What follows belongs to an exercise in optimizing a design on an open flow for small area, a short achievable clock period and few clock cycles per item; a production flow would make more cautious choices. In this exercise RTL edits were held to simulation tests only and were not proved equivalent to the original. Some runs may be left out. An edit can pass the tests and still lose a function that they never use.

--- design/flow/run.sh ---
#!/bin/bash
# synth_recipe.tcl (not shown) runs the flow's synth.tcl, then flattens the netlist and writes it again
# the make line also repeats each setting of config.mk as NAME=value (left out here)
make -C /OpenROAD-flow-scripts/flow DESIGN_CONFIG=/design/flow/config.mk WORK_HOME=/design/flow/orfs CLKGATE_MAP_FILE= SYNTH_SCRIPT=/design/flow/synth_recipe.tcl finish
--- design/flow/config.mk ---
export PLATFORM = sky130hd
export DESIGN_NAME = ntt32_163841
export DESIGN_NICKNAME = ntt32_163841
export VERILOG_FILES = /design/flow/design.v
export SDC_FILE = /design/flow/constraint.sdc
export NUM_CORES = 4
export LEC_CHECK = 0
export CAP_MARGIN = 20
export CORE_MARGIN = 2
export CORE_UTILIZATION = 45
export SLEW_MARGIN = 20
--- design/flow/constraint.sdc ---
create_clock -name core_clock -period 8.0 [get_ports {clk}]
set_input_delay 1.6000 -clock core_clock [delete_from_list [all_inputs] [get_ports {clk}]]
set_output_delay 1.6000 -clock core_clock [all_outputs]
set_load 0.01 [all_outputs]
--- design/flow/design.v ---
module bram_18_6_P ( clk, wr_en, wr_addr, rd_addr, wr_din, wr_dout, rd_dout );
  input                   clk;
  input                   wr_en;
  input       [  5 : 0]   wr_addr;
  input       [  5 : 0]   rd_addr;
  input       [ 17 : 0]   wr_din;
  output      [ 17 : 0]   wr_dout;
  output      [ 17 : 0]   rd_dout;
  reg         [ 17 : 0]   ram [63:0];
  reg         [  5 : 0]   reg_wra;
  reg         [  5 : 0]   reg_rda;
  always @ (posedge clk) begin
    if(wr_en) begin
      ram[wr_addr] <= wr_din;
    end
    reg_wra <= wr_addr;
    reg_rda <= rd_addr;
  end
  assign wr_dout = ram[reg_wra];
  assign rd_dout = ram[reg_rda];
endmodule
module modmul163841s (
  input                     clk,
  input                     rst,
  input signed      [34:0]  inZ,
  output reg signed [17:0]  outZ
) ;
  wire signed       [34:0]  mZ;
  wire              [3:0]   mZptoken;
  wire              [3:0]   mZntoken;
  wire              [3:0]   mZpuu;
  wire              [5:0]   mZpu;
  wire              [5:0]   mZnu;
  wire              [13:0]  mZpl_p0;
  wire              [11:0]  mZnl_p00;
  wire              [4:0]   mZnl_p01;
  wire              [11:0]  mZnl_p0;
  wire              [14:0]  mZnl_p1;
  reg               [13:0]  mZpl;
  reg               [14:0]  mZnl;
  reg               [6:0]   mZpnu;
  reg                       mZ33_1;
  wire              [2:0]   mZn2u;
  wire              [4:0]   mZpn2u;
  wire              [14:0]  mZn2l;
  wire              [13:0]  mZp2l_33T;
  wire              [4:0]   mZp3u;
  wire              [13:0]  mZp2l_33F;
  reg               [17:0]  mZp_33T;
  reg               [17:0]  mZn_33T;
  reg               [17:0]  mZp_33F;
  reg               [14:0]  mZn_33F;
  reg                       mZ33_2;
  wire signed       [18:0]  mZpn_33T;
  wire signed       [17:0]  mZpn_33T_pQ;
  wire signed       [17:0]  mZpn_33T_nQ;
  wire                      mZpn_33T_G;
  wire signed       [18:0]  mZpn_33F;
  wire signed       [17:0]  mZpn_33F_nQ;
  wire                      mZpn_33F_G;
  wire signed       [17:0]  outZ_33T;
  wire signed       [17:0]  outZ_33F;
  assign mZ = inZ;
  assign mZptoken = ( { 2'b0, mZ[20:19] } + { 2'b0, mZ[24:23] } ) + ( { 2'b0, mZ[28:27] } + { 2'b0, mZ[32:31] } ) ;
  assign mZntoken = ( { 2'b0, mZ[18:17] } + { 2'b0, mZ[22:21] } ) + ( { 2'b0, mZ[26:25] } + { 2'b0, mZ[30:29] } ) ;
  assign mZpuu    = mZptoken + { 2'b0, mZ[16:15] };
  assign mZpu     = { mZpuu, mZ[14:13] };
  assign mZnu     = { mZntoken, mZ[32], mZ[32] };
  assign mZpl_p0  = { 1'b0, mZ[12:0] } + { 1'b0, mZ[34], mZ[34], 2'b0, mZ[34], mZ[34], 2'b0, mZ[34], mZ[34], 2'b0, mZ[34] };
  assign mZnl_p00 = { 1'b0, mZ[31:21] } + { 4'b0, mZ[32:25] };
  assign mZnl_p01 = { 1'b0, mZ[32:29] } + { 3'b0, mZptoken[3:2] };
  assign mZnl_p0  = mZnl_p00 + { 7'b0, mZnl_p01 };
  assign mZnl_p1  = { mZnl_p0, mZptoken[1:0], 1'b0 } + { 1'b0, mZnl_p0, mZptoken[1:0] };
  always @ ( posedge clk ) begin
    if(rst) begin
      mZpl   <= 'd0;
      mZnl   <= 'd0;
      mZpnu  <= 'd0;
      mZ33_1 <= 'b0;
    end else begin
      mZpl   <= mZpl_p0;
      mZnl   <= mZnl_p1 + mZntoken;
      mZpnu  <= { 1'b0, mZpu } - { 1'b0, mZnu };
      mZ33_1 <= mZ[33];
    end
  end
  assign mZn2u     = { 1'b0, mZpnu[5:4] } + { 2'b0, mZpnu[6] };
  assign mZpn2u    = { 1'b0, mZpnu[3:0] } - { mZn2u, 2'b0 };
  assign mZn2l     = mZnl + { 13'b0, mZpnu[5:4] };
  assign mZp2l_33T = mZpl + { 12'b0, mZpnu[6], mZpnu[6] };
  assign mZp3u     = { 1'b0, mZpn2u[3:0] } + { 2'b0, mZpn2u[4], 2'b0 };
  assign mZp2l_33F = mZp2l_33T + { 13'b0, mZpn2u[4] };
  always @ ( posedge clk ) begin
    if(rst) begin
      mZp_33T <= 'd0;
      mZn_33T <= 'd0;
      mZp_33F <= 'd0;
      mZn_33F <= 'd0;
      mZ33_2  <= 'b0;
    end else begin
      mZp_33T <= { 1'b0, mZpn2u[3:0], 13'b0 } + { 4'b0, mZp2l_33T } ;
      mZn_33T <= { mZpn2u[4], 2'b0, mZn2l } ;
      mZp_33F <= { mZp3u, 13'b0 } + { 4'b0, mZp2l_33F } ;
      mZn_33F <= mZn2l;
      mZ33_2  <= mZ33_1;
    end
  end
  assign mZpn_33T    = { 1'b0, mZp_33T } - { 1'b0, mZn_33T } ;
  assign mZpn_33T_pQ = mZpn_33T + 'sd78644;
  assign mZpn_33T_nQ = mZpn_33T - 'sd85197;
  assign mZpn_33T_G  = (mZpn_33T > 'sd3276);
  assign outZ_33T    = mZpn_33T_G ? mZpn_33T_nQ : mZpn_33T_pQ ;
  assign mZpn_33F    = { 1'b0, mZp_33F } - { 4'b0, mZn_33F } ;
  assign mZpn_33F_nQ = mZpn_33F - 'sd163841;
  assign mZpn_33F_G  = (mZpn_33F > 'sd81920);
  assign outZ_33F    = mZpn_33F_G ? mZpn_33F_nQ : mZpn_33F[17:0] ;
  always @ ( posedge clk ) begin
    outZ <= mZ33_2 ? outZ_33T : outZ_33F;
  end
endmodule
module ntt32_163841 ( clk, rst, start, input_fg, addr, din, dout, valid );
  localparam Q0 = 163841;
  localparam ST_IDLE   = 0;
  localparam ST_NTT    = 1;
  localparam ST_PMUL   = 2;
  localparam ST_RELOAD = 3;
  localparam ST_INTT   = 4;
  localparam ST_CRT    = 5;   
  localparam ST_REDUCE = 6;
  localparam ST_FINISH = 7;
  input                      clk;
  input                      rst;
  input                      start;
  input                      input_fg;
  input             [5 : 0] addr;
  input signed      [17 : 0] din;
  output reg signed [17 : 0] dout;
  output reg                 valid;
  reg            wr_en   [0 : 1];
  reg   [5  : 0] wr_addr [0 : 1];
  reg   [5  : 0] rd_addr [0 : 1];
  reg   [17 : 0] wr_din  [0 : 1];
  wire  [17 : 0] rd_dout [0 : 1];
  wire  [17 : 0] wr_dout [0 : 1];
  wire         bank_index_rd [0 : 1];
  wire         bank_index_wr [0 : 1];
  wire [4 : 0] data_index_rd [0 : 1];
  wire [4 : 0] data_index_wr [0 : 1];
  reg  bank_index_wr_0_shift_1, bank_index_wr_0_shift_2;
  reg  fg_shift_1, fg_shift_2, fg_shift_3;
  reg  [4  : 0] stage_bit;
  wire [4  : 0] w_addr;
  reg                  ntt_state; 
  reg  signed [17: 0] in_a  ;
  reg  signed [17: 0] in_b  ;
  reg  signed [17: 0] in_w  ;
  wire signed [35: 0] bw    ;
  wire signed [17: 0] out_a ;
  wire signed [17: 0] out_b ;
  reg  [2 : 0] state, next_state;
  reg  [3 : 0] stage, stage_wr;
  wire [3 : 0] stage_rdM, stage_wrM;
  reg  [6 : 0] ctr;
  reg  [6 : 0] ctr_shift_7, ctr_shift_8, ctr_shift_9, ctr_shift_1, ctr_shift_2;
  reg          ctr_MSB_masked;
  reg          poly_select;
  reg          ctr_msb_shift_1;
  wire         ctr_half_end, ctr_full_end, ctr_shift_7_end, stage_rd_end, stage_rd_2, stage_wr_end, ntt_end, point_proc_end, reduce_end;
  reg         [5 : 0] w_addr_in;
  wire signed [17: 0] w_dout ;
  reg          bank_index_rd_shift_1, bank_index_rd_shift_2;
  reg [5 : 0] wr_ctr [0 : 1];
  reg [17: 0] din_shift_1, din_shift_2, din_shift_3;
  reg [5 : 0] w_addr_in_shift_1;
  bram_18_6_P bank_0
  (clk, wr_en[0], wr_addr[0], rd_addr[0], wr_din[0], wr_dout[0], rd_dout[0]);
  bram_18_6_P bank_1
  (clk, wr_en[1], wr_addr[1], rd_addr[1], wr_din[1], wr_dout[1], rd_dout[1]);
  addr_gen addr_rd_0 (clk, stage_rdM, {ctr_MSB_masked, ctr[4:0]}, bank_index_rd[0], data_index_rd[0]);
  addr_gen addr_rd_1 (clk, stage_rdM, {1'b1, ctr[4:0]}, bank_index_rd[1], data_index_rd[1]);
  addr_gen addr_wr_0 (clk, stage_wrM, {wr_ctr[0]}, bank_index_wr[0], data_index_wr[0]);
  addr_gen addr_wr_1 (clk, stage_wrM, {wr_ctr[1]}, bank_index_wr[1], data_index_wr[1]);
  w_addr_gen w_addr_gen_0 (clk, stage_bit, ctr[4:0], w_addr);
  bfu_163841 bfu_inst (clk, ntt_state, in_a, in_b, in_w, bw, out_a, out_b);
  w_163841 rom_w_inst (clk, w_addr_in_shift_1, w_dout);
  assign ctr_half_end         = (ctr[4:0] == 31) ? 1 : 0;
  assign ctr_full_end         = (ctr[5:0] == 63) ? 1 : 0;
  assign stage_rd_end         = (stage == 6) ? 1 : 0;
  assign stage_rd_2           = (stage == 2) ? 1 : 0;
  assign ntt_end         = (stage_rd_end && ctr[4 : 0] == 10) ? 1 : 0;
  assign crt_end         = (stage_rd_2 && ctr[4 : 0] == 10) ? 1 : 0;
  assign point_proc_end   = (ctr == 74) ? 1 : 0;
  assign reload_end      = (stage != 0 && ctr[4:0] == 4) ? 1 : 0;
  assign reduce_end      = (ctr == 68);
  always @ ( posedge clk ) begin
    fg_shift_1 <= input_fg;
    fg_shift_2 <= fg_shift_1;
    fg_shift_3 <= fg_shift_2;
  end
  always @ ( posedge clk ) begin
    if (state == ST_FINISH) begin
      if (bank_index_wr_0_shift_2) begin
        dout <= wr_dout[1][17:0];
      end else begin
        dout <= wr_dout[0][17:0];
      end
    end else begin
      dout <= 'sd0;
    end
  end
  always @ ( posedge clk ) begin
    bank_index_wr_0_shift_1 <= bank_index_wr[0];
    bank_index_wr_0_shift_2 <= bank_index_wr_0_shift_1;
  end
  always @ ( posedge clk ) begin
    if (state == ST_NTT || state == ST_INTT) begin
      if (ntt_end) begin
        poly_select <= ~poly_select;
      end else begin
        poly_select <= poly_select;
      end    
    end else if (state == ST_RELOAD) begin
      poly_select <= 1;
    end else begin
      poly_select <= 0;
    end
  end
  always @ ( posedge clk ) begin
    w_addr_in_shift_1 <= w_addr_in;
  end
  always @ ( posedge clk ) begin
    din_shift_1 <= din;
    din_shift_2 <= din_shift_1;
    din_shift_3 <= din_shift_2;
  end
  always @(posedge clk ) begin
    if ( state == ST_NTT || state == ST_INTT ) begin
      if (poly_select ^ bank_index_rd[0]) begin
        rd_addr[0][4:0] <= data_index_rd[1];
        rd_addr[1][4:0] <= data_index_rd[0];
      end else begin
        rd_addr[0][4:0] <= data_index_rd[0];
        rd_addr[1][4:0] <= data_index_rd[1];
      end
    end else begin
      rd_addr[0][4:0] <= data_index_rd[0];
      rd_addr[1][4:0] <= data_index_rd[0];
    end
    if (state == ST_NTT)  begin
      rd_addr[0][5] <= poly_select;
      rd_addr[1][5] <= poly_select;
    end else if (state == ST_PMUL) begin
      rd_addr[0][5] <=  bank_index_rd[0];
      rd_addr[1][5] <= ~bank_index_rd[0];
    end else if (state == ST_RELOAD) begin
      rd_addr[0][5] <= 0;
      rd_addr[1][5] <= 0;
    end else begin
      rd_addr[0][5] <= 1;
      rd_addr[1][5] <= 1;
    end
  end
  always @ ( posedge clk ) begin
    if (state == ST_NTT || state == ST_INTT) begin
      if (stage == 0 && ctr < 11) begin
        wr_en[0] <= 0;
        wr_en[1] <= 0;
      end else begin
        wr_en[0] <= 1;
        wr_en[1] <= 1;
      end
    end else if (state == ST_IDLE) begin
      if (fg_shift_3 ^ bank_index_wr[0]) begin
        wr_en[0] <= 0;
        wr_en[1] <= 1;
      end else begin
        wr_en[0] <= 1;
        wr_en[1] <= 0;
      end
    end else if (state == ST_PMUL) begin
      if (stage == 0 && ctr < 11) begin
        wr_en[0] <= 0;
        wr_en[1] <= 0;
      end else begin
        wr_en[0] <= ~bank_index_wr[0];
        wr_en[1] <=  bank_index_wr[0];
      end
    end else if (state == ST_REDUCE) begin
      if (stage == 0 && ctr < 4) begin
        wr_en[0] <= 0;
        wr_en[1] <= 0;
      end else begin
        wr_en[0] <= ~bank_index_wr[0];
        wr_en[1] <=  bank_index_wr[0];
      end
    end else if (state == ST_CRT) begin
      if (stage == 0 && ctr < 11) begin
        wr_en[0] <= 0;
        wr_en[1] <= 0;
      end else begin
        wr_en[0] <=  bank_index_wr[0];
        wr_en[1] <= ~bank_index_wr[0];
      end
    end else if (state == ST_RELOAD) begin
      if (stage == 0 && ctr < 4) begin
        wr_en[0] <= 0;
        wr_en[1] <= 0;
      end else begin
        wr_en[0] <=  bank_index_wr[0];
        wr_en[1] <= ~bank_index_wr[0];
      end
    end else begin
      wr_en[0] <= 0;
      wr_en[1] <= 0;
    end
  end
  always @(posedge clk ) begin
    if ( state == ST_NTT || state == ST_INTT ) begin
      if (poly_select ^ bank_index_wr[0]) begin
        wr_addr[0][4:0] <= data_index_wr[1];
        wr_addr[1][4:0] <= data_index_wr[0];
      end else begin
        wr_addr[0][4:0] <= data_index_wr[0];
        wr_addr[1][4:0] <= data_index_wr[1];
      end
    end else begin
      wr_addr[0][4:0] <= data_index_wr[0];
      wr_addr[1][4:0] <= data_index_wr[0];
    end  
    if (state == ST_IDLE) begin
      wr_addr[0][5] <= fg_shift_3;
      wr_addr[1][5] <= fg_shift_3;
    end else if(state == ST_NTT || state == ST_INTT) begin
      wr_addr[0][5] <= poly_select;
      wr_addr[1][5] <= poly_select;
    end else if (state == ST_PMUL || state == ST_REDUCE || state == ST_FINISH) begin
      wr_addr[0][5] <= 0;
      wr_addr[1][5] <= 0;
    end else begin
      wr_addr[0][5] <= 1;
      wr_addr[1][5] <= 1;
    end     
  end
  always @ ( posedge clk ) begin
    if (state == ST_IDLE) begin
      wr_din[0][17:0] <= { din_shift_3 };
      wr_din[1][17:0] <= { din_shift_3 };
    end else if (state == ST_NTT || state == ST_INTT) begin
      if (poly_select ^ bank_index_wr[0]) begin
        wr_din[0][17:0] <= out_b;
        wr_din[1][17:0] <= out_a;
      end else begin
        wr_din[0][17:0] <= out_a;
        wr_din[1][17:0] <= out_b;
      end
    end else if (state == ST_RELOAD) begin
      if (bank_index_rd_shift_2) begin
        wr_din[0][17:0] <= rd_dout[1][17:0];
        wr_din[1][17:0] <= rd_dout[1][17:0];
      end else begin
        wr_din[0][17:0] <= rd_dout[0][17:0];
        wr_din[1][17:0] <= rd_dout[0][17:0];
      end
    end else if (state == ST_REDUCE) begin
      if (bank_index_rd_shift_2) begin
        wr_din[0][17:0] <= rd_dout[0][17:0];
        wr_din[1][17:0] <= rd_dout[0][17:0];
      end else begin
        wr_din[0][17:0] <= rd_dout[1][17:0];
        wr_din[1][17:0] <= rd_dout[1][17:0];
      end
    end else begin
      wr_din[0][17:0] <= out_a;
      wr_din[1][17:0] <= out_a;
    end
  end
  always @ ( posedge clk ) begin
    bank_index_rd_shift_1 <= bank_index_rd[0];
    bank_index_rd_shift_2 <= bank_index_rd_shift_1;
  end
  always @ ( posedge clk ) begin
    if (state == ST_INTT) begin
      ntt_state <= 1;
    end else begin
      ntt_state <= 0;
    end
  end
  always @ ( posedge clk ) begin
    if (state == ST_NTT || state == ST_INTT) begin
      if (poly_select ^ bank_index_rd_shift_2) begin
        in_b <= $signed(rd_dout[0]);
      end else begin
        in_b <= $signed(rd_dout[1]);
      end
    end else if (state == ST_CRT) begin
      if (bank_index_rd_shift_2) begin
        in_b <= $signed(rd_dout[0]);
      end else begin
        in_b <= $signed(rd_dout[1]);
      end
    end else begin  
      in_b <= $signed(rd_dout[1]);
    end
    if (state == ST_NTT || state == ST_INTT) begin
      if (poly_select ^ bank_index_rd_shift_2) begin
        in_a <= $signed(rd_dout[1]);
      end else begin
        in_a <= $signed(rd_dout[0]);
      end
    end else begin  
      in_a <= 'sd0;
    end
  end
  always @ ( posedge clk ) begin
    if (state == ST_NTT) begin
      w_addr_in <= {1'b0, w_addr};
    end else begin
      w_addr_in <= 64 - w_addr;
    end
    if (state == ST_PMUL) begin
        in_w <= rd_dout[0];
    end else begin
      in_w <= w_dout;
    end
  end
  always @ ( posedge clk ) begin
    if (state == ST_IDLE || state == ST_FINISH) begin
      wr_ctr[0] <= addr[5:0];
    end else if (state == ST_RELOAD || state == ST_REDUCE) begin
      wr_ctr[0] <= {ctr_shift_1[0], ctr_shift_1[1], ctr_shift_1[2], ctr_shift_1[3], ctr_shift_1[4], ctr_shift_1[5]};
    end else if (state == ST_NTT || state == ST_INTT) begin
      wr_ctr[0] <= {1'b0, ctr_shift_7[4:0]};
    end else begin
      wr_ctr[0] <= ctr_shift_7[5:0];
    end
    wr_ctr[1] <= {1'b1, ctr_shift_7[4:0]};
  end
  always @ (*) begin
    if (state == ST_NTT || state == ST_INTT) begin
      ctr_MSB_masked = 0;
    end else begin
      ctr_MSB_masked = ctr[5];
    end
  end
  always @ ( posedge clk ) begin
    if (state == ST_NTT || state == ST_INTT) begin
      if (ntt_end) begin
        ctr <= 0;
      end else begin
        ctr <= ctr + 1;
      end
    end else if (state == ST_PMUL) begin
      if (point_proc_end) begin
        ctr <= 0;
      end else begin
        ctr <= ctr + 1;
      end
    end else if (state == ST_CRT) begin
      if (crt_end || ctr_full_end) begin
        ctr <= 0;
      end else begin
        ctr <= ctr + 1;
      end
    end else if (state == ST_RELOAD) begin
      if (reload_end) begin
        ctr <= 0;
      end else begin
        ctr <= ctr + 1;
      end
    end else if (state == ST_REDUCE) begin
      if (reduce_end) begin
        ctr <= 0;
      end else begin
        ctr <= ctr + 1;
      end
    end else begin
      ctr <= 0;
    end
    ctr_shift_7 <= ctr - 7;
    ctr_shift_8 <= ctr_shift_7;
    ctr_shift_9 <= ctr_shift_8;
    ctr_shift_1 <= ctr;
    ctr_shift_2 <= ctr_shift_1;
  end
  always @ ( posedge clk ) begin
    if (state == ST_NTT || state == ST_INTT) begin
      if (ntt_end) begin
        stage <= 0;
      end else if (ctr_half_end) begin
        stage <= stage + 1;
      end else begin
        stage <= stage;
      end
    end else if (state == ST_RELOAD) begin
      if (reload_end) begin
        stage <= 0;
      end else if (ctr_full_end) begin
        stage <= stage + 1;
      end else begin
        stage <= stage;
      end
    end else if (state == ST_CRT) begin
      if (crt_end) begin
        stage <= 0;
      end else if (ctr_full_end) begin
        stage <= stage + 1;
      end else begin
        stage <= stage;
      end
    end else begin
      stage <= 0;
    end
    if (state == ST_NTT || state == ST_INTT) begin
      if (ntt_end) begin
        stage_wr <= 0;
      end else if (ctr_shift_7[4:0] == 0 && stage != 0) begin
        stage_wr <= stage_wr + 1;
      end else begin
        stage_wr <= stage_wr;
      end
    end else if (state == ST_RELOAD) begin
      if (reload_end) begin
        stage_wr <= 0;
      end else if (ctr_shift_7[5:0] == 0 && stage != 0) begin
        stage_wr <= stage_wr + 1;
      end else begin
        stage_wr <= stage_wr;
      end
    end else if (state == ST_CRT) begin
      if (crt_end) begin
        stage_wr <= 0;
      end else if (ctr_shift_9[5:0] == 0 && stage != 0) begin
        stage_wr <= stage_wr + 1;
      end else begin
        stage_wr <= stage_wr;
      end
    end else begin
      stage_wr <= 0;
    end        
  end
  assign stage_rdM = (state == ST_NTT || state == ST_INTT) ? stage : 0;
  assign stage_wrM = (state == ST_NTT || state == ST_INTT) ? stage_wr : 0;
  always @ ( posedge clk ) begin
    if (state == ST_NTT || state == ST_INTT) begin
      if (ntt_end) begin
        stage_bit <= 0;
      end else if (ctr_half_end) begin
        stage_bit[0] <= 1'b1;
        stage_bit[4 : 1] <= stage_bit[3 : 0];
      end else begin
        stage_bit <= stage_bit;
      end
    end else begin
      stage_bit <= 'b0;
    end
  end
  always @ (*) begin
      if (state == ST_FINISH) begin
          valid = 1;
      end else begin
          valid = 0;
      end
  end
  always @ ( posedge clk ) begin
    if(rst) begin
            state <= 0;
        end else begin
            state <= next_state;
        end
  end
  always @(*) begin
    case(state)
    ST_IDLE: begin
      if(start)
        next_state = ST_NTT;
      else
        next_state = ST_IDLE;
    end
    ST_NTT: begin
      if(ntt_end && poly_select == 1)
        next_state = ST_PMUL;
      else
        next_state = ST_NTT;
    end
    ST_PMUL: begin
      if (point_proc_end)
        next_state = ST_RELOAD;
      else
        next_state = ST_PMUL;
    end
    ST_RELOAD: begin
      if (reload_end) begin
        next_state = ST_INTT;
      end else begin
        next_state = ST_RELOAD;
      end
    end
    ST_INTT: begin
      if(ntt_end)
        next_state = ST_REDUCE;
      else
        next_state = ST_INTT;
      end
    ST_REDUCE: begin
      if(reduce_end)
        next_state = ST_FINISH;
      else
        next_state = ST_REDUCE;
    end
    ST_FINISH: begin
      if(!start)
        next_state = ST_FINISH;
      else
        next_state = ST_IDLE;
    end
    default: next_state = ST_IDLE;
    endcase
  end
endmodule
module w_addr_gen ( clk, stage_bit, ctr, w_addr );
  input              clk;
  input      [ 4: 0] stage_bit;
  input      [ 4: 0] ctr;
  output reg [ 4: 0] w_addr;
  wire [ 4: 0] w;
  assign w[ 0] = (stage_bit[ 0]) ? ctr[ 0] : 0;
  assign w[ 1] = (stage_bit[ 1]) ? ctr[ 1] : 0;
  assign w[ 2] = (stage_bit[ 2]) ? ctr[ 2] : 0;
  assign w[ 3] = (stage_bit[ 3]) ? ctr[ 3] : 0;
  assign w[ 4] = (stage_bit[ 4]) ? ctr[ 4] : 0;
  always @ ( posedge clk ) begin
    w_addr <= {w[0], w[1], w[2], w[3], w[4]};
  end
endmodule
module addr_gen ( clk, stage, ctr, bank_index, data_index );
  input              clk;
  input      [2 : 0] stage;
  input      [5 : 0] ctr;
  output reg         bank_index;
  output reg [4 : 0] data_index;
  wire       [5 : 0] bs_out;
  barrel_shifter bs ( clk, ctr, stage, bs_out );
    always @( posedge clk ) begin
        bank_index <= ^bs_out;
    end
    always @( posedge clk ) begin
        data_index <= bs_out[5:1];
    end
endmodule
module barrel_shifter ( clk, in, shift, out );
  input              clk;
  input      [5 : 0] in;
  input      [2 : 0] shift;
  output reg [5 : 0] out;
  reg        [5 : 0] in_s [0:3];
  always @ (*) begin
    in_s[0] = in;
  end
  always @ (*) begin
    if(shift[0]) begin
      in_s[1] = { in_s[0][0], in_s[0][5:1] };
    end else begin
      in_s[1] = in_s[0];
    end
  end
  always @ (*) begin
    if(shift[1]) begin
      in_s[2] = { in_s[1][1:0], in_s[1][5:2] };
    end else begin
      in_s[2] = in_s[1];
    end
  end
  always @ (*) begin
    if(shift[2]) begin
      in_s[3] = { in_s[2][3:0], in_s[2][5:4] };
    end else begin
      in_s[3] = in_s[2];
    end
  end
  always @ ( posedge clk ) begin
    out <= in_s[3];
  end
endmodule
module bfu_163841 ( clk, state, in_a, in_b, w, bw, out_a, out_b );
  input                      clk;
  input                      state;
  input      signed [17 : 0] in_a;
  input      signed [17 : 0] in_b;
  input      signed [17 : 0] w;
  output reg signed [34 : 0] bw;
  output reg signed [17 : 0] out_a;
  output reg signed [17 : 0] out_b;
  wire signed       [17 : 0] mod_bw;
  reg signed        [18 : 0] a, b;
  reg signed        [17 : 0] in_a_s1, in_a_s2, in_a_s3, in_a_s4, in_a_s5;
  reg signed        [34 : 0] bwQ_0, bwQ_1, bwQ_2;
  wire signed       [18 : 0] a_add_q, a_sub_q, b_add_q, b_sub_q;
  modmul163841s mod163841s_inst ( clk, 1'b0, bw, mod_bw );
  assign a_add_q = a + 'sd163841;
  assign a_sub_q = a - 'sd163841;
  assign b_add_q = b + 'sd163841;
  assign b_sub_q = b - 'sd163841;
  always @(posedge clk ) begin
    in_a_s1 <= in_a;
    in_a_s2 <= in_a_s1;
    in_a_s3 <= in_a_s2;
    in_a_s4 <= in_a_s3;
    in_a_s5 <= in_a_s4;
  end
  always @ ( posedge clk ) begin
    bw <= in_b * w;
  end
  always @ ( posedge clk ) begin
    a <= in_a_s4 + mod_bw;
    b <= in_a_s4 - mod_bw;
    if (state == 0) begin
      if (a > 'sd81920) begin
        out_a <= a_sub_q;
      end else if (a < -'sd81920) begin
        out_a <= a_add_q;
      end else begin
        out_a <= a;
      end
    end else begin
      if (a[0] == 0) begin
        out_a <= a[18:1];
      end else if (a[18] == 0) begin  
        out_a <= a_sub_q[18:1];
      end else begin                  
        out_a <= a_add_q[18:1];
      end
    end
    if (state == 0) begin
      if (b > 'sd81920) begin
        out_b <= b_sub_q;
      end else if (b < -'sd81920) begin
        out_b <= b_add_q;
      end else begin
        out_b <= b;
      end
    end else begin
      if (b[0] == 0) begin
        out_b <= b[18:1];
      end else if (b[18] == 0) begin  
        out_b <= b_sub_q[18:1];
      end else begin                  
        out_b <= b_add_q[18:1];
      end
    end
  end
endmodule
module w_163841 ( clk, addr, dout );
  input                       clk;
  input             [ 5 : 0]  addr;
  output signed     [17 : 0]  dout;
  wire signed       [17 : 0]  dout_p;
  wire signed       [17 : 0]  dout_n;
  reg               [ 5 : 0]  addr_reg;
  reg signed [17:0] dout_p_r;
  assign dout_p = dout_p_r;
  assign dout_n = -dout_p;
  assign dout   = addr_reg[5] ? dout_n : dout_p;
  always @ ( posedge clk ) begin
    addr_reg <= addr;
  end
  always @ (*) begin
    case (addr_reg[4:0])
      5'd0 : dout_p_r = 'sd1;
      5'd1 : dout_p_r = 'sd8386;
      5'd2 : dout_p_r = 'sd37207;
      5'd3 : dout_p_r = 'sd64638;
      5'd4 : dout_p_r = 'sd68240;
      5'd5 : dout_p_r = -'sd35973;
      5'd6 : dout_p_r = -'sd38297;
      5'd7 : dout_p_r = -'sd30282;
      5'd8 : dout_p_r = 'sd8698;
      5'd9 : dout_p_r = 'sd32183;
      5'd10: dout_p_r = 'sd40511;
      5'd11: dout_p_r = -'sd80988;
      5'd12: dout_p_r = -'sd44423;
      5'd13: dout_p_r = 'sd43156;
      5'd14: dout_p_r = -'sd18553;
      5'd15: dout_p_r = 'sd63492;
      5'd16: dout_p_r = -'sd39338;
      5'd17: dout_p_r = -'sd76535;
      5'd18: dout_p_r = -'sd57313;
      5'd19: dout_p_r = -'sd81165;
      5'd20: dout_p_r = -'sd54176;
      5'd21: dout_p_r = 'sd11157;
      5'd22: dout_p_r = 'sd9391;
      5'd23: dout_p_r = -'sd54595;
      5'd24: dout_p_r = -'sd61916;
      5'd25: dout_p_r = -'sd15447;
      5'd26: dout_p_r = 'sd59689;
      5'd27: dout_p_r = 'sd17699;
      5'd28: dout_p_r = -'sd16132;
      5'd29: dout_p_r = 'sd49714;
      5'd30: dout_p_r = -'sd73741;
      5'd31: dout_p_r = -'sd56092;
      default: dout_p_r = 'sd0;
    endcase
  end
endmodule
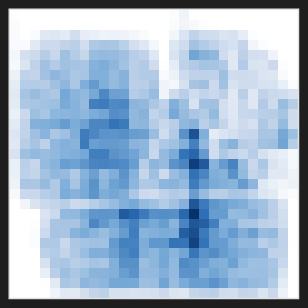
run_1/wire_density.png
Drawn at 0.5 px/um. 29 x 29 tiles, from white (low) to dark blue (high), scaled to the fullest tile. Values are wire area over tile area, all layers added.
nearly empty tiles	13%
emptiest ninth of the die	north-east
densest ninth of the die	south
Vias: 85850
Total GRT Usage: 0.2606
WL per Instance: 31.81 um
Final Routed Wirelength: 432.9 mm

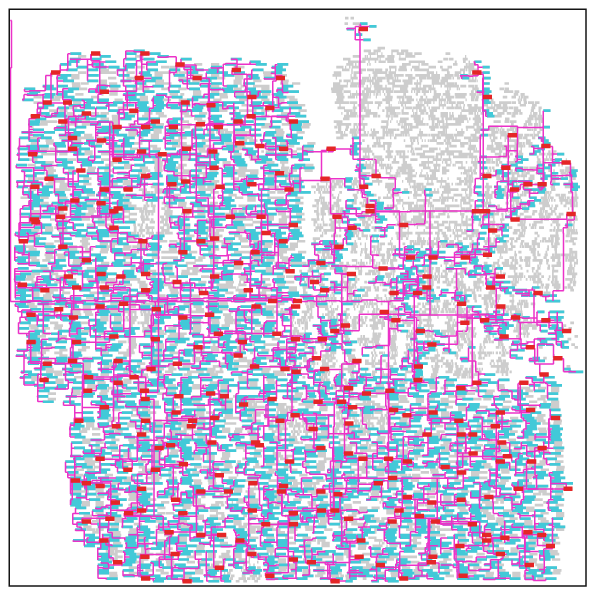
run_1/clock_map.png
Drawn at 1 px/um.
[magenta] clock wires | length: 37.1 mm
[red] cells driving clock nets | count: 325
[cyan] flip-flops | count: 2943
flops lie	widely spread
routed clock nets	326
worst-skew pair later-pin latency: 0.94 ns

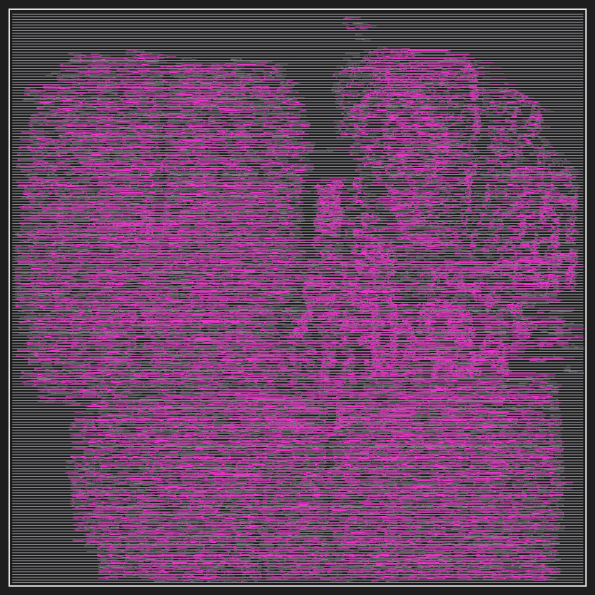
run_1/met1.png
Drawn at 1 px/um. Supply wires on this layer in gray. Cells faint in the background.
share of all routed wire	40%
longest straight run	145 um
main direction	horizontal
Global Route met1 Usage: 0.3705

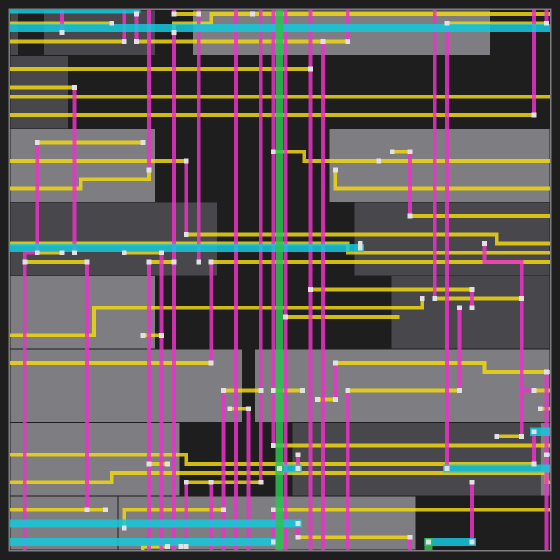
run_1/zoom.png
Window x 134 to 154, y 134 to 154 um. Cells in gray, sequential cells in the stronger gray; small squares are vias.
color	layer
yellow	met1
cyan	met3
magenta	met2
green	met4
cells with their middle in the window	11
sequential cells in the window	6
netlist names of flops here include	`bank_0.ram` (6)
most frequent	edfxtp_1 (6), mux4_2 (2)

==> run notes, run 1 <==
* Status: complete, no violations
* Synthesis warning total at 28
* Met3 WL at approximately 45 mm
* Async set-reset flop share out of synthesis at 0
* Cts repair resizes at 0
* Initial antenna violation count at between 40 and 50
* CTS tree: built
* DRT iter0 DRCs at 11090
* Hold Crit Endpoint: addr_wr_1.data_index[1]
* Post-route insts no fill at approximately 14000
* RR Endpoint: bfu_inst.bw[32]
* Largest net degree at the start of global routing at roughly 140
* Height of the die at 575.3 um
* Final period util at 0.9230
* Most common cell after layout, fill and taps aside: edfxtp_1
* Worst path slowest cell: dfxtp_1
* Setup bufs post-CTS at 0
* Post-Synthesis Cells at between 8000 and 9000
* Reg2reg start: in_b[11]
* Detailed placement HPWL at about 270 mm
* Die Width at around 580 um
* Worst-Margin Slew at between 1 and 1.5 ns
* First-pass GRT wire length at 621.2 mm
* CP startpoint: in_b[11]
* Sink Count at 2943
* Fin util at 0.5047
* H-tree depth at 5
* CP Launch Type: flop
* Design area at around 160000 sq um
* Worst EP required at approximately 8.8 ns
* Top-Level Pins at 47
* DP Area at 153100 sq um
* Reg2reg setup slack at approximately 0.62 ns
* Final hold vios at 0
* Worst path top cell family by delay: adder cells
* Nets at between 9000 and 10000
* Clock slew at reported path FFs at 0.06 ns
* Worst Hold Depth at 0
* Slowest cell delay on critical path at roughly 0.8 ns
* Critical path type: flop to flop
* Post-Synth Adder-Cell Area at 0.06976
* Slew HR at 0.1946
* Number of iterations in the first detailed-routing pass at 7
* Hold_sp: addr_wr_1.bs.out[2]
* Top sig layer: met5
* DR vias/cell at 6.308
* Seq cells post-synth at 2943
* Final min period at 7.384 ns
* Commonest cells after routing, fill and taps aside: 2312 x edfxtp_1, 1507 x mux4_2, 572 x dfxtp_1
* DR DRC count at 0
* EDFF count, synth at 2312
* Worst-path fanout max at 18
* Met2 usage at 0.3963
* Most frequent cell on the critical path: fa_1
* Cells on worst reg2reg path at 22
* CP bufs+invs at 3
* Cts bufs inserted at 325
* Met3 usage at 0.05625
* Max Buffers Root-to-Sink at 4
* Synth cell types at between 80 and 90
* Max Cap Viol at 0
* Post-route ant nets at 0
* Wire length on met2 at 197.1 mm
* GPL Wtd Cong at about 0.89
* Placed cell count at about 13000
* Seq/Total Area, Yosys at 0.5586
* Mux contribution to synthesized area at 0.2399
* Synth Area in XOR/XNOR at 0.01765
* CP endpoint kind: flop
* Share of cells above drive strength 1 at 0.2684
* WP data arrival at about 8.2 ns
* RSZ-0062 raised after global routing: false
* Core region area at about 320000 sq um
* Achievable clock frequency at approximately 140 MHz
* Most common flop cell mapped by yosys: edfxtp_1
* Vias in the first global route at 87070
* PortBufs at 46
* Simple-gate portion of the synthesized area at 0.04657
* Root Driver: clkbuf_16
* Synth Area per Inst at between 15 and 20 sq um
* Critical path endpoint: bfu_inst.bw[32]
* Synthesized Nets at a little under 10000
* Clock skew at around 0.064 ns
* Mapped cell area at 146900 sq um
* Largest regs: bank_0.ram: 1152 flops, bank_1.ram: 1152 flops, wr_din: 36 flops
* Area grow syn2layout at 11.49%
* Hold crit path type: flop to flop
* Met1 Wirelength at 172.8 mm
* FF+latch area at between 80000 and 90000 sq um
* Slew Limit Fails at 0
* Largest family of logic cells by synthesized area: multiplexers
* Compound-Gate Fraction of Synth Area at 0.03781
* Path length in cells of the critical path at 22
* Multi-input combinational cell area at around 60000 sq um
* Gr busiest metal: met2
* Setup TNS at 0 ns
* DIE AREA at 331000 sq um
* Critical-path cell list: nand2_1 -> fa_1 -> fa_1 -> fa_1 -> inv_1 -> fa_1 -> fa_1 -> inv_1 -> fa_1 -> inv_1 -> ha_1 -> and2_1 -> a221o_1 -> a21oi_1 -> a2bb2oi_1 -> a31oi_1 -> o41ai_1 -> o21ai_0 -> nand3_1 -> and2_1 -> o21ai_0 -> xor2_1
* CTS Hold Buffers Added at 0
* Grt total ovfl at 0
* Initial Util at 0.4526
* Final setup vio count at 0
* Fill cell count at ~26000
* Number of placement rows at between 200 and 250
Testbench counts for the RTL of run 1, summed over its fixed seeds: cycles 98,120, txns 96.
## run 1: through the flow
stage	hold slack [ns]	worst slack (ns)
finish	0.2900	0.6163
global route	0.3100	0.3004
CTS	0.2932	0.6855
detailed placement	0.3118	0.7174
global placement	0.3101	0.8447
floorplan	0.3096	1.477
## run 1: cell type report
cell class,instances,area share
Sequential cell,2943,0.5020
Multi-Input combinational cell,4907,0.3723
Clock buffer,419,0.05482
Tap cell,4325,0.03304
Timing Repair Buffer,270,0.01486
Inverter,563,0.01290
Clock inverter,164,0.009771
Antenna cell,20,0.0003056
## run 1: synth_stat cells, types with 62 or more instances
cell | number | share of area
nand3_1 | 77 | 0.0026
nor3_1 | 67 | 0.0023
edfxtp_1 | 2312 | 0.47
fa_1 | 350 | 0.048
xnor2_1 | 199 | 0.012
dfxtp_1 | 631 | 0.086
nor2_1 | 450 | 0.011
buf_1 | 96 | 0.0025
buf_2 | 62 | 0.0021
and2_1 | 151 | 0.0064
xor2_1 | 97 | 0.0058
clkbuf_1 | 378 | 0.0097
o21ai_0 | 229 | 0.0078
ha_1 | 259 | 0.022
mux2i_1 | 77 | 0.0052
mux4_2 | 1507 | 0.23
nand2_1 | 511 | 0.013
inv_1 | 559 | 0.014
a21oi_1 | 257 | 0.0088
## run 1: worst reg2reg max path: stages (launching register included)
cell,delay [ns]
dfxtp_1,0.80
nand2_1,0.18
fa_1,0.54
fa_1,0.51
fa_1,0.54
inv_1,0.06
fa_1,0.50
fa_1,0.50
inv_1,0.05
fa_1,0.48
inv_1,0.05
ha_1,0.34
and2_1,0.20
a221o_1,0.35
a21oi_1,0.22
a2bb2oi_1,0.36
a31oi_1,0.22
o41ai_1,0.50
o21ai_0,0.27
nand3_1,0.15
and2_1,0.16
o21ai_0,0.10
xor2_1,0.16
## run 1: cells by family (layout without fill, tap and decap cells)
kind of cell	Yosys count	after routing
adders and majority gates	609	609
xor gates and xnor gates	296	296
DFF	2943	2943
and+or+nand+nor	1491	1491
muxes	1631	1631
other	0	20
buffers and inverters	1114	1416
AOI/OAI and AO/OA	880	880
## Run 2: files that changed since run 1, shown whole
==> design/flow/design.v <==
module ntt_bank (
  input             clk,
  input             we,
  input      [4:0]  wa,
  input      [17:0] wd,
  input      [4:0]  ra,
  output     [17:0] rd
);
  reg [17:0] mem [0:31];
  always @(posedge clk) begin
    if (we) mem[wa] <= wd;
  end
  assign rd = mem[ra];
endmodule
module kmul (
  input                     clk,
  input      signed [17:0]  a,
  input      signed [17:0]  b,
  output reg signed [17:0]  x,
  output     signed [18:0]  r2
);
  reg signed [27:0] pl;
  reg signed [26:0] ph;
  always @(posedge clk) begin
    pl <= a * $signed({1'b0, b[8:0]});
    ph <= a * $signed(b[17:9]);
  end
  wire signed [35:0] p  = pl + $signed({ph, 9'd0});
  wire        [14:0] pL = p[14:0];
  wire signed [20:0] pH = p[35:15];
  wire        [17:0] f5 = {pL, 2'b00} + {3'b000, pL};
  wire signed [21:0] r1w = $signed({4'b0000, f5}) - pH;
  reg  signed [19:0] r1;
  always @(posedge clk) r1 <= r1w[19:0];
  wire        [14:0] rL = r1[14:0];
  wire signed [4:0]  rH = r1[19:15];
  wire        [17:0] g5 = {rL, 2'b00} + {3'b000, rL};
  assign r2 = $signed({1'b0, g5}) - rH;
  wire signed [18:0] r2m = r2 - 19'sd163841;
  always @(posedge clk) x <= (r2 > 19'sd81920) ? r2m[17:0] : r2[17:0];
endmodule
module jmul (
  input                     clk,
  input      signed [18:0]  s,
  output reg signed [17:0]  t
);
  wire signed [35:0] se = s;
  reg  signed [35:0] jp;
  always @(posedge clk)
    jp <= (se <<< 16) + (se <<< 13) - (se <<< 8) - (se <<< 6) - (se <<< 2);
  wire        [14:0] pL = jp[14:0];
  wire signed [20:0] pH = jp[35:15];
  wire        [17:0] f5 = {pL, 2'b00} + {3'b000, pL};
  wire signed [21:0] jrw = $signed({4'b0000, f5}) - pH;
  reg  signed [20:0] jr;
  always @(posedge clk) jr <= jrw[20:0];
  wire        [14:0] rl = jr[14:0];
  wire signed [5:0]  rh = jr[20:15];
  reg  signed [17:0] tj;
  always @(*) begin
    case (rh)
      -6'sd12: tj = -18'sd65534;
      -6'sd11: tj = -18'sd32766;
      -6'sd10: tj =  18'sd2;
      -6'sd9 : tj =  18'sd32770;
      -6'sd8 : tj =  18'sd65538;
      -6'sd7 : tj = -18'sd65535;
      -6'sd6 : tj = -18'sd32767;
      -6'sd5 : tj =  18'sd1;
      -6'sd4 : tj =  18'sd32769;
      -6'sd3 : tj =  18'sd65537;
      -6'sd2 : tj = -18'sd65536;
      -6'sd1 : tj = -18'sd32768;
       6'sd0 : tj =  18'sd0;
       6'sd1 : tj =  18'sd32768;
       6'sd2 : tj =  18'sd65536;
       6'sd3 : tj = -18'sd65537;
       6'sd4 : tj = -18'sd32769;
       6'sd5 : tj = -18'sd1;
       6'sd6 : tj =  18'sd32767;
       6'sd7 : tj =  18'sd65535;
       6'sd8 : tj = -18'sd65538;
       6'sd9 : tj = -18'sd32770;
       6'sd10: tj = -18'sd2;
       6'sd11: tj =  18'sd32766;
       6'sd12: tj =  18'sd65534;
       6'sd13: tj = -18'sd65539;
       6'sd14: tj = -18'sd32771;
       6'sd15: tj = -18'sd3;
       6'sd16: tj =  18'sd32765;
      default: tj = 18'sd0;
    endcase
  end
  wire signed [18:0] v  = $signed({4'b0000, rl}) + tj;
  wire signed [18:0] vm = v - 19'sd163841;
  always @(posedge clk) t <= (v > 19'sd81920) ? vm[17:0] : v[17:0];
endmodule
module ntt32_163841 ( clk, rst, start, input_fg, addr, din, dout, valid );
  input                      clk;
  input                      rst;
  input                      start;
  input                      input_fg;
  input             [5 : 0]  addr;
  input  signed     [17 : 0] din;
  output reg signed [17 : 0] dout;
  output                     valid;
  localparam signed [18:0] Q = 19'sd163841;
  localparam signed [17:0] C_OUT = 18'sd9171;    
  localparam ST_IDLE = 2'd0, ST_COMP = 2'd1, ST_VALID = 2'd2;
  localparam [7:0] PW0  = 8'd96;     
  localparam [7:0] IV0  = 8'd128;    
  localparam [7:0] IV1  = 8'd144;    
  localparam [7:0] IV2  = 8'd165;    
  localparam [7:0] IEND = 8'd181;
  localparam [7:0] WLAT = 8'd8;      
  localparam [7:0] DONE = 8'd188;    
  function [15:0] seq;
    input [7:0] c;
    reg       act, pl;
    reg [1:0] md, vd, a2, a1, a0;
    reg [3:0] e, g;
    reg [7:0] cc;
    begin
      act = 1'b1; md = 2'd0; pl = 1'b0; vd = 2'd0;
      a2 = 2'd0; a1 = 2'd0; a0 = 2'd0; e = 4'd0;
      g = c[3:0];
      cc = c - IV2;
      if (c < PW0) begin
        pl = c[4];
        case (c[6:5])
          2'd0:    begin vd = 2'd2; a1 = g[3:2]; a0 = g[1:0]; end
          2'd1:    begin vd = 2'd1; a2 = g[3:2]; a0 = g[1:0]; e = {g[3:2], 2'b00}; end
          default: begin vd = 2'd0; a2 = g[3:2]; a1 = g[1:0]; e = {g[1:0], g[3:2]}; end
        endcase
      end else if (c < IV0) begin
        md = 2'd1; a2 = c[4:3]; a1 = c[2:1]; a0 = {1'b0, c[0]};
      end else if (c < IV1) begin
        md = 2'd2; vd = 2'd0; a2 = g[3:2]; a1 = g[1:0];
      end else if (c < IV1 + 8'd16) begin
        md = 2'd2; vd = 2'd1; a2 = g[3:2]; a0 = g[1:0]; e = {g[1:0], 2'b00};
      end else if (c >= IV2 && c < IEND) begin
        md = 2'd2; vd = 2'd2; a0 = cc[3:2]; a1 = cc[1:0]; e = {cc[1:0], cc[3:2]};
      end else begin
        act = 1'b0;
      end
      seq = {act, md, pl, vd, a2, a1, a0, e};
    end
  endfunction
  function [4:0] laddr;
    input [1:0] md;
    input       pl;
    input [1:0] vd, a2, a1, base, b;
    reg   [1:0] t;
    begin
      t = b - base;
      if (md == 2'd1) laddr = {t[0], a2, a1};
      else case (vd)
        2'd2:    laddr = {pl, t, a1};
        2'd1:    laddr = {pl, a2, t};
        default: laddr = {pl, a2, a1};
      endcase
    end
  endfunction
  function signed [17:0] addmod;
    input signed [18:0] v;
    reg   signed [18:0] r;
    begin
      if (v > 19'sd81920)       r = v - Q;
      else if (v < -19'sd81920) r = v + Q;
      else                      r = v;
      addmod = r[17:0];
    end
  endfunction
  function signed [17:0] tw1;
    input [4:0] ie;
    begin
      case (ie)
        5'd0: tw1 = -18'sd72090;
        5'd1: tw1 = -18'sd76400;
        5'd2: tw1 = -18'sd3604;
        5'd3: tw1 = 18'sd24226;
        5'd4: tw1 = -18'sd12462;
        5'd5: tw1 = -18'sd72798;
        5'd6: tw1 = 18'sd23827;
        5'd7: tw1 = 18'sd53047;
        5'd8: tw1 = -18'sd4077;
        5'd9: tw1 = 18'sd34952;
        5'd10: tw1 = 18'sd6178;
        5'd11: tw1 = 18'sd12661;
        5'd12: tw1 = -18'sd69923;
        5'd13: tw1 = 18'sd68783;
        5'd14: tw1 = 18'sd48168;
        5'd15: tw1 = -18'sd62475;
        5'd16: tw1 = -18'sd72090;
        5'd17: tw1 = 18'sd26550;
        5'd18: tw1 = -18'sd11619;
        5'd19: tw1 = 18'sd48461;
        5'd20: tw1 = 18'sd68266;
        5'd21: tw1 = 18'sd18222;
        5'd22: tw1 = -18'sd53961;
        5'd23: tw1 = 18'sd11896;
        5'd24: tw1 = -18'sd19313;
        5'd25: tw1 = 18'sd79931;
        5'd26: tw1 = 18'sd27835;
        5'd27: tw1 = -18'sd49115;
        5'd28: tw1 = 18'sd17884;
        5'd29: tw1 = 18'sd60709;
        5'd30: tw1 = 18'sd51687;
        5'd31: tw1 = -18'sd76104;
        default: tw1 = 18'sd0;
      endcase
    end
  endfunction
  function signed [17:0] tw2;
    input [4:0] ie;
    begin
      case (ie)
        5'd0: tw2 = -18'sd72090;
        5'd1: tw2 = -18'sd3604;
        5'd2: tw2 = -18'sd12462;
        5'd3: tw2 = 18'sd23827;
        5'd4: tw2 = -18'sd4077;
        5'd5: tw2 = 18'sd6178;
        5'd6: tw2 = -18'sd69923;
        5'd7: tw2 = 18'sd48168;
        5'd8: tw2 = 18'sd47449;
        5'd9: tw2 = -18'sd51687;
        5'd10: tw2 = -18'sd17884;
        5'd11: tw2 = -18'sd27835;
        5'd12: tw2 = 18'sd19313;
        5'd13: tw2 = 18'sd53961;
        5'd14: tw2 = -18'sd68266;
        5'd15: tw2 = 18'sd11619;
        5'd16: tw2 = -18'sd72090;
        5'd17: tw2 = -18'sd11619;
        5'd18: tw2 = 18'sd68266;
        5'd19: tw2 = -18'sd53961;
        5'd20: tw2 = -18'sd19313;
        5'd21: tw2 = 18'sd27835;
        5'd22: tw2 = 18'sd17884;
        5'd23: tw2 = 18'sd51687;
        5'd24: tw2 = -18'sd47449;
        5'd25: tw2 = -18'sd48168;
        5'd26: tw2 = 18'sd69923;
        5'd27: tw2 = -18'sd6178;
        5'd28: tw2 = 18'sd4077;
        5'd29: tw2 = -18'sd23827;
        5'd30: tw2 = 18'sd12462;
        5'd31: tw2 = 18'sd3604;
        default: tw2 = 18'sd0;
      endcase
    end
  endfunction
  function signed [17:0] tw3;
    input [4:0] ie;
    begin
      case (ie)
        5'd0: tw3 = -18'sd72090;
        5'd1: tw3 = 18'sd24226;
        5'd2: tw3 = 18'sd23827;
        5'd3: tw3 = 18'sd34952;
        5'd4: tw3 = -18'sd69923;
        5'd5: tw3 = -18'sd62475;
        5'd6: tw3 = -18'sd51687;
        5'd7: tw3 = 18'sd49115;
        5'd8: tw3 = 18'sd19313;
        5'd9: tw3 = -18'sd18222;
        5'd10: tw3 = 18'sd11619;
        5'd11: tw3 = 18'sd76400;
        5'd12: tw3 = 18'sd12462;
        5'd13: tw3 = -18'sd53047;
        5'd14: tw3 = -18'sd6178;
        5'd15: tw3 = -18'sd68783;
        5'd16: tw3 = -18'sd72090;
        5'd17: tw3 = 18'sd48461;
        5'd18: tw3 = -18'sd53961;
        5'd19: tw3 = 18'sd79931;
        5'd20: tw3 = 18'sd17884;
        5'd21: tw3 = -18'sd76104;
        5'd22: tw3 = -18'sd48168;
        5'd23: tw3 = -18'sd12661;
        5'd24: tw3 = 18'sd4077;
        5'd25: tw3 = 18'sd72798;
        5'd26: tw3 = 18'sd3604;
        5'd27: tw3 = -18'sd26550;
        5'd28: tw3 = -18'sd68266;
        5'd29: tw3 = -18'sd11896;
        5'd30: tw3 = -18'sd27835;
        5'd31: tw3 = -18'sd60709;
        default: tw3 = 18'sd0;
      endcase
    end
  endfunction
  reg [1:0] state;
  reg [7:0] cnt;
  always @(posedge clk) begin
    if (rst) begin
      state <= ST_IDLE;
      cnt   <= 8'd0;
    end else begin
      case (state)
        ST_IDLE:  begin
          cnt <= 8'd0;
          if (start) state <= ST_COMP;
        end
        ST_COMP:  begin
          cnt <= cnt + 8'd1;
          if (cnt == DONE) state <= ST_VALID;
        end
        default:  begin
          cnt <= 8'd0;
          if (start) state <= ST_IDLE;
        end
      endcase
    end
  end
  assign valid = (state == ST_VALID);
  wire comp = (state == ST_COMP);
  wire [15:0] rs = seq(cnt);
  wire        rs_act = rs[15] & comp;
  wire [1:0]  rs_md  = rs[14:13];
  wire        rs_pl  = rs[12];
  wire [1:0]  rs_vd  = rs[11:10];
  wire [1:0]  rs_a2  = rs[9:8];
  wire [1:0]  rs_a1  = rs[7:6];
  wire [1:0]  rs_a0  = rs[5:4];
  wire [3:0]  rs_e   = rs[3:0];
  wire [1:0]  rs_base = rs_a2 + rs_a1 + rs_a0 + {1'b0, rs_pl};
  wire [15:0] ws = seq(cnt - WLAT);
  wire        ws_act = ws[15] & comp & ~rst;
  wire [1:0]  ws_md  = ws[14:13];
  wire        ws_pl  = ws[12];
  wire [1:0]  ws_vd  = ws[11:10];
  wire [1:0]  ws_a2  = ws[9:8];
  wire [1:0]  ws_a1  = ws[7:6];
  wire [1:0]  ws_a0  = ws[5:4];
  wire [1:0]  ws_base = ws_a2 + ws_a1 + ws_a0 + {1'b0, ws_pl};
  reg [4:0] ra [0:3];
  reg [1:0] rbase;
  reg       rpw, rout, rinv;
  reg [3:0] re;
  wire [1:0] addr_bank = addr[5:4] + addr[3:2] + addr[1:0];
  integer i;
  always @(posedge clk) begin
    if (comp) begin
      for (i = 0; i < 4; i = i + 1)
        ra[i] <= laddr(rs_md, rs_pl, rs_vd, rs_a2, rs_a1, rs_base, i[1:0]);
      rbase <= rs_base;
      rpw   <= rs_act & (rs_md == 2'd1);
      rinv  <= (rs_md == 2'd2);
      rout  <= 1'b0;
      re    <= rs_e;
    end else begin
      for (i = 0; i < 4; i = i + 1)
        ra[i] <= {1'b0, addr[5:2]};
      rbase <= addr_bank - 2'd1;     
      rpw   <= 1'b0;
      rinv  <= 1'b0;
      rout  <= 1'b1;
      re    <= 4'd0;
    end
  end
  wire [17:0] rd [0:3];
  reg         bwe [0:3];
  reg  [4:0]  bwa [0:3];
  reg  [17:0] bwd [0:3];
  ntt_bank bank0 (.clk(clk), .we(bwe[0]), .wa(bwa[0]), .wd(bwd[0]), .ra(ra[0]), .rd(rd[0]));
  ntt_bank bank1 (.clk(clk), .we(bwe[1]), .wa(bwa[1]), .wd(bwd[1]), .ra(ra[1]), .rd(rd[1]));
  ntt_bank bank2 (.clk(clk), .we(bwe[2]), .wa(bwa[2]), .wd(bwd[2]), .ra(ra[2]), .rd(rd[2]));
  ntt_bank bank3 (.clk(clk), .we(bwe[3]), .wa(bwa[3]), .wd(bwd[3]), .ra(ra[3]), .rd(rd[3]));
  wire [17:0] xc0 = rd[rbase];
  wire [17:0] xc1 = rd[rbase + 2'd1];
  wire [17:0] xc2 = rd[rbase + 2'd2];
  wire [17:0] xc3 = rd[rbase + 2'd3];
  reg  signed [17:0] x0, x1, x2, x3, w1, w2, w3;
  always @(posedge clk) begin
    x0 <= xc0;
    x1 <= xc1;
    x2 <= xc2;
    x3 <= xc3;
    w1 <= rpw ? xc0 : (rout ? C_OUT : tw1({rinv, re}));
    w2 <= rpw ? xc3 : tw2({rinv, re});
    w3 <= rpw ? 18'sd0 : tw3({rinv, re});
  end
  reg [8:1] pwp;
  always @(posedge clk) pwp <= {pwp[7:1], rpw};
  wire signed [17:0] X1, X2, X3;
  wire signed [18:0] r21, r22, r23;
  kmul m1 (.clk(clk), .a(x1), .b(w1), .x(X1), .r2(r21));
  kmul m2 (.clk(clk), .a(x2), .b(w2), .x(X2), .r2(r22));
  kmul m3 (.clk(clk), .a(x3), .b(w3), .x(X3), .r2(r23));
  reg signed [17:0] x0d1, x0d2, X0;
  reg signed [18:0] s3;
  always @(posedge clk) begin
    x0d1 <= x0;
    x0d2 <= x0d1;
    X0   <= pwp[3] ? 18'sd0 : x0d2;
    s3   <= r21 - r23;
    dout <= X1;
  end
  wire signed [18:0] a02p = X0 + X2;
  wire signed [18:0] a02m = X0 - X2;
  wire signed [18:0] a13p = X1 + X3;
  reg  signed [17:0] s0, s1, s2, s0d, s1d, s2d, s0e, s1e, s2e;
  always @(posedge clk) begin
    s0  <= addmod(a02p);
    s1  <= addmod(a02m);
    s2  <= addmod(a13p);
    s0d <= s0;  s1d <= s1;  s2d <= s2;
    s0e <= s0d; s1e <= s1d; s2e <= s2d;
  end
  wire signed [17:0] t3;
  jmul mj (.clk(clk), .s(s3), .t(t3));
  wire signed [18:0] b0 = s0e + s2e;
  wire signed [18:0] b2 = s0e - s2e;
  wire signed [18:0] b1 = s1e + t3;
  wire signed [18:0] b3 = s1e - t3;
  reg  signed [17:0] y [0:3];
  always @(posedge clk) begin
    y[0] <= pwp[7] ? s2e : addmod(b0);
    y[2] <= pwp[7] ? s0e : addmod(b2);
    y[1] <= addmod(b1);
    y[3] <= addmod(b3);
  end
  reg       wwe [0:3];
  reg [4:0] wwa [0:3];
  reg [1:0] wsel [0:3];
  always @(posedge clk) begin
    for (i = 0; i < 4; i = i + 1) begin
      wwe[i]  <= ws_act & ((ws_md != 2'd1) | ~(i[0] ^ ws_base[0]));
      wwa[i]  <= laddr(ws_md, ws_pl, ws_vd, ws_a2, ws_a1, ws_base, i[1:0]);
      wsel[i] <= (ws_md == 2'd2) ? (ws_base - i[1:0]) : (i[1:0] - ws_base);
    end
  end
  reg        ldv, ld_fg;
  reg [5:0]  ld_addr;
  reg [17:0] din_r;
  always @(posedge clk) begin
    ldv     <= (state == ST_IDLE);
    ld_fg   <= input_fg;
    ld_addr <= addr;
    din_r   <= din;
  end
  wire [1:0] ld_bank = ld_addr[5:4] + ld_addr[3:2] + ld_addr[1:0] + {1'b0, ld_fg};
  always @(*) begin
    for (i = 0; i < 4; i = i + 1) begin
      if (ldv) begin
        bwe[i] = (ld_bank == i[1:0]);
        bwa[i] = {ld_fg, ld_addr[5:2]};
        bwd[i] = din_r;
      end else begin
        bwe[i] = wwe[i];
        bwa[i] = wwa[i];
        bwd[i] = y[wsel[i]];
      end
    end
  end
endmodule
==> run notes, run 2 <==
* Status: complete, no violations
* Slowest cell delay on critical path at ~0.74 ns
* Max Buffers Root-to-Sink at 4
* Seq/Total Area, Yosys at 0.4899
* CP bufs+invs at 3
* Largest net degree at the start of global routing at 116
* Slew Limit Fails at 0
* Post-route ant nets at 0
* Post-route setup slack at approximately 1.6 ns
* Vias in the first global route at roughly 110k
* Hold crit path type: flop to flop
* Top-Level Pins at 47
* Cts repair resizes at 0
* Cell taking the most area after synthesis: edfxtp_1
* Critical path type: flop to flop
* Post-Synthesis Cells at around 14000
* PortBufs at 46
* Synth Area per Inst at 12.85 sq um
* CTS Hold Buffers Added at 0
* Share of cells above drive strength 1 at 0.1373
* CTS tree: built
* Fill cell count at around 34000
* Initial Util at 0.4520
* DR DRC count at 0
* Setup TNS at 0 ns
* CP endpoint kind: flop
* EDFF count, synth at 2304
* DIE AREA at 402800 sq um
* Root Driver: clkbuf_16
* Nets at between 15000 and 20000
* Initial antenna violation count at 26
* Achievable clock frequency at approximately 160 MHz
* Top sig layer: met5
* Setup bufs post-CTS at 0
* Final hold vios at 0
* WP data arrival at a little over 7 ns
* Area grow syn2layout at 10.69%
* Async set-reset flop share out of synthesis at 0
* Slew HR at 0.1464
* Max Cap Viol at 0
* Most common cell in the netlist: edfxtp_1
* Seq cells post-synth at about 3200
* Worst EP required at roughly 8.8 ns
* H-tree depth at 5
* Hold_ws at about 0.31 ns
* Sink Count at about 3200
* Multi-input combinational cell area at 84860 sq um
* Final min period at around 6.4 ns
* DRT iter0 DRCs at 10720
* Most common cell after layout, fill and taps aside: edfxtp_1
* Clock skew at between 0.09 and 0.1 ns
* Synthesis warning total at 20
* Mapped cell area at 179000 sq um
* Synth cell count leaders: 2304 x edfxtp_1, 1410 x inv_1, 979 x nand2_1
* Top-area cell type share of the netlist area at 0.3866
* DR vias/cell at 5.647
* FF+latch area at just under 90000 sq um
* Worst-Margin Slew at 1.245 ns
* Cts bufs inserted at around 340
* Final setup vio count at 0
* Wire length on met2 at ~220 mm
* Worst path top cell family by delay: adder cells
* Worst-path fanout max at 18
* RSZ-0062 raised after global routing: false
* First-pass GRT wire length at 702.1 mm
* Synth area leaders: edfxtp_1 39%, dfxtp_1 10%, mux4_2 10%
* Met3 WL at a little over 30 mm
* CP Launch Type: flop
* Met1 Wirelength at slightly above 200 mm
* Critical-path cell list: nand2_1 -> fa_1 -> fa_1 -> inv_1 -> ha_1 -> inv_1 -> fa_1 -> inv_1 -> ha_1 -> ha_1 -> fa_1 -> a21o_1 -> a21oi_1 -> o21bai_1 -> a21oi_1 -> o21bai_1 -> a21oi_1 -> o2111ai_1 -> a21oi_1 -> o21ai_0 -> a41o_1 -> o41a_1 -> xnor2_1
* Die Width at between 600 and 700 um
* Synthesized Nets at ~16000
* Most common flop cell mapped by yosys: edfxtp_1
* Clock slew at reported path FFs at 0.06 ns
* Final period util at 0.8041
* GPL Wtd Cong at 0.8978
* Synth cell types at roughly 120
* DP Worst Slack at between 1.5 and 2 ns
* Worst path slowest cell: dfxtp_1
* Grt total ovfl at 0
* Detailed placement HPWL at roughly 330 mm
* Worst-skew pair later-pin latency at approximately 0.98 ns
* Core region area at slightly below 400000 sq um
* Number of iterations in the first detailed-routing pass at 6
* Commonest cells after routing, fill and taps aside: 2304 x edfxtp_1, 1410 x inv_1, 979 x nand2_1
Testbench counts for the RTL of run 2, summed over its fixed seeds: cycles 37,352, txns 96.
[run 2: metal layers]
metal | track usage | vias to the layer above
li1 | - | 50230
met1 | 0.3288 | 56260
met2 | 0.3710 | 3437
met3 | 0.03423 | 664
met4 | 0.07197 | 4
met5 | 0 | -
[run 2: through the flow]
| step | instances | utilization | instance area [sq um] |
|---|---|---|---|
| after floorplan | 13930 | - | 179000 |
| after global placement | 18950 | 0.4718 | 186800 |
| after detailed placement | 18950 | 0.4722 | 187000 |
| after CTS | 19570 | 0.5001 | 198000 |
| after global routing | 19570 | 0.5002 | 198100 |
| final | 19590 | 0.5003 | 198100 |
[run 2: final timing paths]
path | start | to | slack (ns) | cells after the start
max | w2[9] | m2.ph[25] | 1.57 | 23
min | s1d[4] | s1e[4] | 0.31 | 0
max reg2reg | w2[9] | m2.ph[25] | 1.57 | 23
min reg2reg | s1d[4] | s1e[4] | 0.31 | 0
[run 2: layout make-up]
cell class	count	share of cell area
tap	5242	0.03311
multi-input combinational	8763	0.4284
clock inverter	169	0.009012
sequential	3228	0.4429
timing repair buffer	305	0.01288
inverter	1416	0.02683
antenna	15	0.0001895
clock buffer	447	0.04676
[run 2: logic make-up (layout without fill, tap and decap cells)]
| family | Yosys count | after routing | share of synthesized area |
|---|---|---|---|
| flip-flops | 3228 | 3228 | 0.4899 |
| AND/OR/NAND/NOR | 3162 | 3162 | 0.08572 |
| AO/OA/AOI/OAI | 2104 | 2104 | 0.07578 |
| buffers and inverters | 1942 | 2337 | 0.04115 |
| adder cells (fa/ha/maj) | 1771 | 1771 | 0.1603 |
| multiplexers | 973 | 973 | 0.1103 |
| XOR/XNOR | 753 | 753 | 0.03685 |
| other | 0 | 15 | 0 |
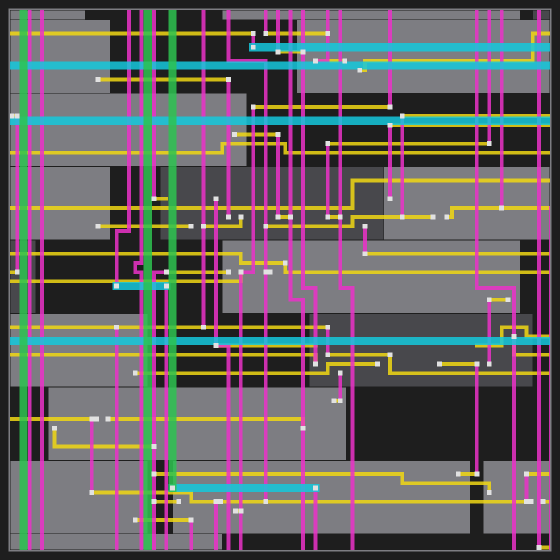
run_2/zoom.png
Window x 149 to 169, y 149 to 169 um. Cells in gray, sequential cells in the stronger gray; small squares are vias.
color	layer
magenta	met2
green	met4
cyan	met3
yellow	met1
cells with their middle in the window	8
netlist names of flops here include	`bank1.mem` (6)
most frequent	edfxtp_1 (6), mux4_2 (2)
sequential cells in the window	6

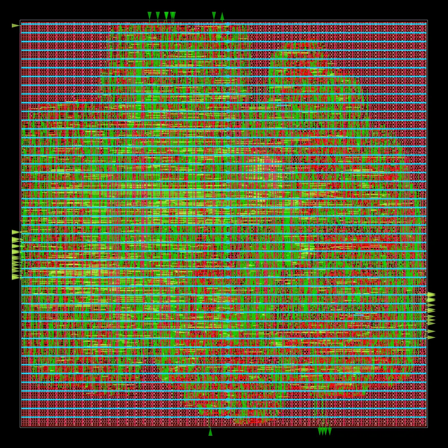
run_2/final_all.png
number of placement rows: 231
height of the die: 634.7 um

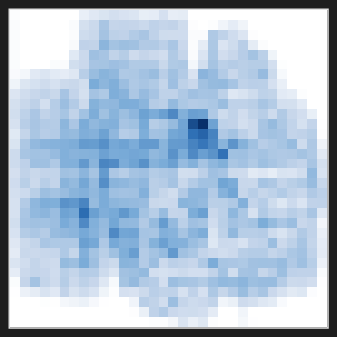
run_2/wire_density.png
Drawn at 0.5 px/um. 32 x 32 tiles, from white (low) to dark blue (high), scaled to the fullest tile. Values are wire area over tile area, all layers added.
emptiest ninth of the die	north-east
mean over tiles	0.19
fullest tile	0.70
nearly empty tiles	16%
densest ninth of the die	center
tiles over half the peak	7.0%
Vias: 110600
Final Routed Wirelength: 469.9 mm
Total GRT Usage: 0.2324
WL per Instance: 23.99 um

==> run 3: too many edits to list; what changed since run 2 <==
design/flow/design.v: 458 -> 1373 lines; modules unchanged: 0
  ntt_bank: edited, 14 -> 21 lines
  bmul: new, 824 lines
  csa: new, 7 lines
  kmul: edited, 27 -> 48 lines
  tred: new, 72 lines
  jmul: edited, 56 -> 26 lines
  ntt32_163841: edited, 361 -> 375 lines
==> module ntt_bank as of run 3 <==
module ntt_bank (
  input             clk,
  input             we,
  input      [4:0]  wa,
  input      [17:0] wd,
  input      [4:0]  ra,
  output     [17:0] rd
);
  reg [17:0] mem [0:31];
  always @(posedge clk) begin
    if (we) mem[wa] <= wd;
  end
  reg [17:0] r;
  integer k;
  always @(*) begin
    r = 18'd0;
    for (k = 0; k < 32; k = k + 1)
      r = r | (mem[k] & {18{ra == k[4:0]}});
  end
  assign rd = r;
endmodule
==> module ntt32_163841 as of run 3 <==
module ntt32_163841 ( clk, rst, start, input_fg, addr, din, dout, valid );
  input                      clk;
  input                      rst;
  input                      start;
  input                      input_fg;
  input             [5 : 0]  addr;
  input  signed     [17 : 0] din;
  output reg signed [17 : 0] dout;
  output                     valid;
  localparam signed [18:0] Q = 19'sd163841;
  localparam signed [17:0] C_OUT = 18'sd9171;    
  localparam ST_IDLE = 2'd0, ST_COMP = 2'd1, ST_VALID = 2'd2;
  localparam [7:0] PW0  = 8'd96;     
  localparam [7:0] IV0  = 8'd128;    
  localparam [7:0] IV1  = 8'd144;    
  localparam [7:0] IV2  = 8'd167;    
  localparam [7:0] IEND = 8'd183;
  localparam [7:0] WLAT = 8'd10;     
  localparam [7:0] DONE = 8'd192;    
  function [15:0] seq;
    input [7:0] c;
    reg       act, pl;
    reg [1:0] md, vd, a2, a1, a0;
    reg [3:0] e, g;
    reg [7:0] cc;
    begin
      act = 1'b1; md = 2'd0; pl = 1'b0; vd = 2'd0;
      a2 = 2'd0; a1 = 2'd0; a0 = 2'd0; e = 4'd0;
      g = c[3:0];
      cc = c - IV2;
      if (c < PW0) begin
        pl = c[4];
        case (c[6:5])
          2'd0:    begin vd = 2'd2; a1 = g[3:2]; a0 = g[1:0]; end
          2'd1:    begin vd = 2'd1; a2 = g[3:2]; a0 = g[1:0]; e = {g[3:2], 2'b00}; end
          default: begin vd = 2'd0; a2 = g[3:2]; a1 = g[1:0]; e = {g[1:0], g[3:2]}; end
        endcase
      end else if (c < IV0) begin
        md = 2'd1; a2 = c[4:3]; a1 = c[2:1]; a0 = {1'b0, c[0]};
      end else if (c < IV1) begin
        md = 2'd2; vd = 2'd0; a2 = g[3:2]; a1 = g[1:0];
      end else if (c < IV1 + 8'd16) begin
        md = 2'd2; vd = 2'd1; a2 = g[3:2]; a0 = g[1:0]; e = {g[1:0], 2'b00};
      end else if (c >= IV2 && c < IEND) begin
        md = 2'd2; vd = 2'd2; a0 = cc[3:2]; a1 = cc[1:0]; e = {cc[1:0], cc[3:2]};
      end else begin
        act = 1'b0;
      end
      seq = {act, md, pl, vd, a2, a1, a0, e};
    end
  endfunction
  function [4:0] laddr;
    input [1:0] md;
    input       pl;
    input [1:0] vd, a2, a1, base, b;
    reg   [1:0] t;
    begin
      t = b - base;
      if (md == 2'd1) laddr = {t[0], a2, a1};
      else case (vd)
        2'd2:    laddr = {pl, t, a1};
        2'd1:    laddr = {pl, a2, t};
        default: laddr = {pl, a2, a1};
      endcase
    end
  endfunction
  function signed [17:0] tw1;
    input [4:0] ie;
    begin
      case (ie)
        5'd0: tw1 = -18'sd72090;
        5'd1: tw1 = -18'sd76400;
        5'd2: tw1 = -18'sd3604;
        5'd3: tw1 = 18'sd24226;
        5'd4: tw1 = -18'sd12462;
        5'd5: tw1 = -18'sd72798;
        5'd6: tw1 = 18'sd23827;
        5'd7: tw1 = 18'sd53047;
        5'd8: tw1 = -18'sd4077;
        5'd9: tw1 = 18'sd34952;
        5'd10: tw1 = 18'sd6178;
        5'd11: tw1 = 18'sd12661;
        5'd12: tw1 = -18'sd69923;
        5'd13: tw1 = 18'sd68783;
        5'd14: tw1 = 18'sd48168;
        5'd15: tw1 = -18'sd62475;
        5'd16: tw1 = -18'sd72090;
        5'd17: tw1 = 18'sd26550;
        5'd18: tw1 = -18'sd11619;
        5'd19: tw1 = 18'sd48461;
        5'd20: tw1 = 18'sd68266;
        5'd21: tw1 = 18'sd18222;
        5'd22: tw1 = -18'sd53961;
        5'd23: tw1 = 18'sd11896;
        5'd24: tw1 = -18'sd19313;
        5'd25: tw1 = 18'sd79931;
        5'd26: tw1 = 18'sd27835;
        5'd27: tw1 = -18'sd49115;
        5'd28: tw1 = 18'sd17884;
        5'd29: tw1 = 18'sd60709;
        5'd30: tw1 = 18'sd51687;
        5'd31: tw1 = -18'sd76104;
        default: tw1 = 18'sd0;
      endcase
    end
  endfunction
  function signed [17:0] tw2;
    input [4:0] ie;
    begin
      case (ie)
        5'd0: tw2 = -18'sd72090;
        5'd1: tw2 = -18'sd3604;
        5'd2: tw2 = -18'sd12462;
        5'd3: tw2 = 18'sd23827;
        5'd4: tw2 = -18'sd4077;
        5'd5: tw2 = 18'sd6178;
        5'd6: tw2 = -18'sd69923;
        5'd7: tw2 = 18'sd48168;
        5'd8: tw2 = 18'sd47449;
        5'd9: tw2 = -18'sd51687;
        5'd10: tw2 = -18'sd17884;
        5'd11: tw2 = -18'sd27835;
        5'd12: tw2 = 18'sd19313;
        5'd13: tw2 = 18'sd53961;
        5'd14: tw2 = -18'sd68266;
        5'd15: tw2 = 18'sd11619;
        5'd16: tw2 = -18'sd72090;
        5'd17: tw2 = -18'sd11619;
        5'd18: tw2 = 18'sd68266;
        5'd19: tw2 = -18'sd53961;
        5'd20: tw2 = -18'sd19313;
        5'd21: tw2 = 18'sd27835;
        5'd22: tw2 = 18'sd17884;
        5'd23: tw2 = 18'sd51687;
        5'd24: tw2 = -18'sd47449;
        5'd25: tw2 = -18'sd48168;
        5'd26: tw2 = 18'sd69923;
        5'd27: tw2 = -18'sd6178;
        5'd28: tw2 = 18'sd4077;
        5'd29: tw2 = -18'sd23827;
        5'd30: tw2 = 18'sd12462;
        5'd31: tw2 = 18'sd3604;
        default: tw2 = 18'sd0;
      endcase
    end
  endfunction
  function signed [17:0] tw3;
    input [4:0] ie;
    begin
      case (ie)
        5'd0: tw3 = -18'sd72090;
        5'd1: tw3 = 18'sd24226;
        5'd2: tw3 = 18'sd23827;
        5'd3: tw3 = 18'sd34952;
        5'd4: tw3 = -18'sd69923;
        5'd5: tw3 = -18'sd62475;
        5'd6: tw3 = -18'sd51687;
        5'd7: tw3 = 18'sd49115;
        5'd8: tw3 = 18'sd19313;
        5'd9: tw3 = -18'sd18222;
        5'd10: tw3 = 18'sd11619;
        5'd11: tw3 = 18'sd76400;
        5'd12: tw3 = 18'sd12462;
        5'd13: tw3 = -18'sd53047;
        5'd14: tw3 = -18'sd6178;
        5'd15: tw3 = -18'sd68783;
        5'd16: tw3 = -18'sd72090;
        5'd17: tw3 = 18'sd48461;
        5'd18: tw3 = -18'sd53961;
        5'd19: tw3 = 18'sd79931;
        5'd20: tw3 = 18'sd17884;
        5'd21: tw3 = -18'sd76104;
        5'd22: tw3 = -18'sd48168;
        5'd23: tw3 = -18'sd12661;
        5'd24: tw3 = 18'sd4077;
        5'd25: tw3 = 18'sd72798;
        5'd26: tw3 = 18'sd3604;
        5'd27: tw3 = -18'sd26550;
        5'd28: tw3 = -18'sd68266;
        5'd29: tw3 = -18'sd11896;
        5'd30: tw3 = -18'sd27835;
        5'd31: tw3 = -18'sd60709;
        default: tw3 = 18'sd0;
      endcase
    end
  endfunction
  reg [1:0] state;
  reg [7:0] cnt, cntw;    
  always @(posedge clk) begin
    if (rst) begin
      state <= ST_IDLE;
      cnt   <= 8'd0;
      cntw  <= 8'd0 - WLAT;
    end else begin
      case (state)
        ST_IDLE:  begin
          cnt  <= 8'd0;
          cntw <= 8'd0 - WLAT;
          if (start) state <= ST_COMP;
        end
        ST_COMP:  begin
          cnt  <= cnt + 8'd1;
          cntw <= cntw + 8'd1;
          if (cnt == DONE) state <= ST_VALID;
        end
        default:  begin
          cnt  <= 8'd0;
          cntw <= 8'd0 - WLAT;
          if (start) state <= ST_IDLE;
        end
      endcase
    end
  end
  assign valid = (state == ST_VALID);
  wire comp = (state == ST_COMP);
  wire [15:0] rs = seq(cnt);
  wire        rs_act = rs[15] & comp;
  wire [1:0]  rs_md  = rs[14:13];
  wire        rs_pl  = rs[12];
  wire [1:0]  rs_vd  = rs[11:10];
  wire [1:0]  rs_a2  = rs[9:8];
  wire [1:0]  rs_a1  = rs[7:6];
  wire [1:0]  rs_a0  = rs[5:4];
  wire [3:0]  rs_e   = rs[3:0];
  wire [1:0]  rs_base = rs_a2 + rs_a1 + rs_a0 + {1'b0, rs_pl};
  wire [15:0] ws = seq(cntw);
  wire        ws_act = ws[15] & comp & ~rst;
  wire [1:0]  ws_md  = ws[14:13];
  wire        ws_pl  = ws[12];
  wire [1:0]  ws_vd  = ws[11:10];
  wire [1:0]  ws_a2  = ws[9:8];
  wire [1:0]  ws_a1  = ws[7:6];
  wire [1:0]  ws_a0  = ws[5:4];
  wire [1:0]  ws_base = ws_a2 + ws_a1 + ws_a0 + {1'b0, ws_pl};
  reg [4:0] ra [0:3];
  reg [1:0] rbase;
  reg       rpw, rout, rinv;
  reg [3:0] re;
  wire [1:0] addr_bank = addr[5:4] + addr[3:2] + addr[1:0];
  integer i;
  always @(posedge clk) begin
    if (comp) begin
      for (i = 0; i < 4; i = i + 1)
        ra[i] <= laddr(rs_md, rs_pl, rs_vd, rs_a2, rs_a1, rs_base, i[1:0]);
      rbase <= rs_base;
      rpw   <= rs_act & (rs_md == 2'd1);
      rinv  <= (rs_md == 2'd2);
      rout  <= 1'b0;
      re    <= rs_e;
    end else begin
      for (i = 0; i < 4; i = i + 1)
        ra[i] <= {1'b0, addr[5:2]};
      rbase <= addr_bank - 2'd1;     
      rpw   <= 1'b0;
      rinv  <= 1'b0;
      rout  <= 1'b1;
      re    <= 4'd0;
    end
  end
  wire [17:0] rd [0:3];
  reg         bwe [0:3];
  reg  [4:0]  bwa [0:3];
  reg  [17:0] bwd [0:3];
  ntt_bank bank0 (.clk(clk), .we(bwe[0]), .wa(bwa[0]), .wd(bwd[0]), .ra(ra[0]), .rd(rd[0]));
  ntt_bank bank1 (.clk(clk), .we(bwe[1]), .wa(bwa[1]), .wd(bwd[1]), .ra(ra[1]), .rd(rd[1]));
  ntt_bank bank2 (.clk(clk), .we(bwe[2]), .wa(bwa[2]), .wd(bwd[2]), .ra(ra[2]), .rd(rd[2]));
  ntt_bank bank3 (.clk(clk), .we(bwe[3]), .wa(bwa[3]), .wd(bwd[3]), .ra(ra[3]), .rd(rd[3]));
  wire [17:0] xc0 = rd[rbase];
  wire [17:0] xm1 = rd[rbase + 2'd1];
  wire [17:0] xm2 = rd[rbase + 2'd2];
  wire [17:0] xm3 = rd[rbase + 2'd3];
  reg  signed [17:0] x0, x1, x2, x3, w1, w2, w3;
  always @(posedge clk) begin
    x0 <= xc0;
    x1 <= xm1;
    x2 <= xm2;
    x3 <= xm3;
    w1 <= rpw ? xc0 : (rout ? C_OUT : tw1({rinv, re}));
    w2 <= rpw ? xm3 : tw2({rinv, re});
    w3 <= rpw ? 18'sd0 : tw3({rinv, re});
  end
  reg [8:1] pwp;
  always @(posedge clk) pwp <= {pwp[7:1], rpw};
  wire signed [18:0] X1, X2, X3;
  wire signed [17:0] kc1, kc2, kc3;
  wire        [18:0] rs1, rs2, rs3, rc1, rc2, rc3;
  kmul m1 (.clk(clk), .a(x1), .b(w1), .x(X1), .xc(kc1), .rs(rs1), .rc(rc1));
  kmul m2 (.clk(clk), .a(x2), .b(w2), .x(X2), .xc(kc2), .rs(rs2), .rc(rc2));
  kmul m3 (.clk(clk), .a(x3), .b(w3), .x(X3), .xc(kc3), .rs(rs3), .rc(rc3));
  wire [19:0] f1s, f1c, f2s, f2c;
  csa #(20) sa (.x({rs1[18], rs1}), .y({rc1[18], rc1}), .z(~{rs3[18], rs3}), .s(f1s), .c(f1c));
  csa #(20) sb (.x(f1s), .y(f1c), .z(~{rc3[18], rc3}), .s(f2s), .c(f2c));
  wire [19:0] s3w = f2s + f2c + 20'd2;
  reg signed [17:0] x0d1, x0d2, x0d3, X0;
  reg signed [18:0] s3;
  always @(posedge clk) begin
    x0d1 <= x0;
    x0d2 <= x0d1;
    x0d3 <= x0d2;
    X0   <= pwp[4] ? 18'sd0 : x0d3;
    s3   <= s3w[18:0];
    dout <= kc1;           
  end
  wire signed [18:0] X1k = pwp[5] ? 19'sd0 : X1;
  wire signed [18:0] X2k = pwp[5] ? 19'sd0 : X2;
  reg  signed [20:0] v0, v2;
  reg  signed [19:0] s1;
  always @(posedge clk) begin
    v0 <= X0 + X1 + X2k + X3;
    v2 <= X0 + X2 - X1k - X3;
    s1 <= X0 - X2;
  end
  wire signed [17:0] t3;
  jmul mj (.clk(clk), .s(s3), .t(t3));
  wire signed [17:0] v0r, v2r;
  tred rv0 (.v(v0), .r(v0r));
  tred rv2 (.v(v2), .r(v2r));
  reg signed [17:0] y0d, y2d, y0e, y2e;
  reg signed [19:0] s1d, s1e;
  always @(posedge clk) begin
    y0d <= v0r;  y2d <= v2r;  s1d <= s1;
    y0e <= y0d;  y2e <= y2d;  s1e <= s1d;
  end
  reg signed [20:0] v1, v3;
  reg signed [17:0] y0f, y2f;
  always @(posedge clk) begin
    v1  <= s1e + t3;
    v3  <= s1e - t3;
    y0f <= y0e;
    y2f <= y2e;
  end
  wire signed [17:0] v1r, v3r;
  tred rv1 (.v(v1), .r(v1r));
  tred rv3 (.v(v3), .r(v3r));
  reg  signed [17:0] y [0:3];
  always @(posedge clk) begin
    y[0] <= y0f;
    y[2] <= y2f;
    y[1] <= v1r;
    y[3] <= v3r;
  end
  reg       wwe [0:3];
  reg [4:0] wwa [0:3];
  reg [1:0] wsel [0:3];
  always @(posedge clk) begin
    for (i = 0; i < 4; i = i + 1) begin
      wwe[i]  <= ws_act & ((ws_md != 2'd1) | ~(i[0] ^ ws_base[0]));
      wwa[i]  <= laddr(ws_md, ws_pl, ws_vd, ws_a2, ws_a1, ws_base, i[1:0]);
      wsel[i] <= (ws_md == 2'd2) ? (ws_base - i[1:0]) : (i[1:0] - ws_base);
    end
  end
  reg        ldv, ld_fg;
  reg [5:0]  ld_addr;
  reg [17:0] din_r;
  always @(posedge clk) begin
    ldv     <= (state == ST_IDLE);
    ld_fg   <= input_fg;
    ld_addr <= addr;
    din_r   <= din;
  end
  wire [1:0] ld_bank = ld_addr[5:4] + ld_addr[3:2] + ld_addr[1:0] + {1'b0, ld_fg};
  always @(*) begin
    for (i = 0; i < 4; i = i + 1) begin
      if (ldv) begin
        bwe[i] = (ld_bank == i[1:0]);
        bwa[i] = {ld_fg, ld_addr[5:2]};
        bwd[i] = din_r;
      end else begin
        bwe[i] = wwe[i];
        bwa[i] = wwa[i];
        bwd[i] = y[wsel[i]];
      end
    end
  end
endmodule
==> module jmul as of run 3 <==
module jmul (
  input                     clk,
  input      signed [18:0]  s,
  output reg signed [17:0]  t
);
  wire [35:0] se = {{17{s[18]}}, s};
  wire [35:0] j1s, j1c, j2s, j2c, j3s, j3c;
  csa #(36) ja (.x(se << 16), .y(se << 13), .z(~(se << 8)), .s(j1s), .c(j1c));
  csa #(36) jb (.x(~(se << 6)), .y(~(se << 2)), .z(j1s), .s(j2s), .c(j2c));
  csa #(36) jc (.x(j1c), .y(j2c), .z(j2s), .s(j3s), .c(j3c));
  reg  [16:0] jl;
  reg  [20:0] jh;
  always @(posedge clk) begin
    jl <= j3s[14:0] + j3c[14:0] + 17'd3;
    jh <= j3s[35:15] + j3c[35:15];
  end
  wire [21:0] u1 = {3'd0, jl, 2'b00};
  wire [21:0] u2 = {5'd0, jl};
  wire [21:0] v1s, v1c;
  csa #(22) jd (.x(u1), .y(u2), .z(~{jh[20], jh}), .s(v1s), .c(v1c));
  reg  signed [20:0] jr;
  always @(posedge clk) jr <= v1s + v1c + 22'd1;
  wire signed [17:0] tr;
  tred rj (.v(jr), .r(tr));
  always @(posedge clk) t <= tr;
endmodule
==> module csa as of run 3 <==
module csa #(parameter W = 8) (
  input  [W-1:0] x, y, z,
  output [W-1:0] s, c
);
  assign s = x ^ y ^ z;
  assign c = {((x[W-2:0] & y[W-2:0]) | (x[W-2:0] & z[W-2:0]) | (y[W-2:0] & z[W-2:0])), 1'b0};
endmodule
==> run notes, run 3 <==
* Top-area cell type share of the netlist area at 0.3852
* Cts repair resizes at 0
* Slew Limit Fails at 0
* Post-Synthesis Cells at roughly 16000
* Cells on worst reg2reg path at 12
* Share of cells above drive strength 1 at 0.08725
* Top-Level Pins at 47
* Initial antenna violation count at 29
* Simple-gate portion of the synthesized area at 0.09191
* Synth cell count leaders: 2304 x edfxtp_1, 1301 x inv_1, 1261 x dfxtp_1
* Slowest cell delay on critical path at 0.77 ns
* Vias at around 130k
* Cell taking the most area after synthesis: edfxtp_1
* CTS Hold Buffers Added at 0
* Met3 usage at 0.04763
* Hold_sp: y2d[15]
* Nets at roughly 17000
* Area grow syn2layout at 11.00%
* Synthesized Nets at 17390
* CP Launch Type: flop
* Worst path slowest cell: dfxtp_2
* Hold crit path type: flop to flop
* Detailed placement HPWL at 396.2 mm
* Max Buffers Root-to-Sink at 4
* Grt total ovfl at 0
* DRT iter0 DRCs at roughly 17000
* Final min period at approximately 5 ns
* Synth cell types at just under 100
* Hold_ws at ~0.32 ns
* Global Route met1 Usage at 0.3928
* Critical-path cell list: inv_1 -> nor2_2 -> a21oi_1 -> o22ai_1 -> a21oi_1 -> fa_1 -> inv_1 -> ha_1 -> fa_1 -> fa_1 -> inv_1 -> fa_1
* CTS tree: built
* Largest family of logic cells by synthesized area: compound AO/OA/AOI/OAI gates
* Total GRT Usage at 0.2842
* DR DRC count at 0
* Vias in the first global route at 120500
* Clock slew at reported path FFs at ~0.060 ns
* Most common cell after layout, fill and taps aside: edfxtp_1
* Synth area leaders: edfxtp_1 39%, dfxtp_1 14%, fa_1 7.9%
* Number of placement rows at about 230
* CP endpoint kind: flop
* Setup TNS at 0 ns
* Post-Synth Adder-Cell Area at 0.1281
* Status: complete, no violations
* First-pass GRT wire length at approximately 850 mm
* WL per Instance at 27.64 um
* Slew HR at 0.2023
* Largest net degree at the start of global routing at 99
* Worst-path fanout max at 37
* Most common flop cell mapped by yosys: edfxtp_1
* DIE AREA at about 400000 sq um
* RSZ-0062 raised after global routing: false
* Mux contribution to synthesized area at 0.02212
* Gr busiest metal: met2
* Worst EP required at about 8.9 ns
* Seq/Total Area, Yosys at 0.5257
* Most frequent cell on the critical path: fa_1
* Core region area at between 300000 and 400000 sq um
* WP data arrival at ~5.9 ns
* Synth Area in XOR/XNOR at 0.02579
* Final period util at 0.6318
* Met2 usage at 0.4400
* Critical path type: flop to flop
* Async set-reset flop share out of synthesis at 0
* PortBufs at 46
* Seq cells post-synth at ~3600
* Reg2reg start: w2[2]
* H-tree depth at 5
* Achievable clock frequency at between 150 and 200 MHz
* Initial Util at 0.4510
* Sink Count at about 3600
* Number of iterations in the first detailed-routing pass at 10
* Hold Crit Endpoint: y2e[15]
* Max Cap Viol at 0
* Reg2reg setup slack at approximately 3 ns
* Compound-Gate Fraction of Synth Area at 0.1572
* Most common cell in the netlist: edfxtp_1
* EDFF count, synth at ~2300
* Synth Area per Inst at ~11 sq um
* Worst-Margin Slew at roughly 1.2 ns
* Post-route ant nets at 0
* Synthesis warning total at 20
* Final setup vio count at 0
* Setup bufs post-CTS at 0
* Final hold vios at 0
* Root Driver: clkbuf_16
* Cts bufs inserted at 365
Testbench counts for the RTL of run 3, summed over its fixed seeds: cycles 37,736, txns 96.
[run 3: cell count changes in the layout (fill, tap and decap cells not counted), sizes merged, moves of 125 or more]
cell / delta
a22oi: +1052
and3: +226
fa: -159
a21oi: +474
xnor2: -135
nor2: +477
dfxtp: +337
o21ai: +277
mux4: -718
buf: +125
o22ai: +140
ha: -274
and2: -474
a211oi: +138
[run 3: layout make-up]
cell class,count,area (sq um)
diodes,13,32.53
inverters,1327,4981
clock buffers,473,10050
flip-flops and latches,3565,94490
fillers,35110,198900
well taps,5265,6588
repair buffers,429,3339
clock inverters,195,2083
multi-input cells,10130,77800
[run 3: cell families after synthesis]
logic type | after synthesis
compound gates | 4316
flops | 3565
simple gates | 3551
buf+inv | 2337
fa+ha+maj | 1431
xor+xnor | 528
mux | 299
[run 3: worst max path at each step]
stage                             end   from  slack (ns)  depth (start not counted)
after floorplan             mj.jh[20]  s3[9]        3.60                         16
after global placement    m2.cs_c[20]  w2[2]        2.13                         12
after detailed placement  m2.cs_c[20]  w2[2]        2.12                         12
after CTS                 m2.cs_c[20]  w2[2]        2.11                         12
after global routing        mj.jh[20]  s3[9]        2.65                         16
final                     m2.cs_c[20]  w2[2]        2.95                         12
[run 3: through the flow]
stage	std cells	util	worst slack [ns]	cell area [sq um]
after floorplan	16030	-	3.598	179600
after global placement	20710	0.4699	2.125	187100
after detailed placement	20710	0.4700	2.123	187200
after CTS	21380	0.5004	2.108	199300
after global routing	21380	0.5005	2.649	199300
final	21390	0.5006	2.945	199400
[run 3: critical path, delay by kind of cell (launching register included)]
kind | cells | cell delay, ns
AO/OA/AOI/OAI | 3 | 0.40
buffers and inverters | 3 | 0.73
AND/OR/NAND/NOR | 1 | 0.75
flip-flops | 1 | 0.77
adder cells (fa/ha/maj) | 5 | 2.27
[run 3: per-layer routing]
metal / wire, um / share of wire
met1: 240000 / 0.41
met2: 263300 / 0.45
met3: 56970 / 0.096
met4: 30850 / 0.052
met5: 52 / 0.000088
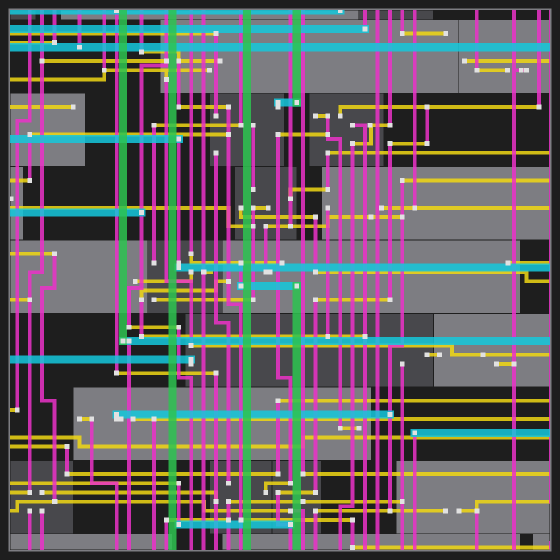
run_3/zoom.png
Window x 149 to 169, y 149 to 169 um. Cells in gray, sequential cells in the stronger gray; small squares are vias.
color	layer
cyan	met3
yellow	met1
magenta	met2
green	met4
sequential cells in the window	5
netlist names of flops here include	`bank1.mem` (5)
cells with their middle in the window	13
most frequent	edfxtp_1 (5), a22oi_1 (3), nand4_1 (2)

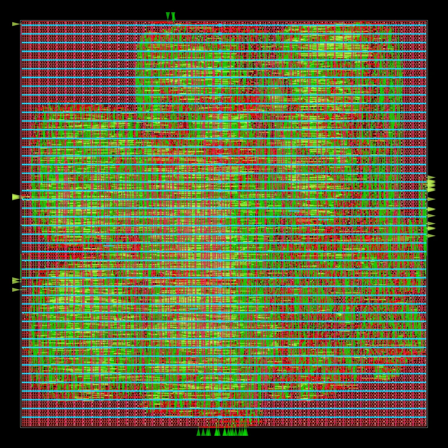
run_3/final_all.png
Die Width: 635.8 um
Final Routed Wirelength: 591.2 mm

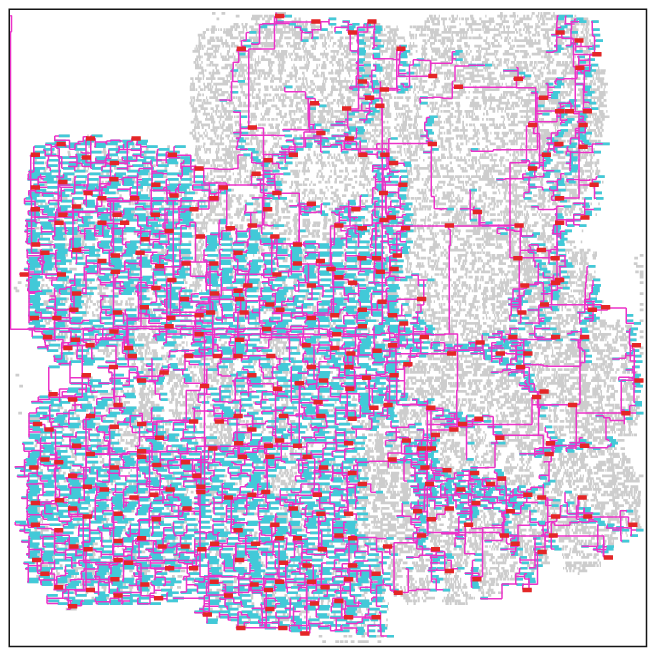
run_3/clock_map.png
Drawn at 1 px/um.
[cyan] flip-flops | count: 3565
[magenta] clock wires | length: 42.5 mm
[red] cells driving clock nets | count: 365
routed clock nets	366
clock skew: 0.1066 ns
worst-skew pair later-pin latency: 1.00 ns

==> inputs of run 4 (changes only) <==
--- a/design/flow/design.v
+++ b/design/flow/design.v
@@ -854,2 +854,3 @@
   input                     clk,
+  input                     hold,      
   input      signed [17:0]  a,
@@ -898,10 +899,10 @@
   assign xc = (r2 > 19'sd81920) ? r2m[17:0] : r2[17:0];
-  always @(posedge clk) x <= r2;
+  always @(posedge clk) if (!hold) x <= r2;
 endmodule
-module tred (
-  input  signed [20:0] v,
-  output signed [17:0] r
+module tval (
+  input  [5:0]         h,
+  output signed [17:0] t
 );
-  wire [5:0] hu = v[20:15];
-  wire signed [17:0] t =
+  wire [5:0] hu = h;
+  assign t =
     ({18{hu == 6'd32}} & 18'h30006) |
@@ -969,2 +970,9 @@
     ({18{hu == 6'd31}} & 18'h07ffa);
+endmodule
+module tred (
+  input  signed [20:0] v,
+  output signed [17:0] r
+);
+  wire signed [17:0] t;
+  tval tv (.h(v[20:15]), .t(t));
   wire signed [18:0] s = $signed({4'b0000, v[14:0]}) + t;
@@ -975,3 +983,4 @@
   input      signed [18:0]  s,
-  output reg signed [17:0]  t
+  output     [14:0]         tl,
+  output     signed [17:0]  th
 );
@@ -994,5 +1003,4 @@
   always @(posedge clk) jr <= v1s + v1c + 22'd1;
-  wire signed [17:0] tr;
-  tred rj (.v(jr), .r(tr));
-  always @(posedge clk) t <= tr;
+  assign tl = jr[14:0];
+  tval tj (.h(jr[20:15]), .t(th));
 endmodule
@@ -1011,8 +1019,7 @@
   localparam [7:0] PW0  = 8'd96;     
-  localparam [7:0] IV0  = 8'd128;    
-  localparam [7:0] IV1  = 8'd144;    
-  localparam [7:0] IV2  = 8'd167;    
-  localparam [7:0] IEND = 8'd183;
-  localparam [7:0] WLAT = 8'd10;     
-  localparam [7:0] DONE = 8'd192;    
+  localparam [7:0] IV1  = 8'd128;    
+  localparam [7:0] IV2  = 8'd150;    
+  localparam [7:0] IEND = 8'd166;
+  localparam [7:0] WLAT = 8'd9;      
+  localparam [7:0] DONE = 8'd174;    
   function [15:0] seq;
@@ -1035,6 +1042,4 @@
         endcase
-      end else if (c < IV0) begin
-        md = 2'd1; a2 = c[4:3]; a1 = c[2:1]; a0 = {1'b0, c[0]};
       end else if (c < IV1) begin
-        md = 2'd2; vd = 2'd0; a2 = g[3:2]; a1 = g[1:0];
+        md = 2'd1; a2 = c[4:3]; a1 = c[2:1]; a0 = {1'b0, c[0]};
       end else if (c < IV1 + 8'd16) begin
@@ -1224,4 +1229,5 @@
   wire [15:0] ws = seq(cntw);
-  wire        ws_act = ws[15] & comp & ~rst;
-  wire [1:0]  ws_md  = ws[14:13];
+  wire        ws_pw  = (ws[14:13] == 2'd1);
+  wire        ws_act = ws[15] & comp & ~rst & ~(ws_pw & ~ws[4]);
+  wire [1:0]  ws_md  = ws_pw ? 2'd2 : ws[14:13];
   wire        ws_pl  = ws[12];
@@ -1230,3 +1236,3 @@
   wire [1:0]  ws_a1  = ws[7:6];
-  wire [1:0]  ws_a0  = ws[5:4];
+  wire [1:0]  ws_a0  = ws_pw ? 2'd0 : ws[5:4];
   wire [1:0]  ws_base = ws_a2 + ws_a1 + ws_a0 + {1'b0, ws_pl};
@@ -1234,3 +1240,3 @@
   reg [1:0] rbase;
-  reg       rpw, rout, rinv;
+  reg       rpw, rpwb, rout, rinv;
   reg [3:0] re;
@@ -1244,2 +1250,3 @@
       rpw   <= rs_act & (rs_md == 2'd1);
+      rpwb  <= rs_act & (rs_md == 2'd1) & rs_a0[0];
       rinv  <= (rs_md == 2'd2);
@@ -1252,2 +1259,3 @@
       rpw   <= 1'b0;
+      rpwb  <= 1'b0;
       rinv  <= 1'b0;
@@ -1277,6 +1285,6 @@
     w2 <= rpw ? xm3 : tw2({rinv, re});
-    w3 <= rpw ? 18'sd0 : tw3({rinv, re});
+    w3 <= rpw ? (rpwb ? xm2 : 18'sd0) : tw3({rinv, re});
   end
-  reg [8:1] pwp;
-  always @(posedge clk) pwp <= {pwp[7:1], rpw};
+  reg [4:1] pwbp;
+  always @(posedge clk) pwbp <= {pwbp[3:1], rpwb};
   wire signed [18:0] X1, X2, X3;
@@ -1284,5 +1292,5 @@
   wire        [18:0] rs1, rs2, rs3, rc1, rc2, rc3;
-  kmul m1 (.clk(clk), .a(x1), .b(w1), .x(X1), .xc(kc1), .rs(rs1), .rc(rc1));
-  kmul m2 (.clk(clk), .a(x2), .b(w2), .x(X2), .xc(kc2), .rs(rs2), .rc(rc2));
-  kmul m3 (.clk(clk), .a(x3), .b(w3), .x(X3), .xc(kc3), .rs(rs3), .rc(rc3));
+  kmul m1 (.clk(clk), .hold(1'b0), .a(x1), .b(w1), .x(X1), .xc(kc1), .rs(rs1), .rc(rc1));
+  kmul m2 (.clk(clk), .hold(pwbp[4]), .a(x2), .b(w2), .x(X2), .xc(kc2), .rs(rs2), .rc(rc2));
+  kmul m3 (.clk(clk), .hold(1'b0), .a(x3), .b(w3), .x(X3), .xc(kc3), .rs(rs3), .rc(rc3));
   wire [19:0] f1s, f1c, f2s, f2c;
@@ -1291,3 +1299,4 @@
   wire [19:0] s3w = f2s + f2c + 20'd2;
-  reg signed [17:0] x0d1, x0d2, x0d3, X0;
+  reg signed [17:0] x0d1, x0d2, x0d3;
+  reg signed [18:0] X0;
   reg signed [18:0] s3;
@@ -1297,3 +1306,3 @@
     x0d3 <= x0d2;
-    X0   <= pwp[4] ? 18'sd0 : x0d3;
+    X0   <= pwbp[4] ? X1 : x0d3;    
     s3   <= s3w[18:0];
@@ -1301,4 +1310,2 @@
   end
-  wire signed [18:0] X1k = pwp[5] ? 19'sd0 : X1;
-  wire signed [18:0] X2k = pwp[5] ? 19'sd0 : X2;
   reg  signed [20:0] v0, v2;
@@ -1306,8 +1313,9 @@
   always @(posedge clk) begin
-    v0 <= X0 + X1 + X2k + X3;
-    v2 <= X0 + X2 - X1k - X3;
+    v0 <= X0 + X1 + X2 + X3;
+    v2 <= X0 + X2 - X1 - X3;
     s1 <= X0 - X2;
   end
-  wire signed [17:0] t3;
-  jmul mj (.clk(clk), .s(s3), .t(t3));
+  wire        [14:0] t3l;
+  wire signed [17:0] t3h;
+  jmul mj (.clk(clk), .s(s3), .tl(t3l), .th(t3h));
   wire signed [17:0] v0r, v2r;
@@ -1315,7 +1323,6 @@
   tred rv2 (.v(v2), .r(v2r));
-  reg signed [17:0] y0d, y2d, y0e, y2e;
-  reg signed [19:0] s1d, s1e;
+  reg signed [17:0] y0d, y2d;
+  reg signed [19:0] s1d;
   always @(posedge clk) begin
     y0d <= v0r;  y2d <= v2r;  s1d <= s1;
-    y0e <= y0d;  y2e <= y2d;  s1e <= s1d;
   end
@@ -1324,6 +1331,6 @@
   always @(posedge clk) begin
-    v1  <= s1e + t3;
-    v3  <= s1e - t3;
-    y0f <= y0e;
-    y2f <= y2e;
+    v1  <= s1d + $signed({1'b0, t3l}) + t3h;
+    v3  <= s1d - $signed({1'b0, t3l}) - t3h;
+    y0f <= y0d;
+    y2f <= y2d;
   end
--- a/design/flow/config.mk
+++ b/design/flow/config.mk
@@ -10,2 +10,3 @@
 export CORE_UTILIZATION = 45
+export SETUP_SLACK_MARGIN = 3.3
 export SLEW_MARGIN = 20
==> run notes, run 4 <==
* Status: complete, no violations
* Most common flop cell mapped by yosys: edfxtp_1
* Commonest cells after routing, fill and taps aside: 2323 x edfxtp_1, 1365 x inv_1, 1131 x dfxtp_1
* RSZ-0062 raised after global routing: true
* Initial antenna violation count at 44
* Height of the die at roughly 640 um
* Synth area leaders: edfxtp_1 39%, dfxtp_1 13%, fa_1 8.2%
* Synth cell types at 100
* Fin util at 0.5024
* Slew HR at 0.2022
* Synth cell count leaders: 2323 x edfxtp_1, 1368 x inv_1, 1182 x dfxtp_1
* Share of cells above drive strength 1 at 0.09823
* H-tree depth at 5
* Synth Area per Inst at between 10 and 15 sq um
* Synthesis warning total at 20
* Grt total ovfl at 0
* WP data arrival at roughly 5.7 ns
* Seq/Total Area, Yosys at 0.5193
* Path length in cells of the critical path at 10
* Slowest cell delay on critical path at 0.80 ns
* Top-area cell type share of the netlist area at 0.3877
* CP endpoint kind: flop
* CP bufs+invs at 2
* Hold crit path type: flop to flop
* EDFF count, synth at about 2300
* Reg2reg start: ra[2][1]
* CTS Hold Buffers Added at 0
* Hold_sp: x0[4]
* Post-Synthesis Cells at ~16000
* Worst Hold Depth at 0
* Final setup vio count at 0
* CP Launch Type: flop
* Achievable clock frequency at 207.5 MHz
* Critical path endpoint: w1[14]
* Top-Level Pins at 47
* Worst EP required at between 8 and 9 ns
* First-pass GRT wire length at about 870 mm
* Number of placement rows at between 200 and 250
* PortBufs at 46
* Most common cell in the netlist: edfxtp_1
* Post-route insts no fill at ~22000
* Initial Util at 0.4514
* Nets at between 15000 and 20000
* Final min period at between 4 and 5 ns
* CTS tree: built
* Worst-Margin Slew at ~1.2 ns
* DR vias/cell at 6.142
* Slew Limit Fails at 0
* Area grow syn2layout at 11.30%
* Cts bufs inserted at 370
* Cell taking the most area after synthesis: edfxtp_1
* Critical-path cell list: buf_4 -> nor3b_2 -> buf_4 -> and2_1 -> a22oi_1 -> nand4_1 -> or4_1 -> mux2i_1 -> mux2i_1 -> a22o_1
* Synthesized Nets at 17480
* Most common cell after layout, fill and taps aside: edfxtp_1
* Max Buffers Root-to-Sink at 4
* Worst path top cell family by delay: simple AND/OR/NAND/NOR gates
* Post-route ant nets at 0
* DIE AREA at between 400000 and 500000 sq um
* Async set-reset flop share out of synthesis at 0
* Final period util at 0.6024
* Critical path type: flop to flop
* CP startpoint: ra[2][1]
* Mapped cell area at around 180000 sq um
* Design area at between 200000 and 250000 sq um
* Max Cap Viol at 0
* Seq cells post-synth at 3505
* Worst path slowest cell: and2_1
* DRT iter0 DRCs at 18390
* Number of iterations in the first detailed-routing pass at 6
* Detailed placement HPWL at just over 400 mm
* Fill cell count at around 35000
* Final hold vios at 0
* Hold_ws at 0.3171 ns
* RR Endpoint: w1[14]
* Clock slew at reported path FFs at ~0.06 ns
* Vias in the first global route at 121700
* Sink Count at roughly 3500
* Die Width at ~640 um
* Post-route setup slack at approximately 3.2 ns
* DP Worst Slack at between 2 and 3 ns
* Hold Crit Endpoint: x0d1[4]
* Core region area at about 400000 sq um
* Setup TNS at 0 ns
* Root Driver: clkbuf_16
* DP Area at approximately 190000 sq um
* Largest net degree at the start of global routing at approximately 90
* GPL Wtd Cong at 0.9411
* Worst-path fanout max at 26
* Cells on worst reg2reg path at 10
* DR DRC count at 0
* Vias at roughly 130k
* WL per Instance at about 28 um
* Reg2reg setup slack at about 3.2 ns
* Placed cell count at 20780
* Total GRT Usage at 0.2916
Testbench counts for the RTL of run 4, summed over its fixed seeds: cycles 36,008, txns 96.
[run 4: per-layer routing]
| layer | GRT usage | part of all wire | wire length (um) | vias up |
|---|---|---|---|---|
| met3 | 0.05623 | 0.11 | 67880 | 1173 |
| met4 | 0.1187 | 0.047 | 28360 | 20 |
| li1 | - | - | - | 58160 |
| met2 | 0.4460 | 0.44 | 268800 | 7327 |
| met5 | 0 | 0.00022 | 134 | - |
| met1 | 0.4078 | 0.40 | 244300 | 65410 |
[run 4: worst register-to-register path: cells and delay by family, from the launching register on]
family	cells	cell delay (ns)
AO/OA/AOI/OAI	2	0.49
buffers and inverters	2	0.80
flip-flops	1	0.30
multiplexers	2	0.94
AND/OR/NAND/NOR	4	2.19
[run 4: layout make-up]
| class | instances | area, sq um | share of cell area |
|---|---|---|---|
| Antenna cell | 14 | 35.03 | 0.0001750 |
| Clock buffer | 500 | 10290 | 0.05138 |
| Clock inverter | 179 | 1793 | 0.008954 |
| Inverter | 1393 | 5249 | 0.02621 |
| Multi-Input combinational cell | 10140 | 78780 | 0.3934 |
| Sequential cell | 3505 | 93520 | 0.4670 |
| Tap cell | 5265 | 6588 | 0.03290 |
| Timing Repair Buffer | 509 | 3986 | 0.01991 |
| Timing Repair inverter | 1 | 5.005 | 0.00002499 |
[run 4: cells by family (layout without fill, tap and decap cells)]
| family | Yosys count | after routing | share of synthesized area |
|---|---|---|---|
| AO/OA/AOI/OAI | 4135 | 4135 | 0.1497 |
| XOR/XNOR | 519 | 519 | 0.02527 |
| adder cells (fa/ha/maj) | 1456 | 1456 | 0.1308 |
| buffers and inverters | 2447 | 2582 | 0.05192 |
| flip-flops | 3505 | 3505 | 0.5193 |
| multiplexers | 318 | 318 | 0.02344 |
| other | 0 | 14 | 0 |
| AND/OR/NAND/NOR | 3712 | 3712 | 0.09960 |
[run 4: repair_timing]
action,in CTS,in global routing
gates cloned,1,0
endpoints found under the setup margin,48,147
pin swaps,1,9
resized for setup,25,65
setup buffers,2,31
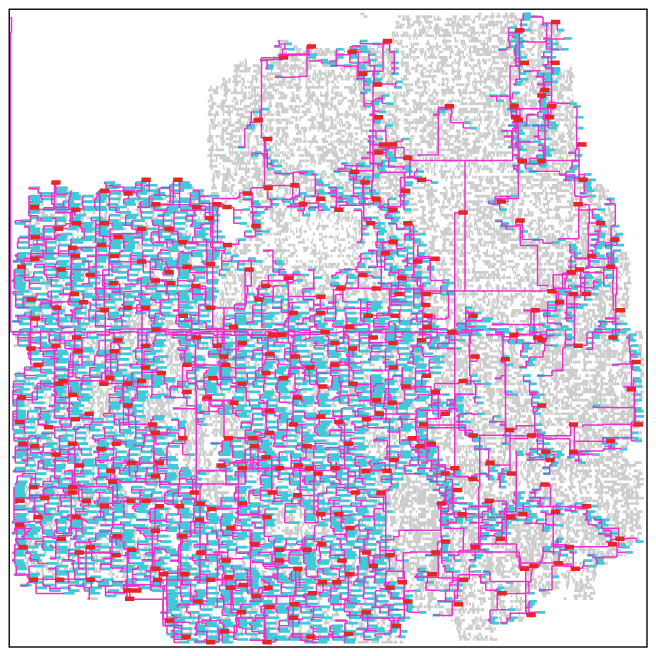
run_4/clock_map.png
Drawn at 1 px/um.
[magenta] clock wires | length: 42.0 mm
[cyan] flip-flops | count: 3505
[red] cells driving clock nets | count: 370
routed clock nets	371
clock skew: 0.09349 ns
worst-skew pair later-pin latency: 1.01 ns

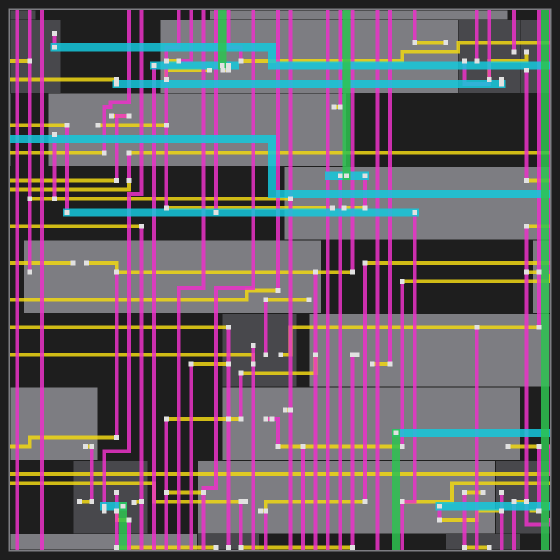
run_4/zoom.png
Window x 149 to 169, y 149 to 169 um. Cells in gray, sequential cells in the stronger gray; small squares are vias.
color	layer
cyan	met3
magenta	met2
green	met4
yellow	met1
netlist names of flops here include	`bank1.mem` (7)
most frequent	edfxtp_1 (7), a22oi_1 (3)
sequential cells in the window	7
cells with their middle in the window	12

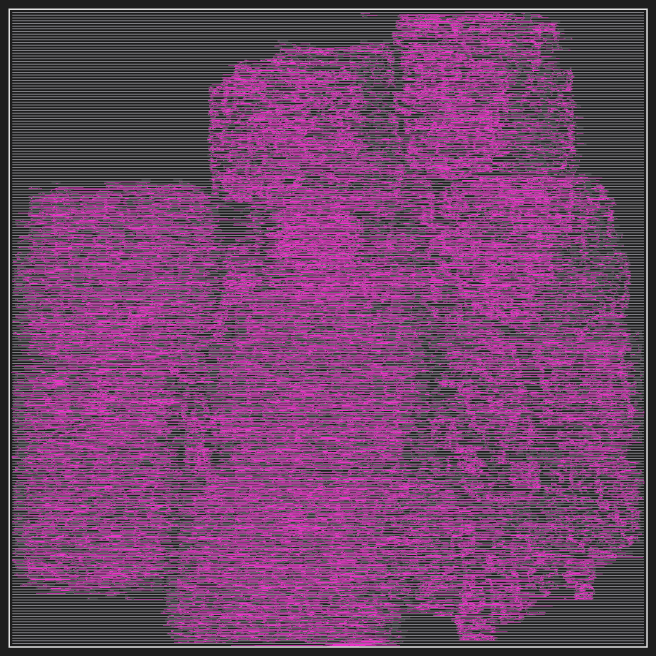
run_4/met1.png
Drawn at 1 px/um. Supply wires on this layer in gray. Cells faint in the background.
wire length on this layer	244 mm
share of all routed wire	40%
Final Routed Wirelength: 609.5 mm
Global Route met1 Usage: 0.4078

==> inputs of run 5 (changes only) <==
--- a/design/flow/design.v
+++ b/design/flow/design.v
@@ -869,19 +869,10 @@
   end
-  wire [20:0] hw = cs_s[35:15] + cs_c[35:15];
-  wire [18:0] o1 = {2'b0, cs_s[14:0], 2'b00};
-  wire [18:0] o2 = {4'd0, cs_s[14:0]};
-  wire [18:0] o3 = {2'b0, cs_c[14:0], 2'b00};
-  wire [18:0] o4 = {4'd0, cs_c[14:0]};
-  wire [18:0] k1s, k1c, k2s, k2c;
-  csa #(19) ka (.x(o1),  .y(o2),  .z(o3),  .s(k1s), .c(k1c));
-  csa #(19) kb (.x(o4),  .y(k1s), .z(k1c), .s(k2s), .c(k2c));
+  reg  [15:0] lr;
   reg  [20:0] hr;
-  reg  [18:0] ls, lc;
   always @(posedge clk) begin
-    hr <= hw;
-    ls <= k2s;
-    lc <= k2c;
+    lr <= cs_s[14:0] + cs_c[14:0];
+    hr <= cs_s[35:15] + cs_c[35:15];
   end
   wire [21:0] k3s, k3c;
-  csa #(22) kc (.x({3'd0, ls}), .y({3'd0, lc}), .z(~{hr[20], hr}), .s(k3s), .c(k3c));
+  csa #(22) kc (.x({4'd0, lr, 2'b00}), .y({6'd0, lr}), .z(~{hr[20], hr}), .s(k3s), .c(k3c));
   reg  signed [21:0] r1;
@@ -898,84 +889,8 @@
   wire signed [18:0] r2m = m2s + m2c;       
-  assign xc = (r2 > 19'sd81920) ? r2m[17:0] : r2[17:0];
+  wire [18:0] m3s, m3c;
+  csa #(19) kf (.x(m1s), .y(m1c), .z(19'd442368), .s(m3s), .c(m3c));
+  wire [18:0] dcmp = m3s + m3c;
+  assign xc = dcmp[18] ? r2[17:0] : r2m[17:0];
   always @(posedge clk) if (!hold) x <= r2;
 endmodule
-module tval (
-  input  [5:0]         h,
-  output signed [17:0] t
-);
-  wire [5:0] hu = h;
-  assign t =
-    ({18{hu == 6'd32}} & 18'h30006) |
-    ({18{hu == 6'd33}} & 18'h38006) |
-    ({18{hu == 6'd34}} & 18'h00006) |
-    ({18{hu == 6'd35}} & 18'h08006) |
-    ({18{hu == 6'd36}} & 18'h10006) |
-    ({18{hu == 6'd37}} & 18'h30005) |
-    ({18{hu == 6'd38}} & 18'h38005) |
-    ({18{hu == 6'd39}} & 18'h00005) |
-    ({18{hu == 6'd40}} & 18'h08005) |
-    ({18{hu == 6'd41}} & 18'h10005) |
-    ({18{hu == 6'd42}} & 18'h30004) |
-    ({18{hu == 6'd43}} & 18'h38004) |
-    ({18{hu == 6'd44}} & 18'h00004) |
-    ({18{hu == 6'd45}} & 18'h08004) |
-    ({18{hu == 6'd46}} & 18'h10004) |
-    ({18{hu == 6'd47}} & 18'h30003) |
-    ({18{hu == 6'd48}} & 18'h38003) |
-    ({18{hu == 6'd49}} & 18'h00003) |
-    ({18{hu == 6'd50}} & 18'h08003) |
-    ({18{hu == 6'd51}} & 18'h10003) |
-    ({18{hu == 6'd52}} & 18'h30002) |
-    ({18{hu == 6'd53}} & 18'h38002) |
-    ({18{hu == 6'd54}} & 18'h00002) |
-    ({18{hu == 6'd55}} & 18'h08002) |
-    ({18{hu == 6'd56}} & 18'h10002) |
-    ({18{hu == 6'd57}} & 18'h30001) |
-    ({18{hu == 6'd58}} & 18'h38001) |
-    ({18{hu == 6'd59}} & 18'h00001) |
-    ({18{hu == 6'd60}} & 18'h08001) |
-    ({18{hu == 6'd61}} & 18'h10001) |
-    ({18{hu == 6'd62}} & 18'h30000) |
-    ({18{hu == 6'd63}} & 18'h38000) |
-    ({18{hu == 6'd1}} & 18'h08000) |
-    ({18{hu == 6'd2}} & 18'h10000) |
-    ({18{hu == 6'd3}} & 18'h2ffff) |
-    ({18{hu == 6'd4}} & 18'h37fff) |
-    ({18{hu == 6'd5}} & 18'h3ffff) |
-    ({18{hu == 6'd6}} & 18'h07fff) |
-    ({18{hu == 6'd7}} & 18'h0ffff) |
-    ({18{hu == 6'd8}} & 18'h2fffe) |
-    ({18{hu == 6'd9}} & 18'h37ffe) |
-    ({18{hu == 6'd10}} & 18'h3fffe) |
-    ({18{hu == 6'd11}} & 18'h07ffe) |
-    ({18{hu == 6'd12}} & 18'h0fffe) |
-    ({18{hu == 6'd13}} & 18'h2fffd) |
-    ({18{hu == 6'd14}} & 18'h37ffd) |
-    ({18{hu == 6'd15}} & 18'h3fffd) |
-    ({18{hu == 6'd16}} & 18'h07ffd) |
-    ({18{hu == 6'd17}} & 18'h0fffd) |
-    ({18{hu == 6'd18}} & 18'h2fffc) |
-    ({18{hu == 6'd19}} & 18'h37ffc) |
-    ({18{hu == 6'd20}} & 18'h3fffc) |
-    ({18{hu == 6'd21}} & 18'h07ffc) |
-    ({18{hu == 6'd22}} & 18'h0fffc) |
-    ({18{hu == 6'd23}} & 18'h2fffb) |
-    ({18{hu == 6'd24}} & 18'h37ffb) |
-    ({18{hu == 6'd25}} & 18'h3fffb) |
-    ({18{hu == 6'd26}} & 18'h07ffb) |
-    ({18{hu == 6'd27}} & 18'h0fffb) |
-    ({18{hu == 6'd28}} & 18'h2fffa) |
-    ({18{hu == 6'd29}} & 18'h37ffa) |
-    ({18{hu == 6'd30}} & 18'h3fffa) |
-    ({18{hu == 6'd31}} & 18'h07ffa);
-endmodule
-module tred (
-  input  signed [20:0] v,
-  output signed [17:0] r
-);
-  wire signed [17:0] t;
-  tval tv (.h(v[20:15]), .t(t));
-  wire signed [18:0] s = $signed({4'b0000, v[14:0]}) + t;
-  assign r = s[17:0];
-endmodule
 module jmul (
@@ -983,4 +898,4 @@
   input      signed [18:0]  s,
-  output     [14:0]         tl,
-  output     signed [17:0]  th
+  output reg [16:0]         jl,
+  output reg [20:0]         jh
 );
@@ -991,4 +906,2 @@
   csa #(36) jc (.x(j1c), .y(j2c), .z(j2s), .s(j3s), .c(j3c));
-  reg  [16:0] jl;
-  reg  [20:0] jh;
   always @(posedge clk) begin
@@ -997,10 +910,12 @@
   end
-  wire [21:0] u1 = {3'd0, jl, 2'b00};
-  wire [21:0] u2 = {5'd0, jl};
-  wire [21:0] v1s, v1c;
-  csa #(22) jd (.x(u1), .y(u2), .z(~{jh[20], jh}), .s(v1s), .c(v1c));
-  reg  signed [20:0] jr;
-  always @(posedge clk) jr <= v1s + v1c + 22'd1;
-  assign tl = jr[14:0];
-  tval tj (.h(jr[20:15]), .t(th));
+endmodule
+module kred5 (
+  input  [21:0] v,
+  output [17:0] r
+);
+  wire [17:0] l  = {{3{v[14]}}, v[14:0]};
+  wire [17:0] hn = ~{{11{v[21]}}, v[21:15]};        
+  wire [17:0] cs, cc;
+  csa #(18) c0 (.x({l[15:0], 2'b00}), .y(l), .z(hn), .s(cs), .c(cc));
+  assign r = cs + cc + {17'd0, ~v[14]};
 endmodule
@@ -1016,3 +931,3 @@
   localparam signed [18:0] Q = 19'sd163841;
-  localparam signed [17:0] C_OUT = 18'sd9171;    
+  localparam signed [17:0] C_OUT = 18'sd55847;   
   localparam ST_IDLE = 2'd0, ST_COMP = 2'd1, ST_VALID = 2'd2;
@@ -1020,6 +935,6 @@
   localparam [7:0] IV1  = 8'd128;    
-  localparam [7:0] IV2  = 8'd150;    
-  localparam [7:0] IEND = 8'd166;
-  localparam [7:0] WLAT = 8'd9;      
-  localparam [7:0] DONE = 8'd174;    
+  localparam [7:0] IV2  = 8'd149;    
+  localparam [7:0] IEND = 8'd165;
+  localparam [7:0] WLAT = 8'd8;      
+  localparam [7:0] DONE = 8'd172;    
   function [15:0] seq;
@@ -1195,3 +1110,3 @@
       cnt   <= 8'd0;
-      cntw  <= 8'd0 - WLAT;
+      cntw  <= 8'd1 - WLAT;
     end else begin
@@ -1199,4 +1114,4 @@
         ST_IDLE:  begin
-          cnt  <= 8'd0;
-          cntw <= 8'd0 - WLAT;
+          cnt  <= start ? 8'd1 : 8'd0;
+          cntw <= start ? 8'd2 - WLAT : 8'd1 - WLAT;
           if (start) state <= ST_COMP;
@@ -1210,3 +1125,3 @@
           cnt  <= 8'd0;
-          cntw <= 8'd0 - WLAT;
+          cntw <= 8'd1 - WLAT;
           if (start) state <= ST_IDLE;
@@ -1218,4 +1133,10 @@
   wire comp = (state == ST_COMP);
-  wire [15:0] rs = seq(cnt);
-  wire        rs_act = rs[15] & comp;
+  wire iss  = comp | ((state == ST_IDLE) & start);    
+  reg  [15:0] rs;
+  always @(posedge clk) begin
+    if (rst | ~(comp | start)) rs <= seq(8'd0);
+    else if (~comp)            rs <= seq(8'd1);
+    else                       rs <= seq(cnt + 8'd1);
+  end
+  wire        rs_act = rs[15] & iss;
   wire [1:0]  rs_md  = rs[14:13];
@@ -1228,3 +1149,4 @@
   wire [1:0]  rs_base = rs_a2 + rs_a1 + rs_a0 + {1'b0, rs_pl};
-  wire [15:0] ws = seq(cntw);
+  reg  [15:0] ws;
+  always @(posedge clk) ws <= seq(cntw);
   wire        ws_pw  = (ws[14:13] == 2'd1);
@@ -1245,3 +1167,3 @@
   always @(posedge clk) begin
-    if (comp) begin
+    if (iss) begin
       for (i = 0; i < 4; i = i + 1)
@@ -1310,3 +1232,3 @@
   end
-  reg  signed [20:0] v0, v2;
+  reg  signed [21:0] v0, v2;
   reg  signed [19:0] s1;
@@ -1317,30 +1239,33 @@
   end
-  wire        [14:0] t3l;
-  wire signed [17:0] t3h;
-  jmul mj (.clk(clk), .s(s3), .tl(t3l), .th(t3h));
-  wire signed [17:0] v0r, v2r;
-  tred rv0 (.v(v0), .r(v0r));
-  tred rv2 (.v(v2), .r(v2r));
-  reg signed [17:0] y0d, y2d;
-  reg signed [19:0] s1d;
-  always @(posedge clk) begin
-    y0d <= v0r;  y2d <= v2r;  s1d <= s1;
-  end
-  reg signed [20:0] v1, v3;
-  reg signed [17:0] y0f, y2f;
+  wire        [16:0] jl;
+  wire        [20:0] jh;
+  jmul mj (.clk(clk), .s(s3), .jl(jl), .jh(jh));
+  wire [17:0] k0, k2;
+  kred5 r0 (.v(v0), .r(k0));
+  kred5 r2 (.v(v2), .r(k2));
+  wire [21:0] t1 = {3'd0, jl, 2'b00};
+  wire [21:0] t2 = {5'd0, jl};
+  wire [21:0] t4 = {{2{s1[19]}}, s1};
+  wire [21:0] pa_s, pa_c, pb_s, pb_c, ma_s, ma_c, mb_s, mb_c;
+  csa #(22) cp1 (.x(t1), .y(t2), .z(~{jh[20], jh}), .s(pa_s), .c(pa_c));
+  csa #(22) cp2 (.x(pa_s), .y(pa_c), .z(t4), .s(pb_s), .c(pb_c));
+  csa #(22) cm1 (.x(~t1), .y(~t2), .z({jh[20], jh}), .s(ma_s), .c(ma_c));
+  csa #(22) cm2 (.x(ma_s), .y(ma_c), .z(t4), .s(mb_s), .c(mb_c));
+  reg  [21:0] v1, v3;
+  reg  [17:0] y0e, y2e;
   always @(posedge clk) begin
-    v1  <= s1d + $signed({1'b0, t3l}) + t3h;
-    v3  <= s1d - $signed({1'b0, t3l}) - t3h;
-    y0f <= y0d;
-    y2f <= y2d;
-  end
-  wire signed [17:0] v1r, v3r;
-  tred rv1 (.v(v1), .r(v1r));
-  tred rv3 (.v(v3), .r(v3r));
+    v1  <= pb_s + pb_c + 22'd1;
+    v3  <= mb_s + mb_c + 22'd2;
+    y0e <= k0;
+    y2e <= k2;
+  end
+  wire [17:0] k1, k3;
+  kred5 r1 (.v(v1), .r(k1));
+  kred5 r3 (.v(v3), .r(k3));
   reg  signed [17:0] y [0:3];
   always @(posedge clk) begin
-    y[0] <= y0f;
-    y[2] <= y2f;
-    y[1] <= v1r;
-    y[3] <= v3r;
+    y[0] <= y0e;
+    y[2] <= y2e;
+    y[1] <= k1;
+    y[3] <= k3;
   end
==> run notes, run 5 <==
* Total GRT Usage at 0.3056
* CTS tree: built
* Height of the die at ~630 um
* Cts bufs inserted at approximately 360
* Largest family of logic cells by synthesized area: compound AO/OA/AOI/OAI gates
* Most common flop cell mapped by yosys: edfxtp_1
* Tapcells at ~5200
* #MultiIn Comb at about 10000
* Async set-reset flop share out of synthesis at 0
* Number of placement rows at 231
* Slew HR at 0.1534
* Critical path type: flop to flop
* Post-route ant nets at 0
* DR vias/cell at between 6 and 7
* Mux contribution to synthesized area at 0.02606
* RSZ-0062 raised after global routing: true
* Final period util at 0.6121
* Top-Level Pins at 47
* Worst-path fanout max at 10
* DIE AREA at around 400000 sq um
* Worst path top cell family by delay: simple AND/OR/NAND/NOR gates
* Max Cap Viol at 0
* Synth Area in XOR/XNOR at 0.02632
* Max-area cell class: flip-flops and latches
* Synthesized Nets at ~17000
* H-tree depth at 5
* Multi-input combinational cell area at a little under 80000 sq um
* PortBufs at 46
* Sink Count at 3406
* Clock slew at reported path FFs at around 0.060 ns
* Final setup vio count at 0
* Clk cell area share at 0.05891
* Post-Synthesis Cells at 15930
* Seq cells post-synth at between 3000 and 4000
* CP bufs+invs at 1
* Slowest cell delay on critical path at 1.08 ns
* Final min period at 4.897 ns
* Vias in the first global route at between 100k and 150k
* Nets at around 17000
* Simple-gate portion of the synthesized area at 0.09807
* FFs & Latches at 3406
* Final-layout clock buffer total at 450
* Most common cell after layout, fill and taps aside: edfxtp_1
* Die Width at ~630 um
* Grt total ovfl at 0
* Initial Util at 0.4512
* CP Launch Type: flop
* # diodes at 7
* Inverter count at 1435
* Root Driver: clkbuf_16
* CTS Hold Buffers Added at 0
* Worst-Margin Slew at roughly 1.3 ns
* Worst path slowest cell: nor2_2
* Detailed placement HPWL at roughly 420 mm
* Synth cell count leaders: 2323 x edfxtp_1, 1406 x inv_1, 1083 x dfxtp_1
* Critical-path cell list: fa_1 -> ha_1 -> xnor2_1 -> xnor2_1 -> xnor2_1 -> a31oi_1 -> nor2_1 -> nand2_1 -> nor2_2 -> buf_4
* Synthesis warning total at 20
* Max Buffers Root-to-Sink at 4
* DR DRC count at 0
* Cell taking the most area after synthesis: edfxtp_1
* Commonest cells after routing, fill and taps aside: 2323 x edfxtp_1, 1401 x inv_1, 1033 x dfxtp_1
* Number of iterations in the first detailed-routing pass at 6
* Fill cell count at about 35000
* Share of cells above drive strength 1 at 0.1020
* Most common cell in the netlist: edfxtp_1
* WP data arrival at ~5.6 ns
* Seq/Total Area, Yosys at 0.5126
* Final hold vios at 0
* Seq area share at 0.4621
* Worst-skew pair later-pin latency at approximately 1.1 ns
* Area grow syn2layout at 11.04%
* CP endpoint kind: flop
* Post-Synth Adder-Cell Area at 0.1346
* WL per Instance at 29.34 um
* Synth Area per Inst at ~11 sq um
* Fraction of area in multi-input gates at 0.3977
* Achievable clock frequency at between 200 and 250 MHz
* GPL Wtd Cong at roughly 0.93
* DRT iter0 DRCs at roughly 18000
* Data buffer area share at 0.02090
* Synth area leaders: edfxtp_1 39%, dfxtp_1 12%, fa_1 8.1%
* Status: complete, no violations
* EDFF count, synth at 2323
* Core region area at between 300000 and 400000 sq um
* Top-area cell type share of the netlist area at 0.3910
* Largest net degree at the start of global routing at 99
* Initial antenna violation count at 45
* Slew Limit Fails at 0
* Hold crit path type: flop to flop
* Compound-Gate Fraction of Synth Area at 0.1494
* FF+latch area at ~92000 sq um
* First-pass GRT wire length at between 800 and 900 mm
* Repair and plain buffers at approximately 530
* Synth cell types at 97
* Mapped cell area at around 180000 sq um
* Setup TNS at 0 ns
* Clock skew at 0.1275 ns
* Worst EP required at around 8.7 ns
* Most frequent cell on the critical path: xnor2_1
Testbench counts for the RTL of run 5, summed over its fixed seeds: cycles 35,720, txns 96.
## run 5: cell count changes in the layout (fill, tap and decap cells not counted), moves of 30 or more
cell / before / now
a22o_1: 21 / 57
a22oi_1: 886 / 789
a32oi_1: 17 / 50
and3_1: 453 / 406
clkbuf_1: 87 / 57
dfxtp_1: 1131 / 1033
ha_1: 619 / 681
inv_1: 1365 / 1401
nand3_1: 464 / 429
nor2_2: 113 / 145
nor2_4: 75 / 37
o21ai_0: 774 / 730
## run 5: timing repair
action	in CTS	in global routing
setup endpoints to repair	61	138
resized for setup	17	43
cloned	0	1
buffers inserted	9	4
pin swaps	14	14
## run 5: kinds of logic after synthesis
logic type,count (synthesis)
AO/OA/AOI/OAI,4065
buffers and inverters,2455
XOR/XNOR,536
flip-flops,3406
adder cells (fa/ha/maj),1503
multiplexers,355
AND/OR/NAND/NOR,3611
## run 5: final timing paths
check,startpoint,end,slack [ns],depth (start not counted)
max,ld_fg,bank1.mem[6][10],3.10,10
min,y0e[10],y[0][10],0.30,0
max reg2reg,ld_fg,bank1.mem[6][10],3.10,10
min reg2reg,y0e[10],y[0][10],0.30,0
## run 5: layer usage
| layer | GRT usage | up-vias | routed length (um) |
|---|---|---|---|
| li1 | - | 57750 | - |
| met1 | 0.4297 | 64830 | 254400 |
| met2 | 0.4638 | 7389 | 272800 |
| met3 | 0.05674 | 1241 | 66290 |
| met4 | 0.1291 | 22 | 32460 |
| met5 | 0 | - | 322 |
## run 5: worst register-to-register path, delay by kind of cell, from the launching register on
family | cells | cell delay [ns]
simple gates | 3 | 2.11
xor+xnor | 3 | 0.79
fa+ha+maj | 2 | 0.64
flops | 1 | 0.45
buf+inv | 1 | 0.42
compound gates | 1 | 0.13
## run 5: metrics by stage
| stage | worst slack (ns) | utilization | cells | hold slack, ns | area, sq um |
|---|---|---|---|---|---|
| after global placement | 2.836 | 0.4703 | 20660 | 0.3105 | 185900 |
| after CTS | 3.250 | 0.5003 | 21330 | 0.3135 | 197800 |
| after global routing | 3.110 | 0.5009 | 21340 | 0.3221 | 198100 |
| after detailed placement | 2.799 | 0.4704 | 20670 | 0.3121 | 186000 |
| final | 3.103 | 0.5010 | 21350 | 0.2970 | 198100 |
| after floorplan | 3.423 | - | 15930 | 0.3096 | 178400 |
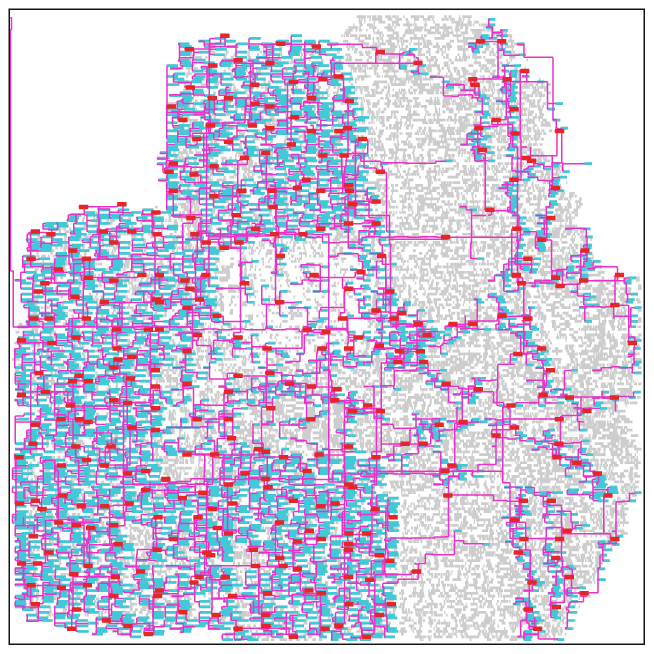
run_5/clock_map.png
Drawn at 1 px/um.
[magenta] clock wires | length: 41.8 mm
[cyan] flip-flops | count: 3406
[red] cells driving clock nets | count: 358
flops lie	widely spread

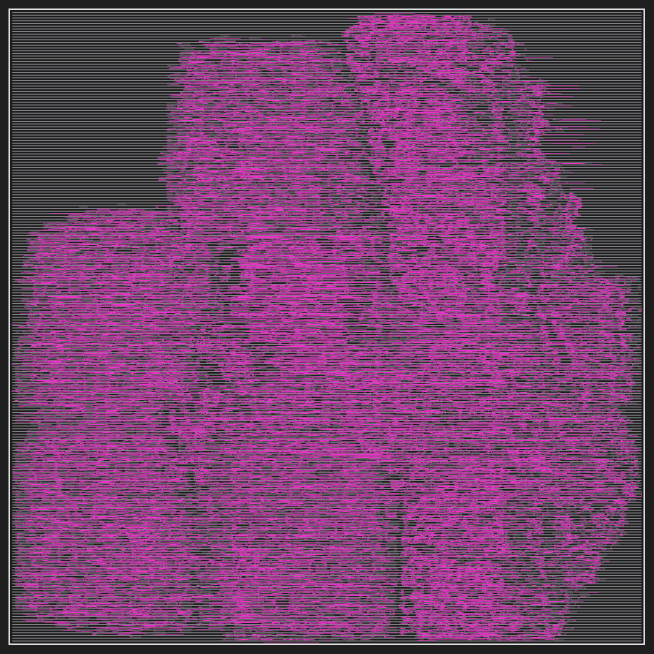
run_5/met1.png
Drawn at 1 px/um. Supply wires on this layer in gray. Cells faint in the background.
nets with wire on the layer	16482
main direction	horizontal
longest straight run	105 um
share of all routed wire	41%
Global Route met1 Usage: 0.4297
Final Routed Wirelength: 626.2 mm
Vias: 131200

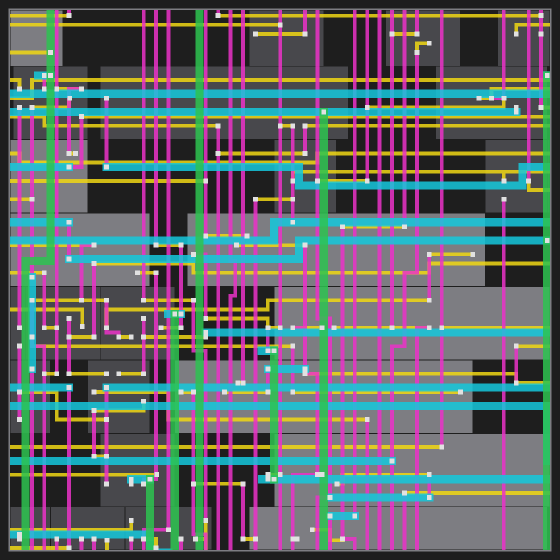
run_5/zoom.png
Window x 148 to 168, y 148 to 168 um. Cells in gray, sequential cells in the stronger gray; small squares are vias.
color	layer
magenta	met2
yellow	met1
green	met4
cyan	met3
cells with their middle in the window	21
most frequent	a22oi_1 (5), edfxtp_1 (5)
netlist names of flops here include	`bank0.mem` (5)
sequential cells in the window	5

==> static timing again, ports no longer ideal <==
Ports are ideal in the flow. The routed layouts listed here were re-timed in OpenROAD.
Step 1 (the two cells are an assumption about what drives the block):
set clk [get_ports {clk}]
set_driving_cell -lib_cell sky130_fd_sc_hd__clkbuf_16 $clk
set_driving_cell -lib_cell sky130_fd_sc_hd__buf_2 [delete_from_list [all_inputs] $clk]
Step 2 also shifts input and output timing later by t, the mid clock arrival at the registers, as if the neighbouring blocks saw the same clock.
Slacks: ideal ports / drivers / drivers and shift; pairs: ideal ports / drivers.
run	t, ns	setup WS [ns]	worst setup path after step 2	clock arrival spread, ns	worst register clock-pin slew, ns
run 1	1.007	0.616 / 0.616 / 0.616	register to register	0.069 / 0.068	0.07 / 0.07
run 2	1.034	1.567 / 1.567 / 1.567	register to register	0.109 / 0.109	0.07 / 0.07
run 3	1.066	2.945 / 2.945 / 2.945	register to register	0.111 / 0.111	0.07 / 0.07
run 4	1.062	3.181 / 3.181 / 3.181	register to register	0.108 / 0.108	0.07 / 0.07
run 5	1.097	3.103 / 3.103 / 2.734	input to register	0.134 / 0.134	0.08 / 0.08
After both steps every run listed still meets setup and hold. The setup slack of run 5, which loses most, moves by 0.000 ns with the drivers and by -0.369 ns with both steps.
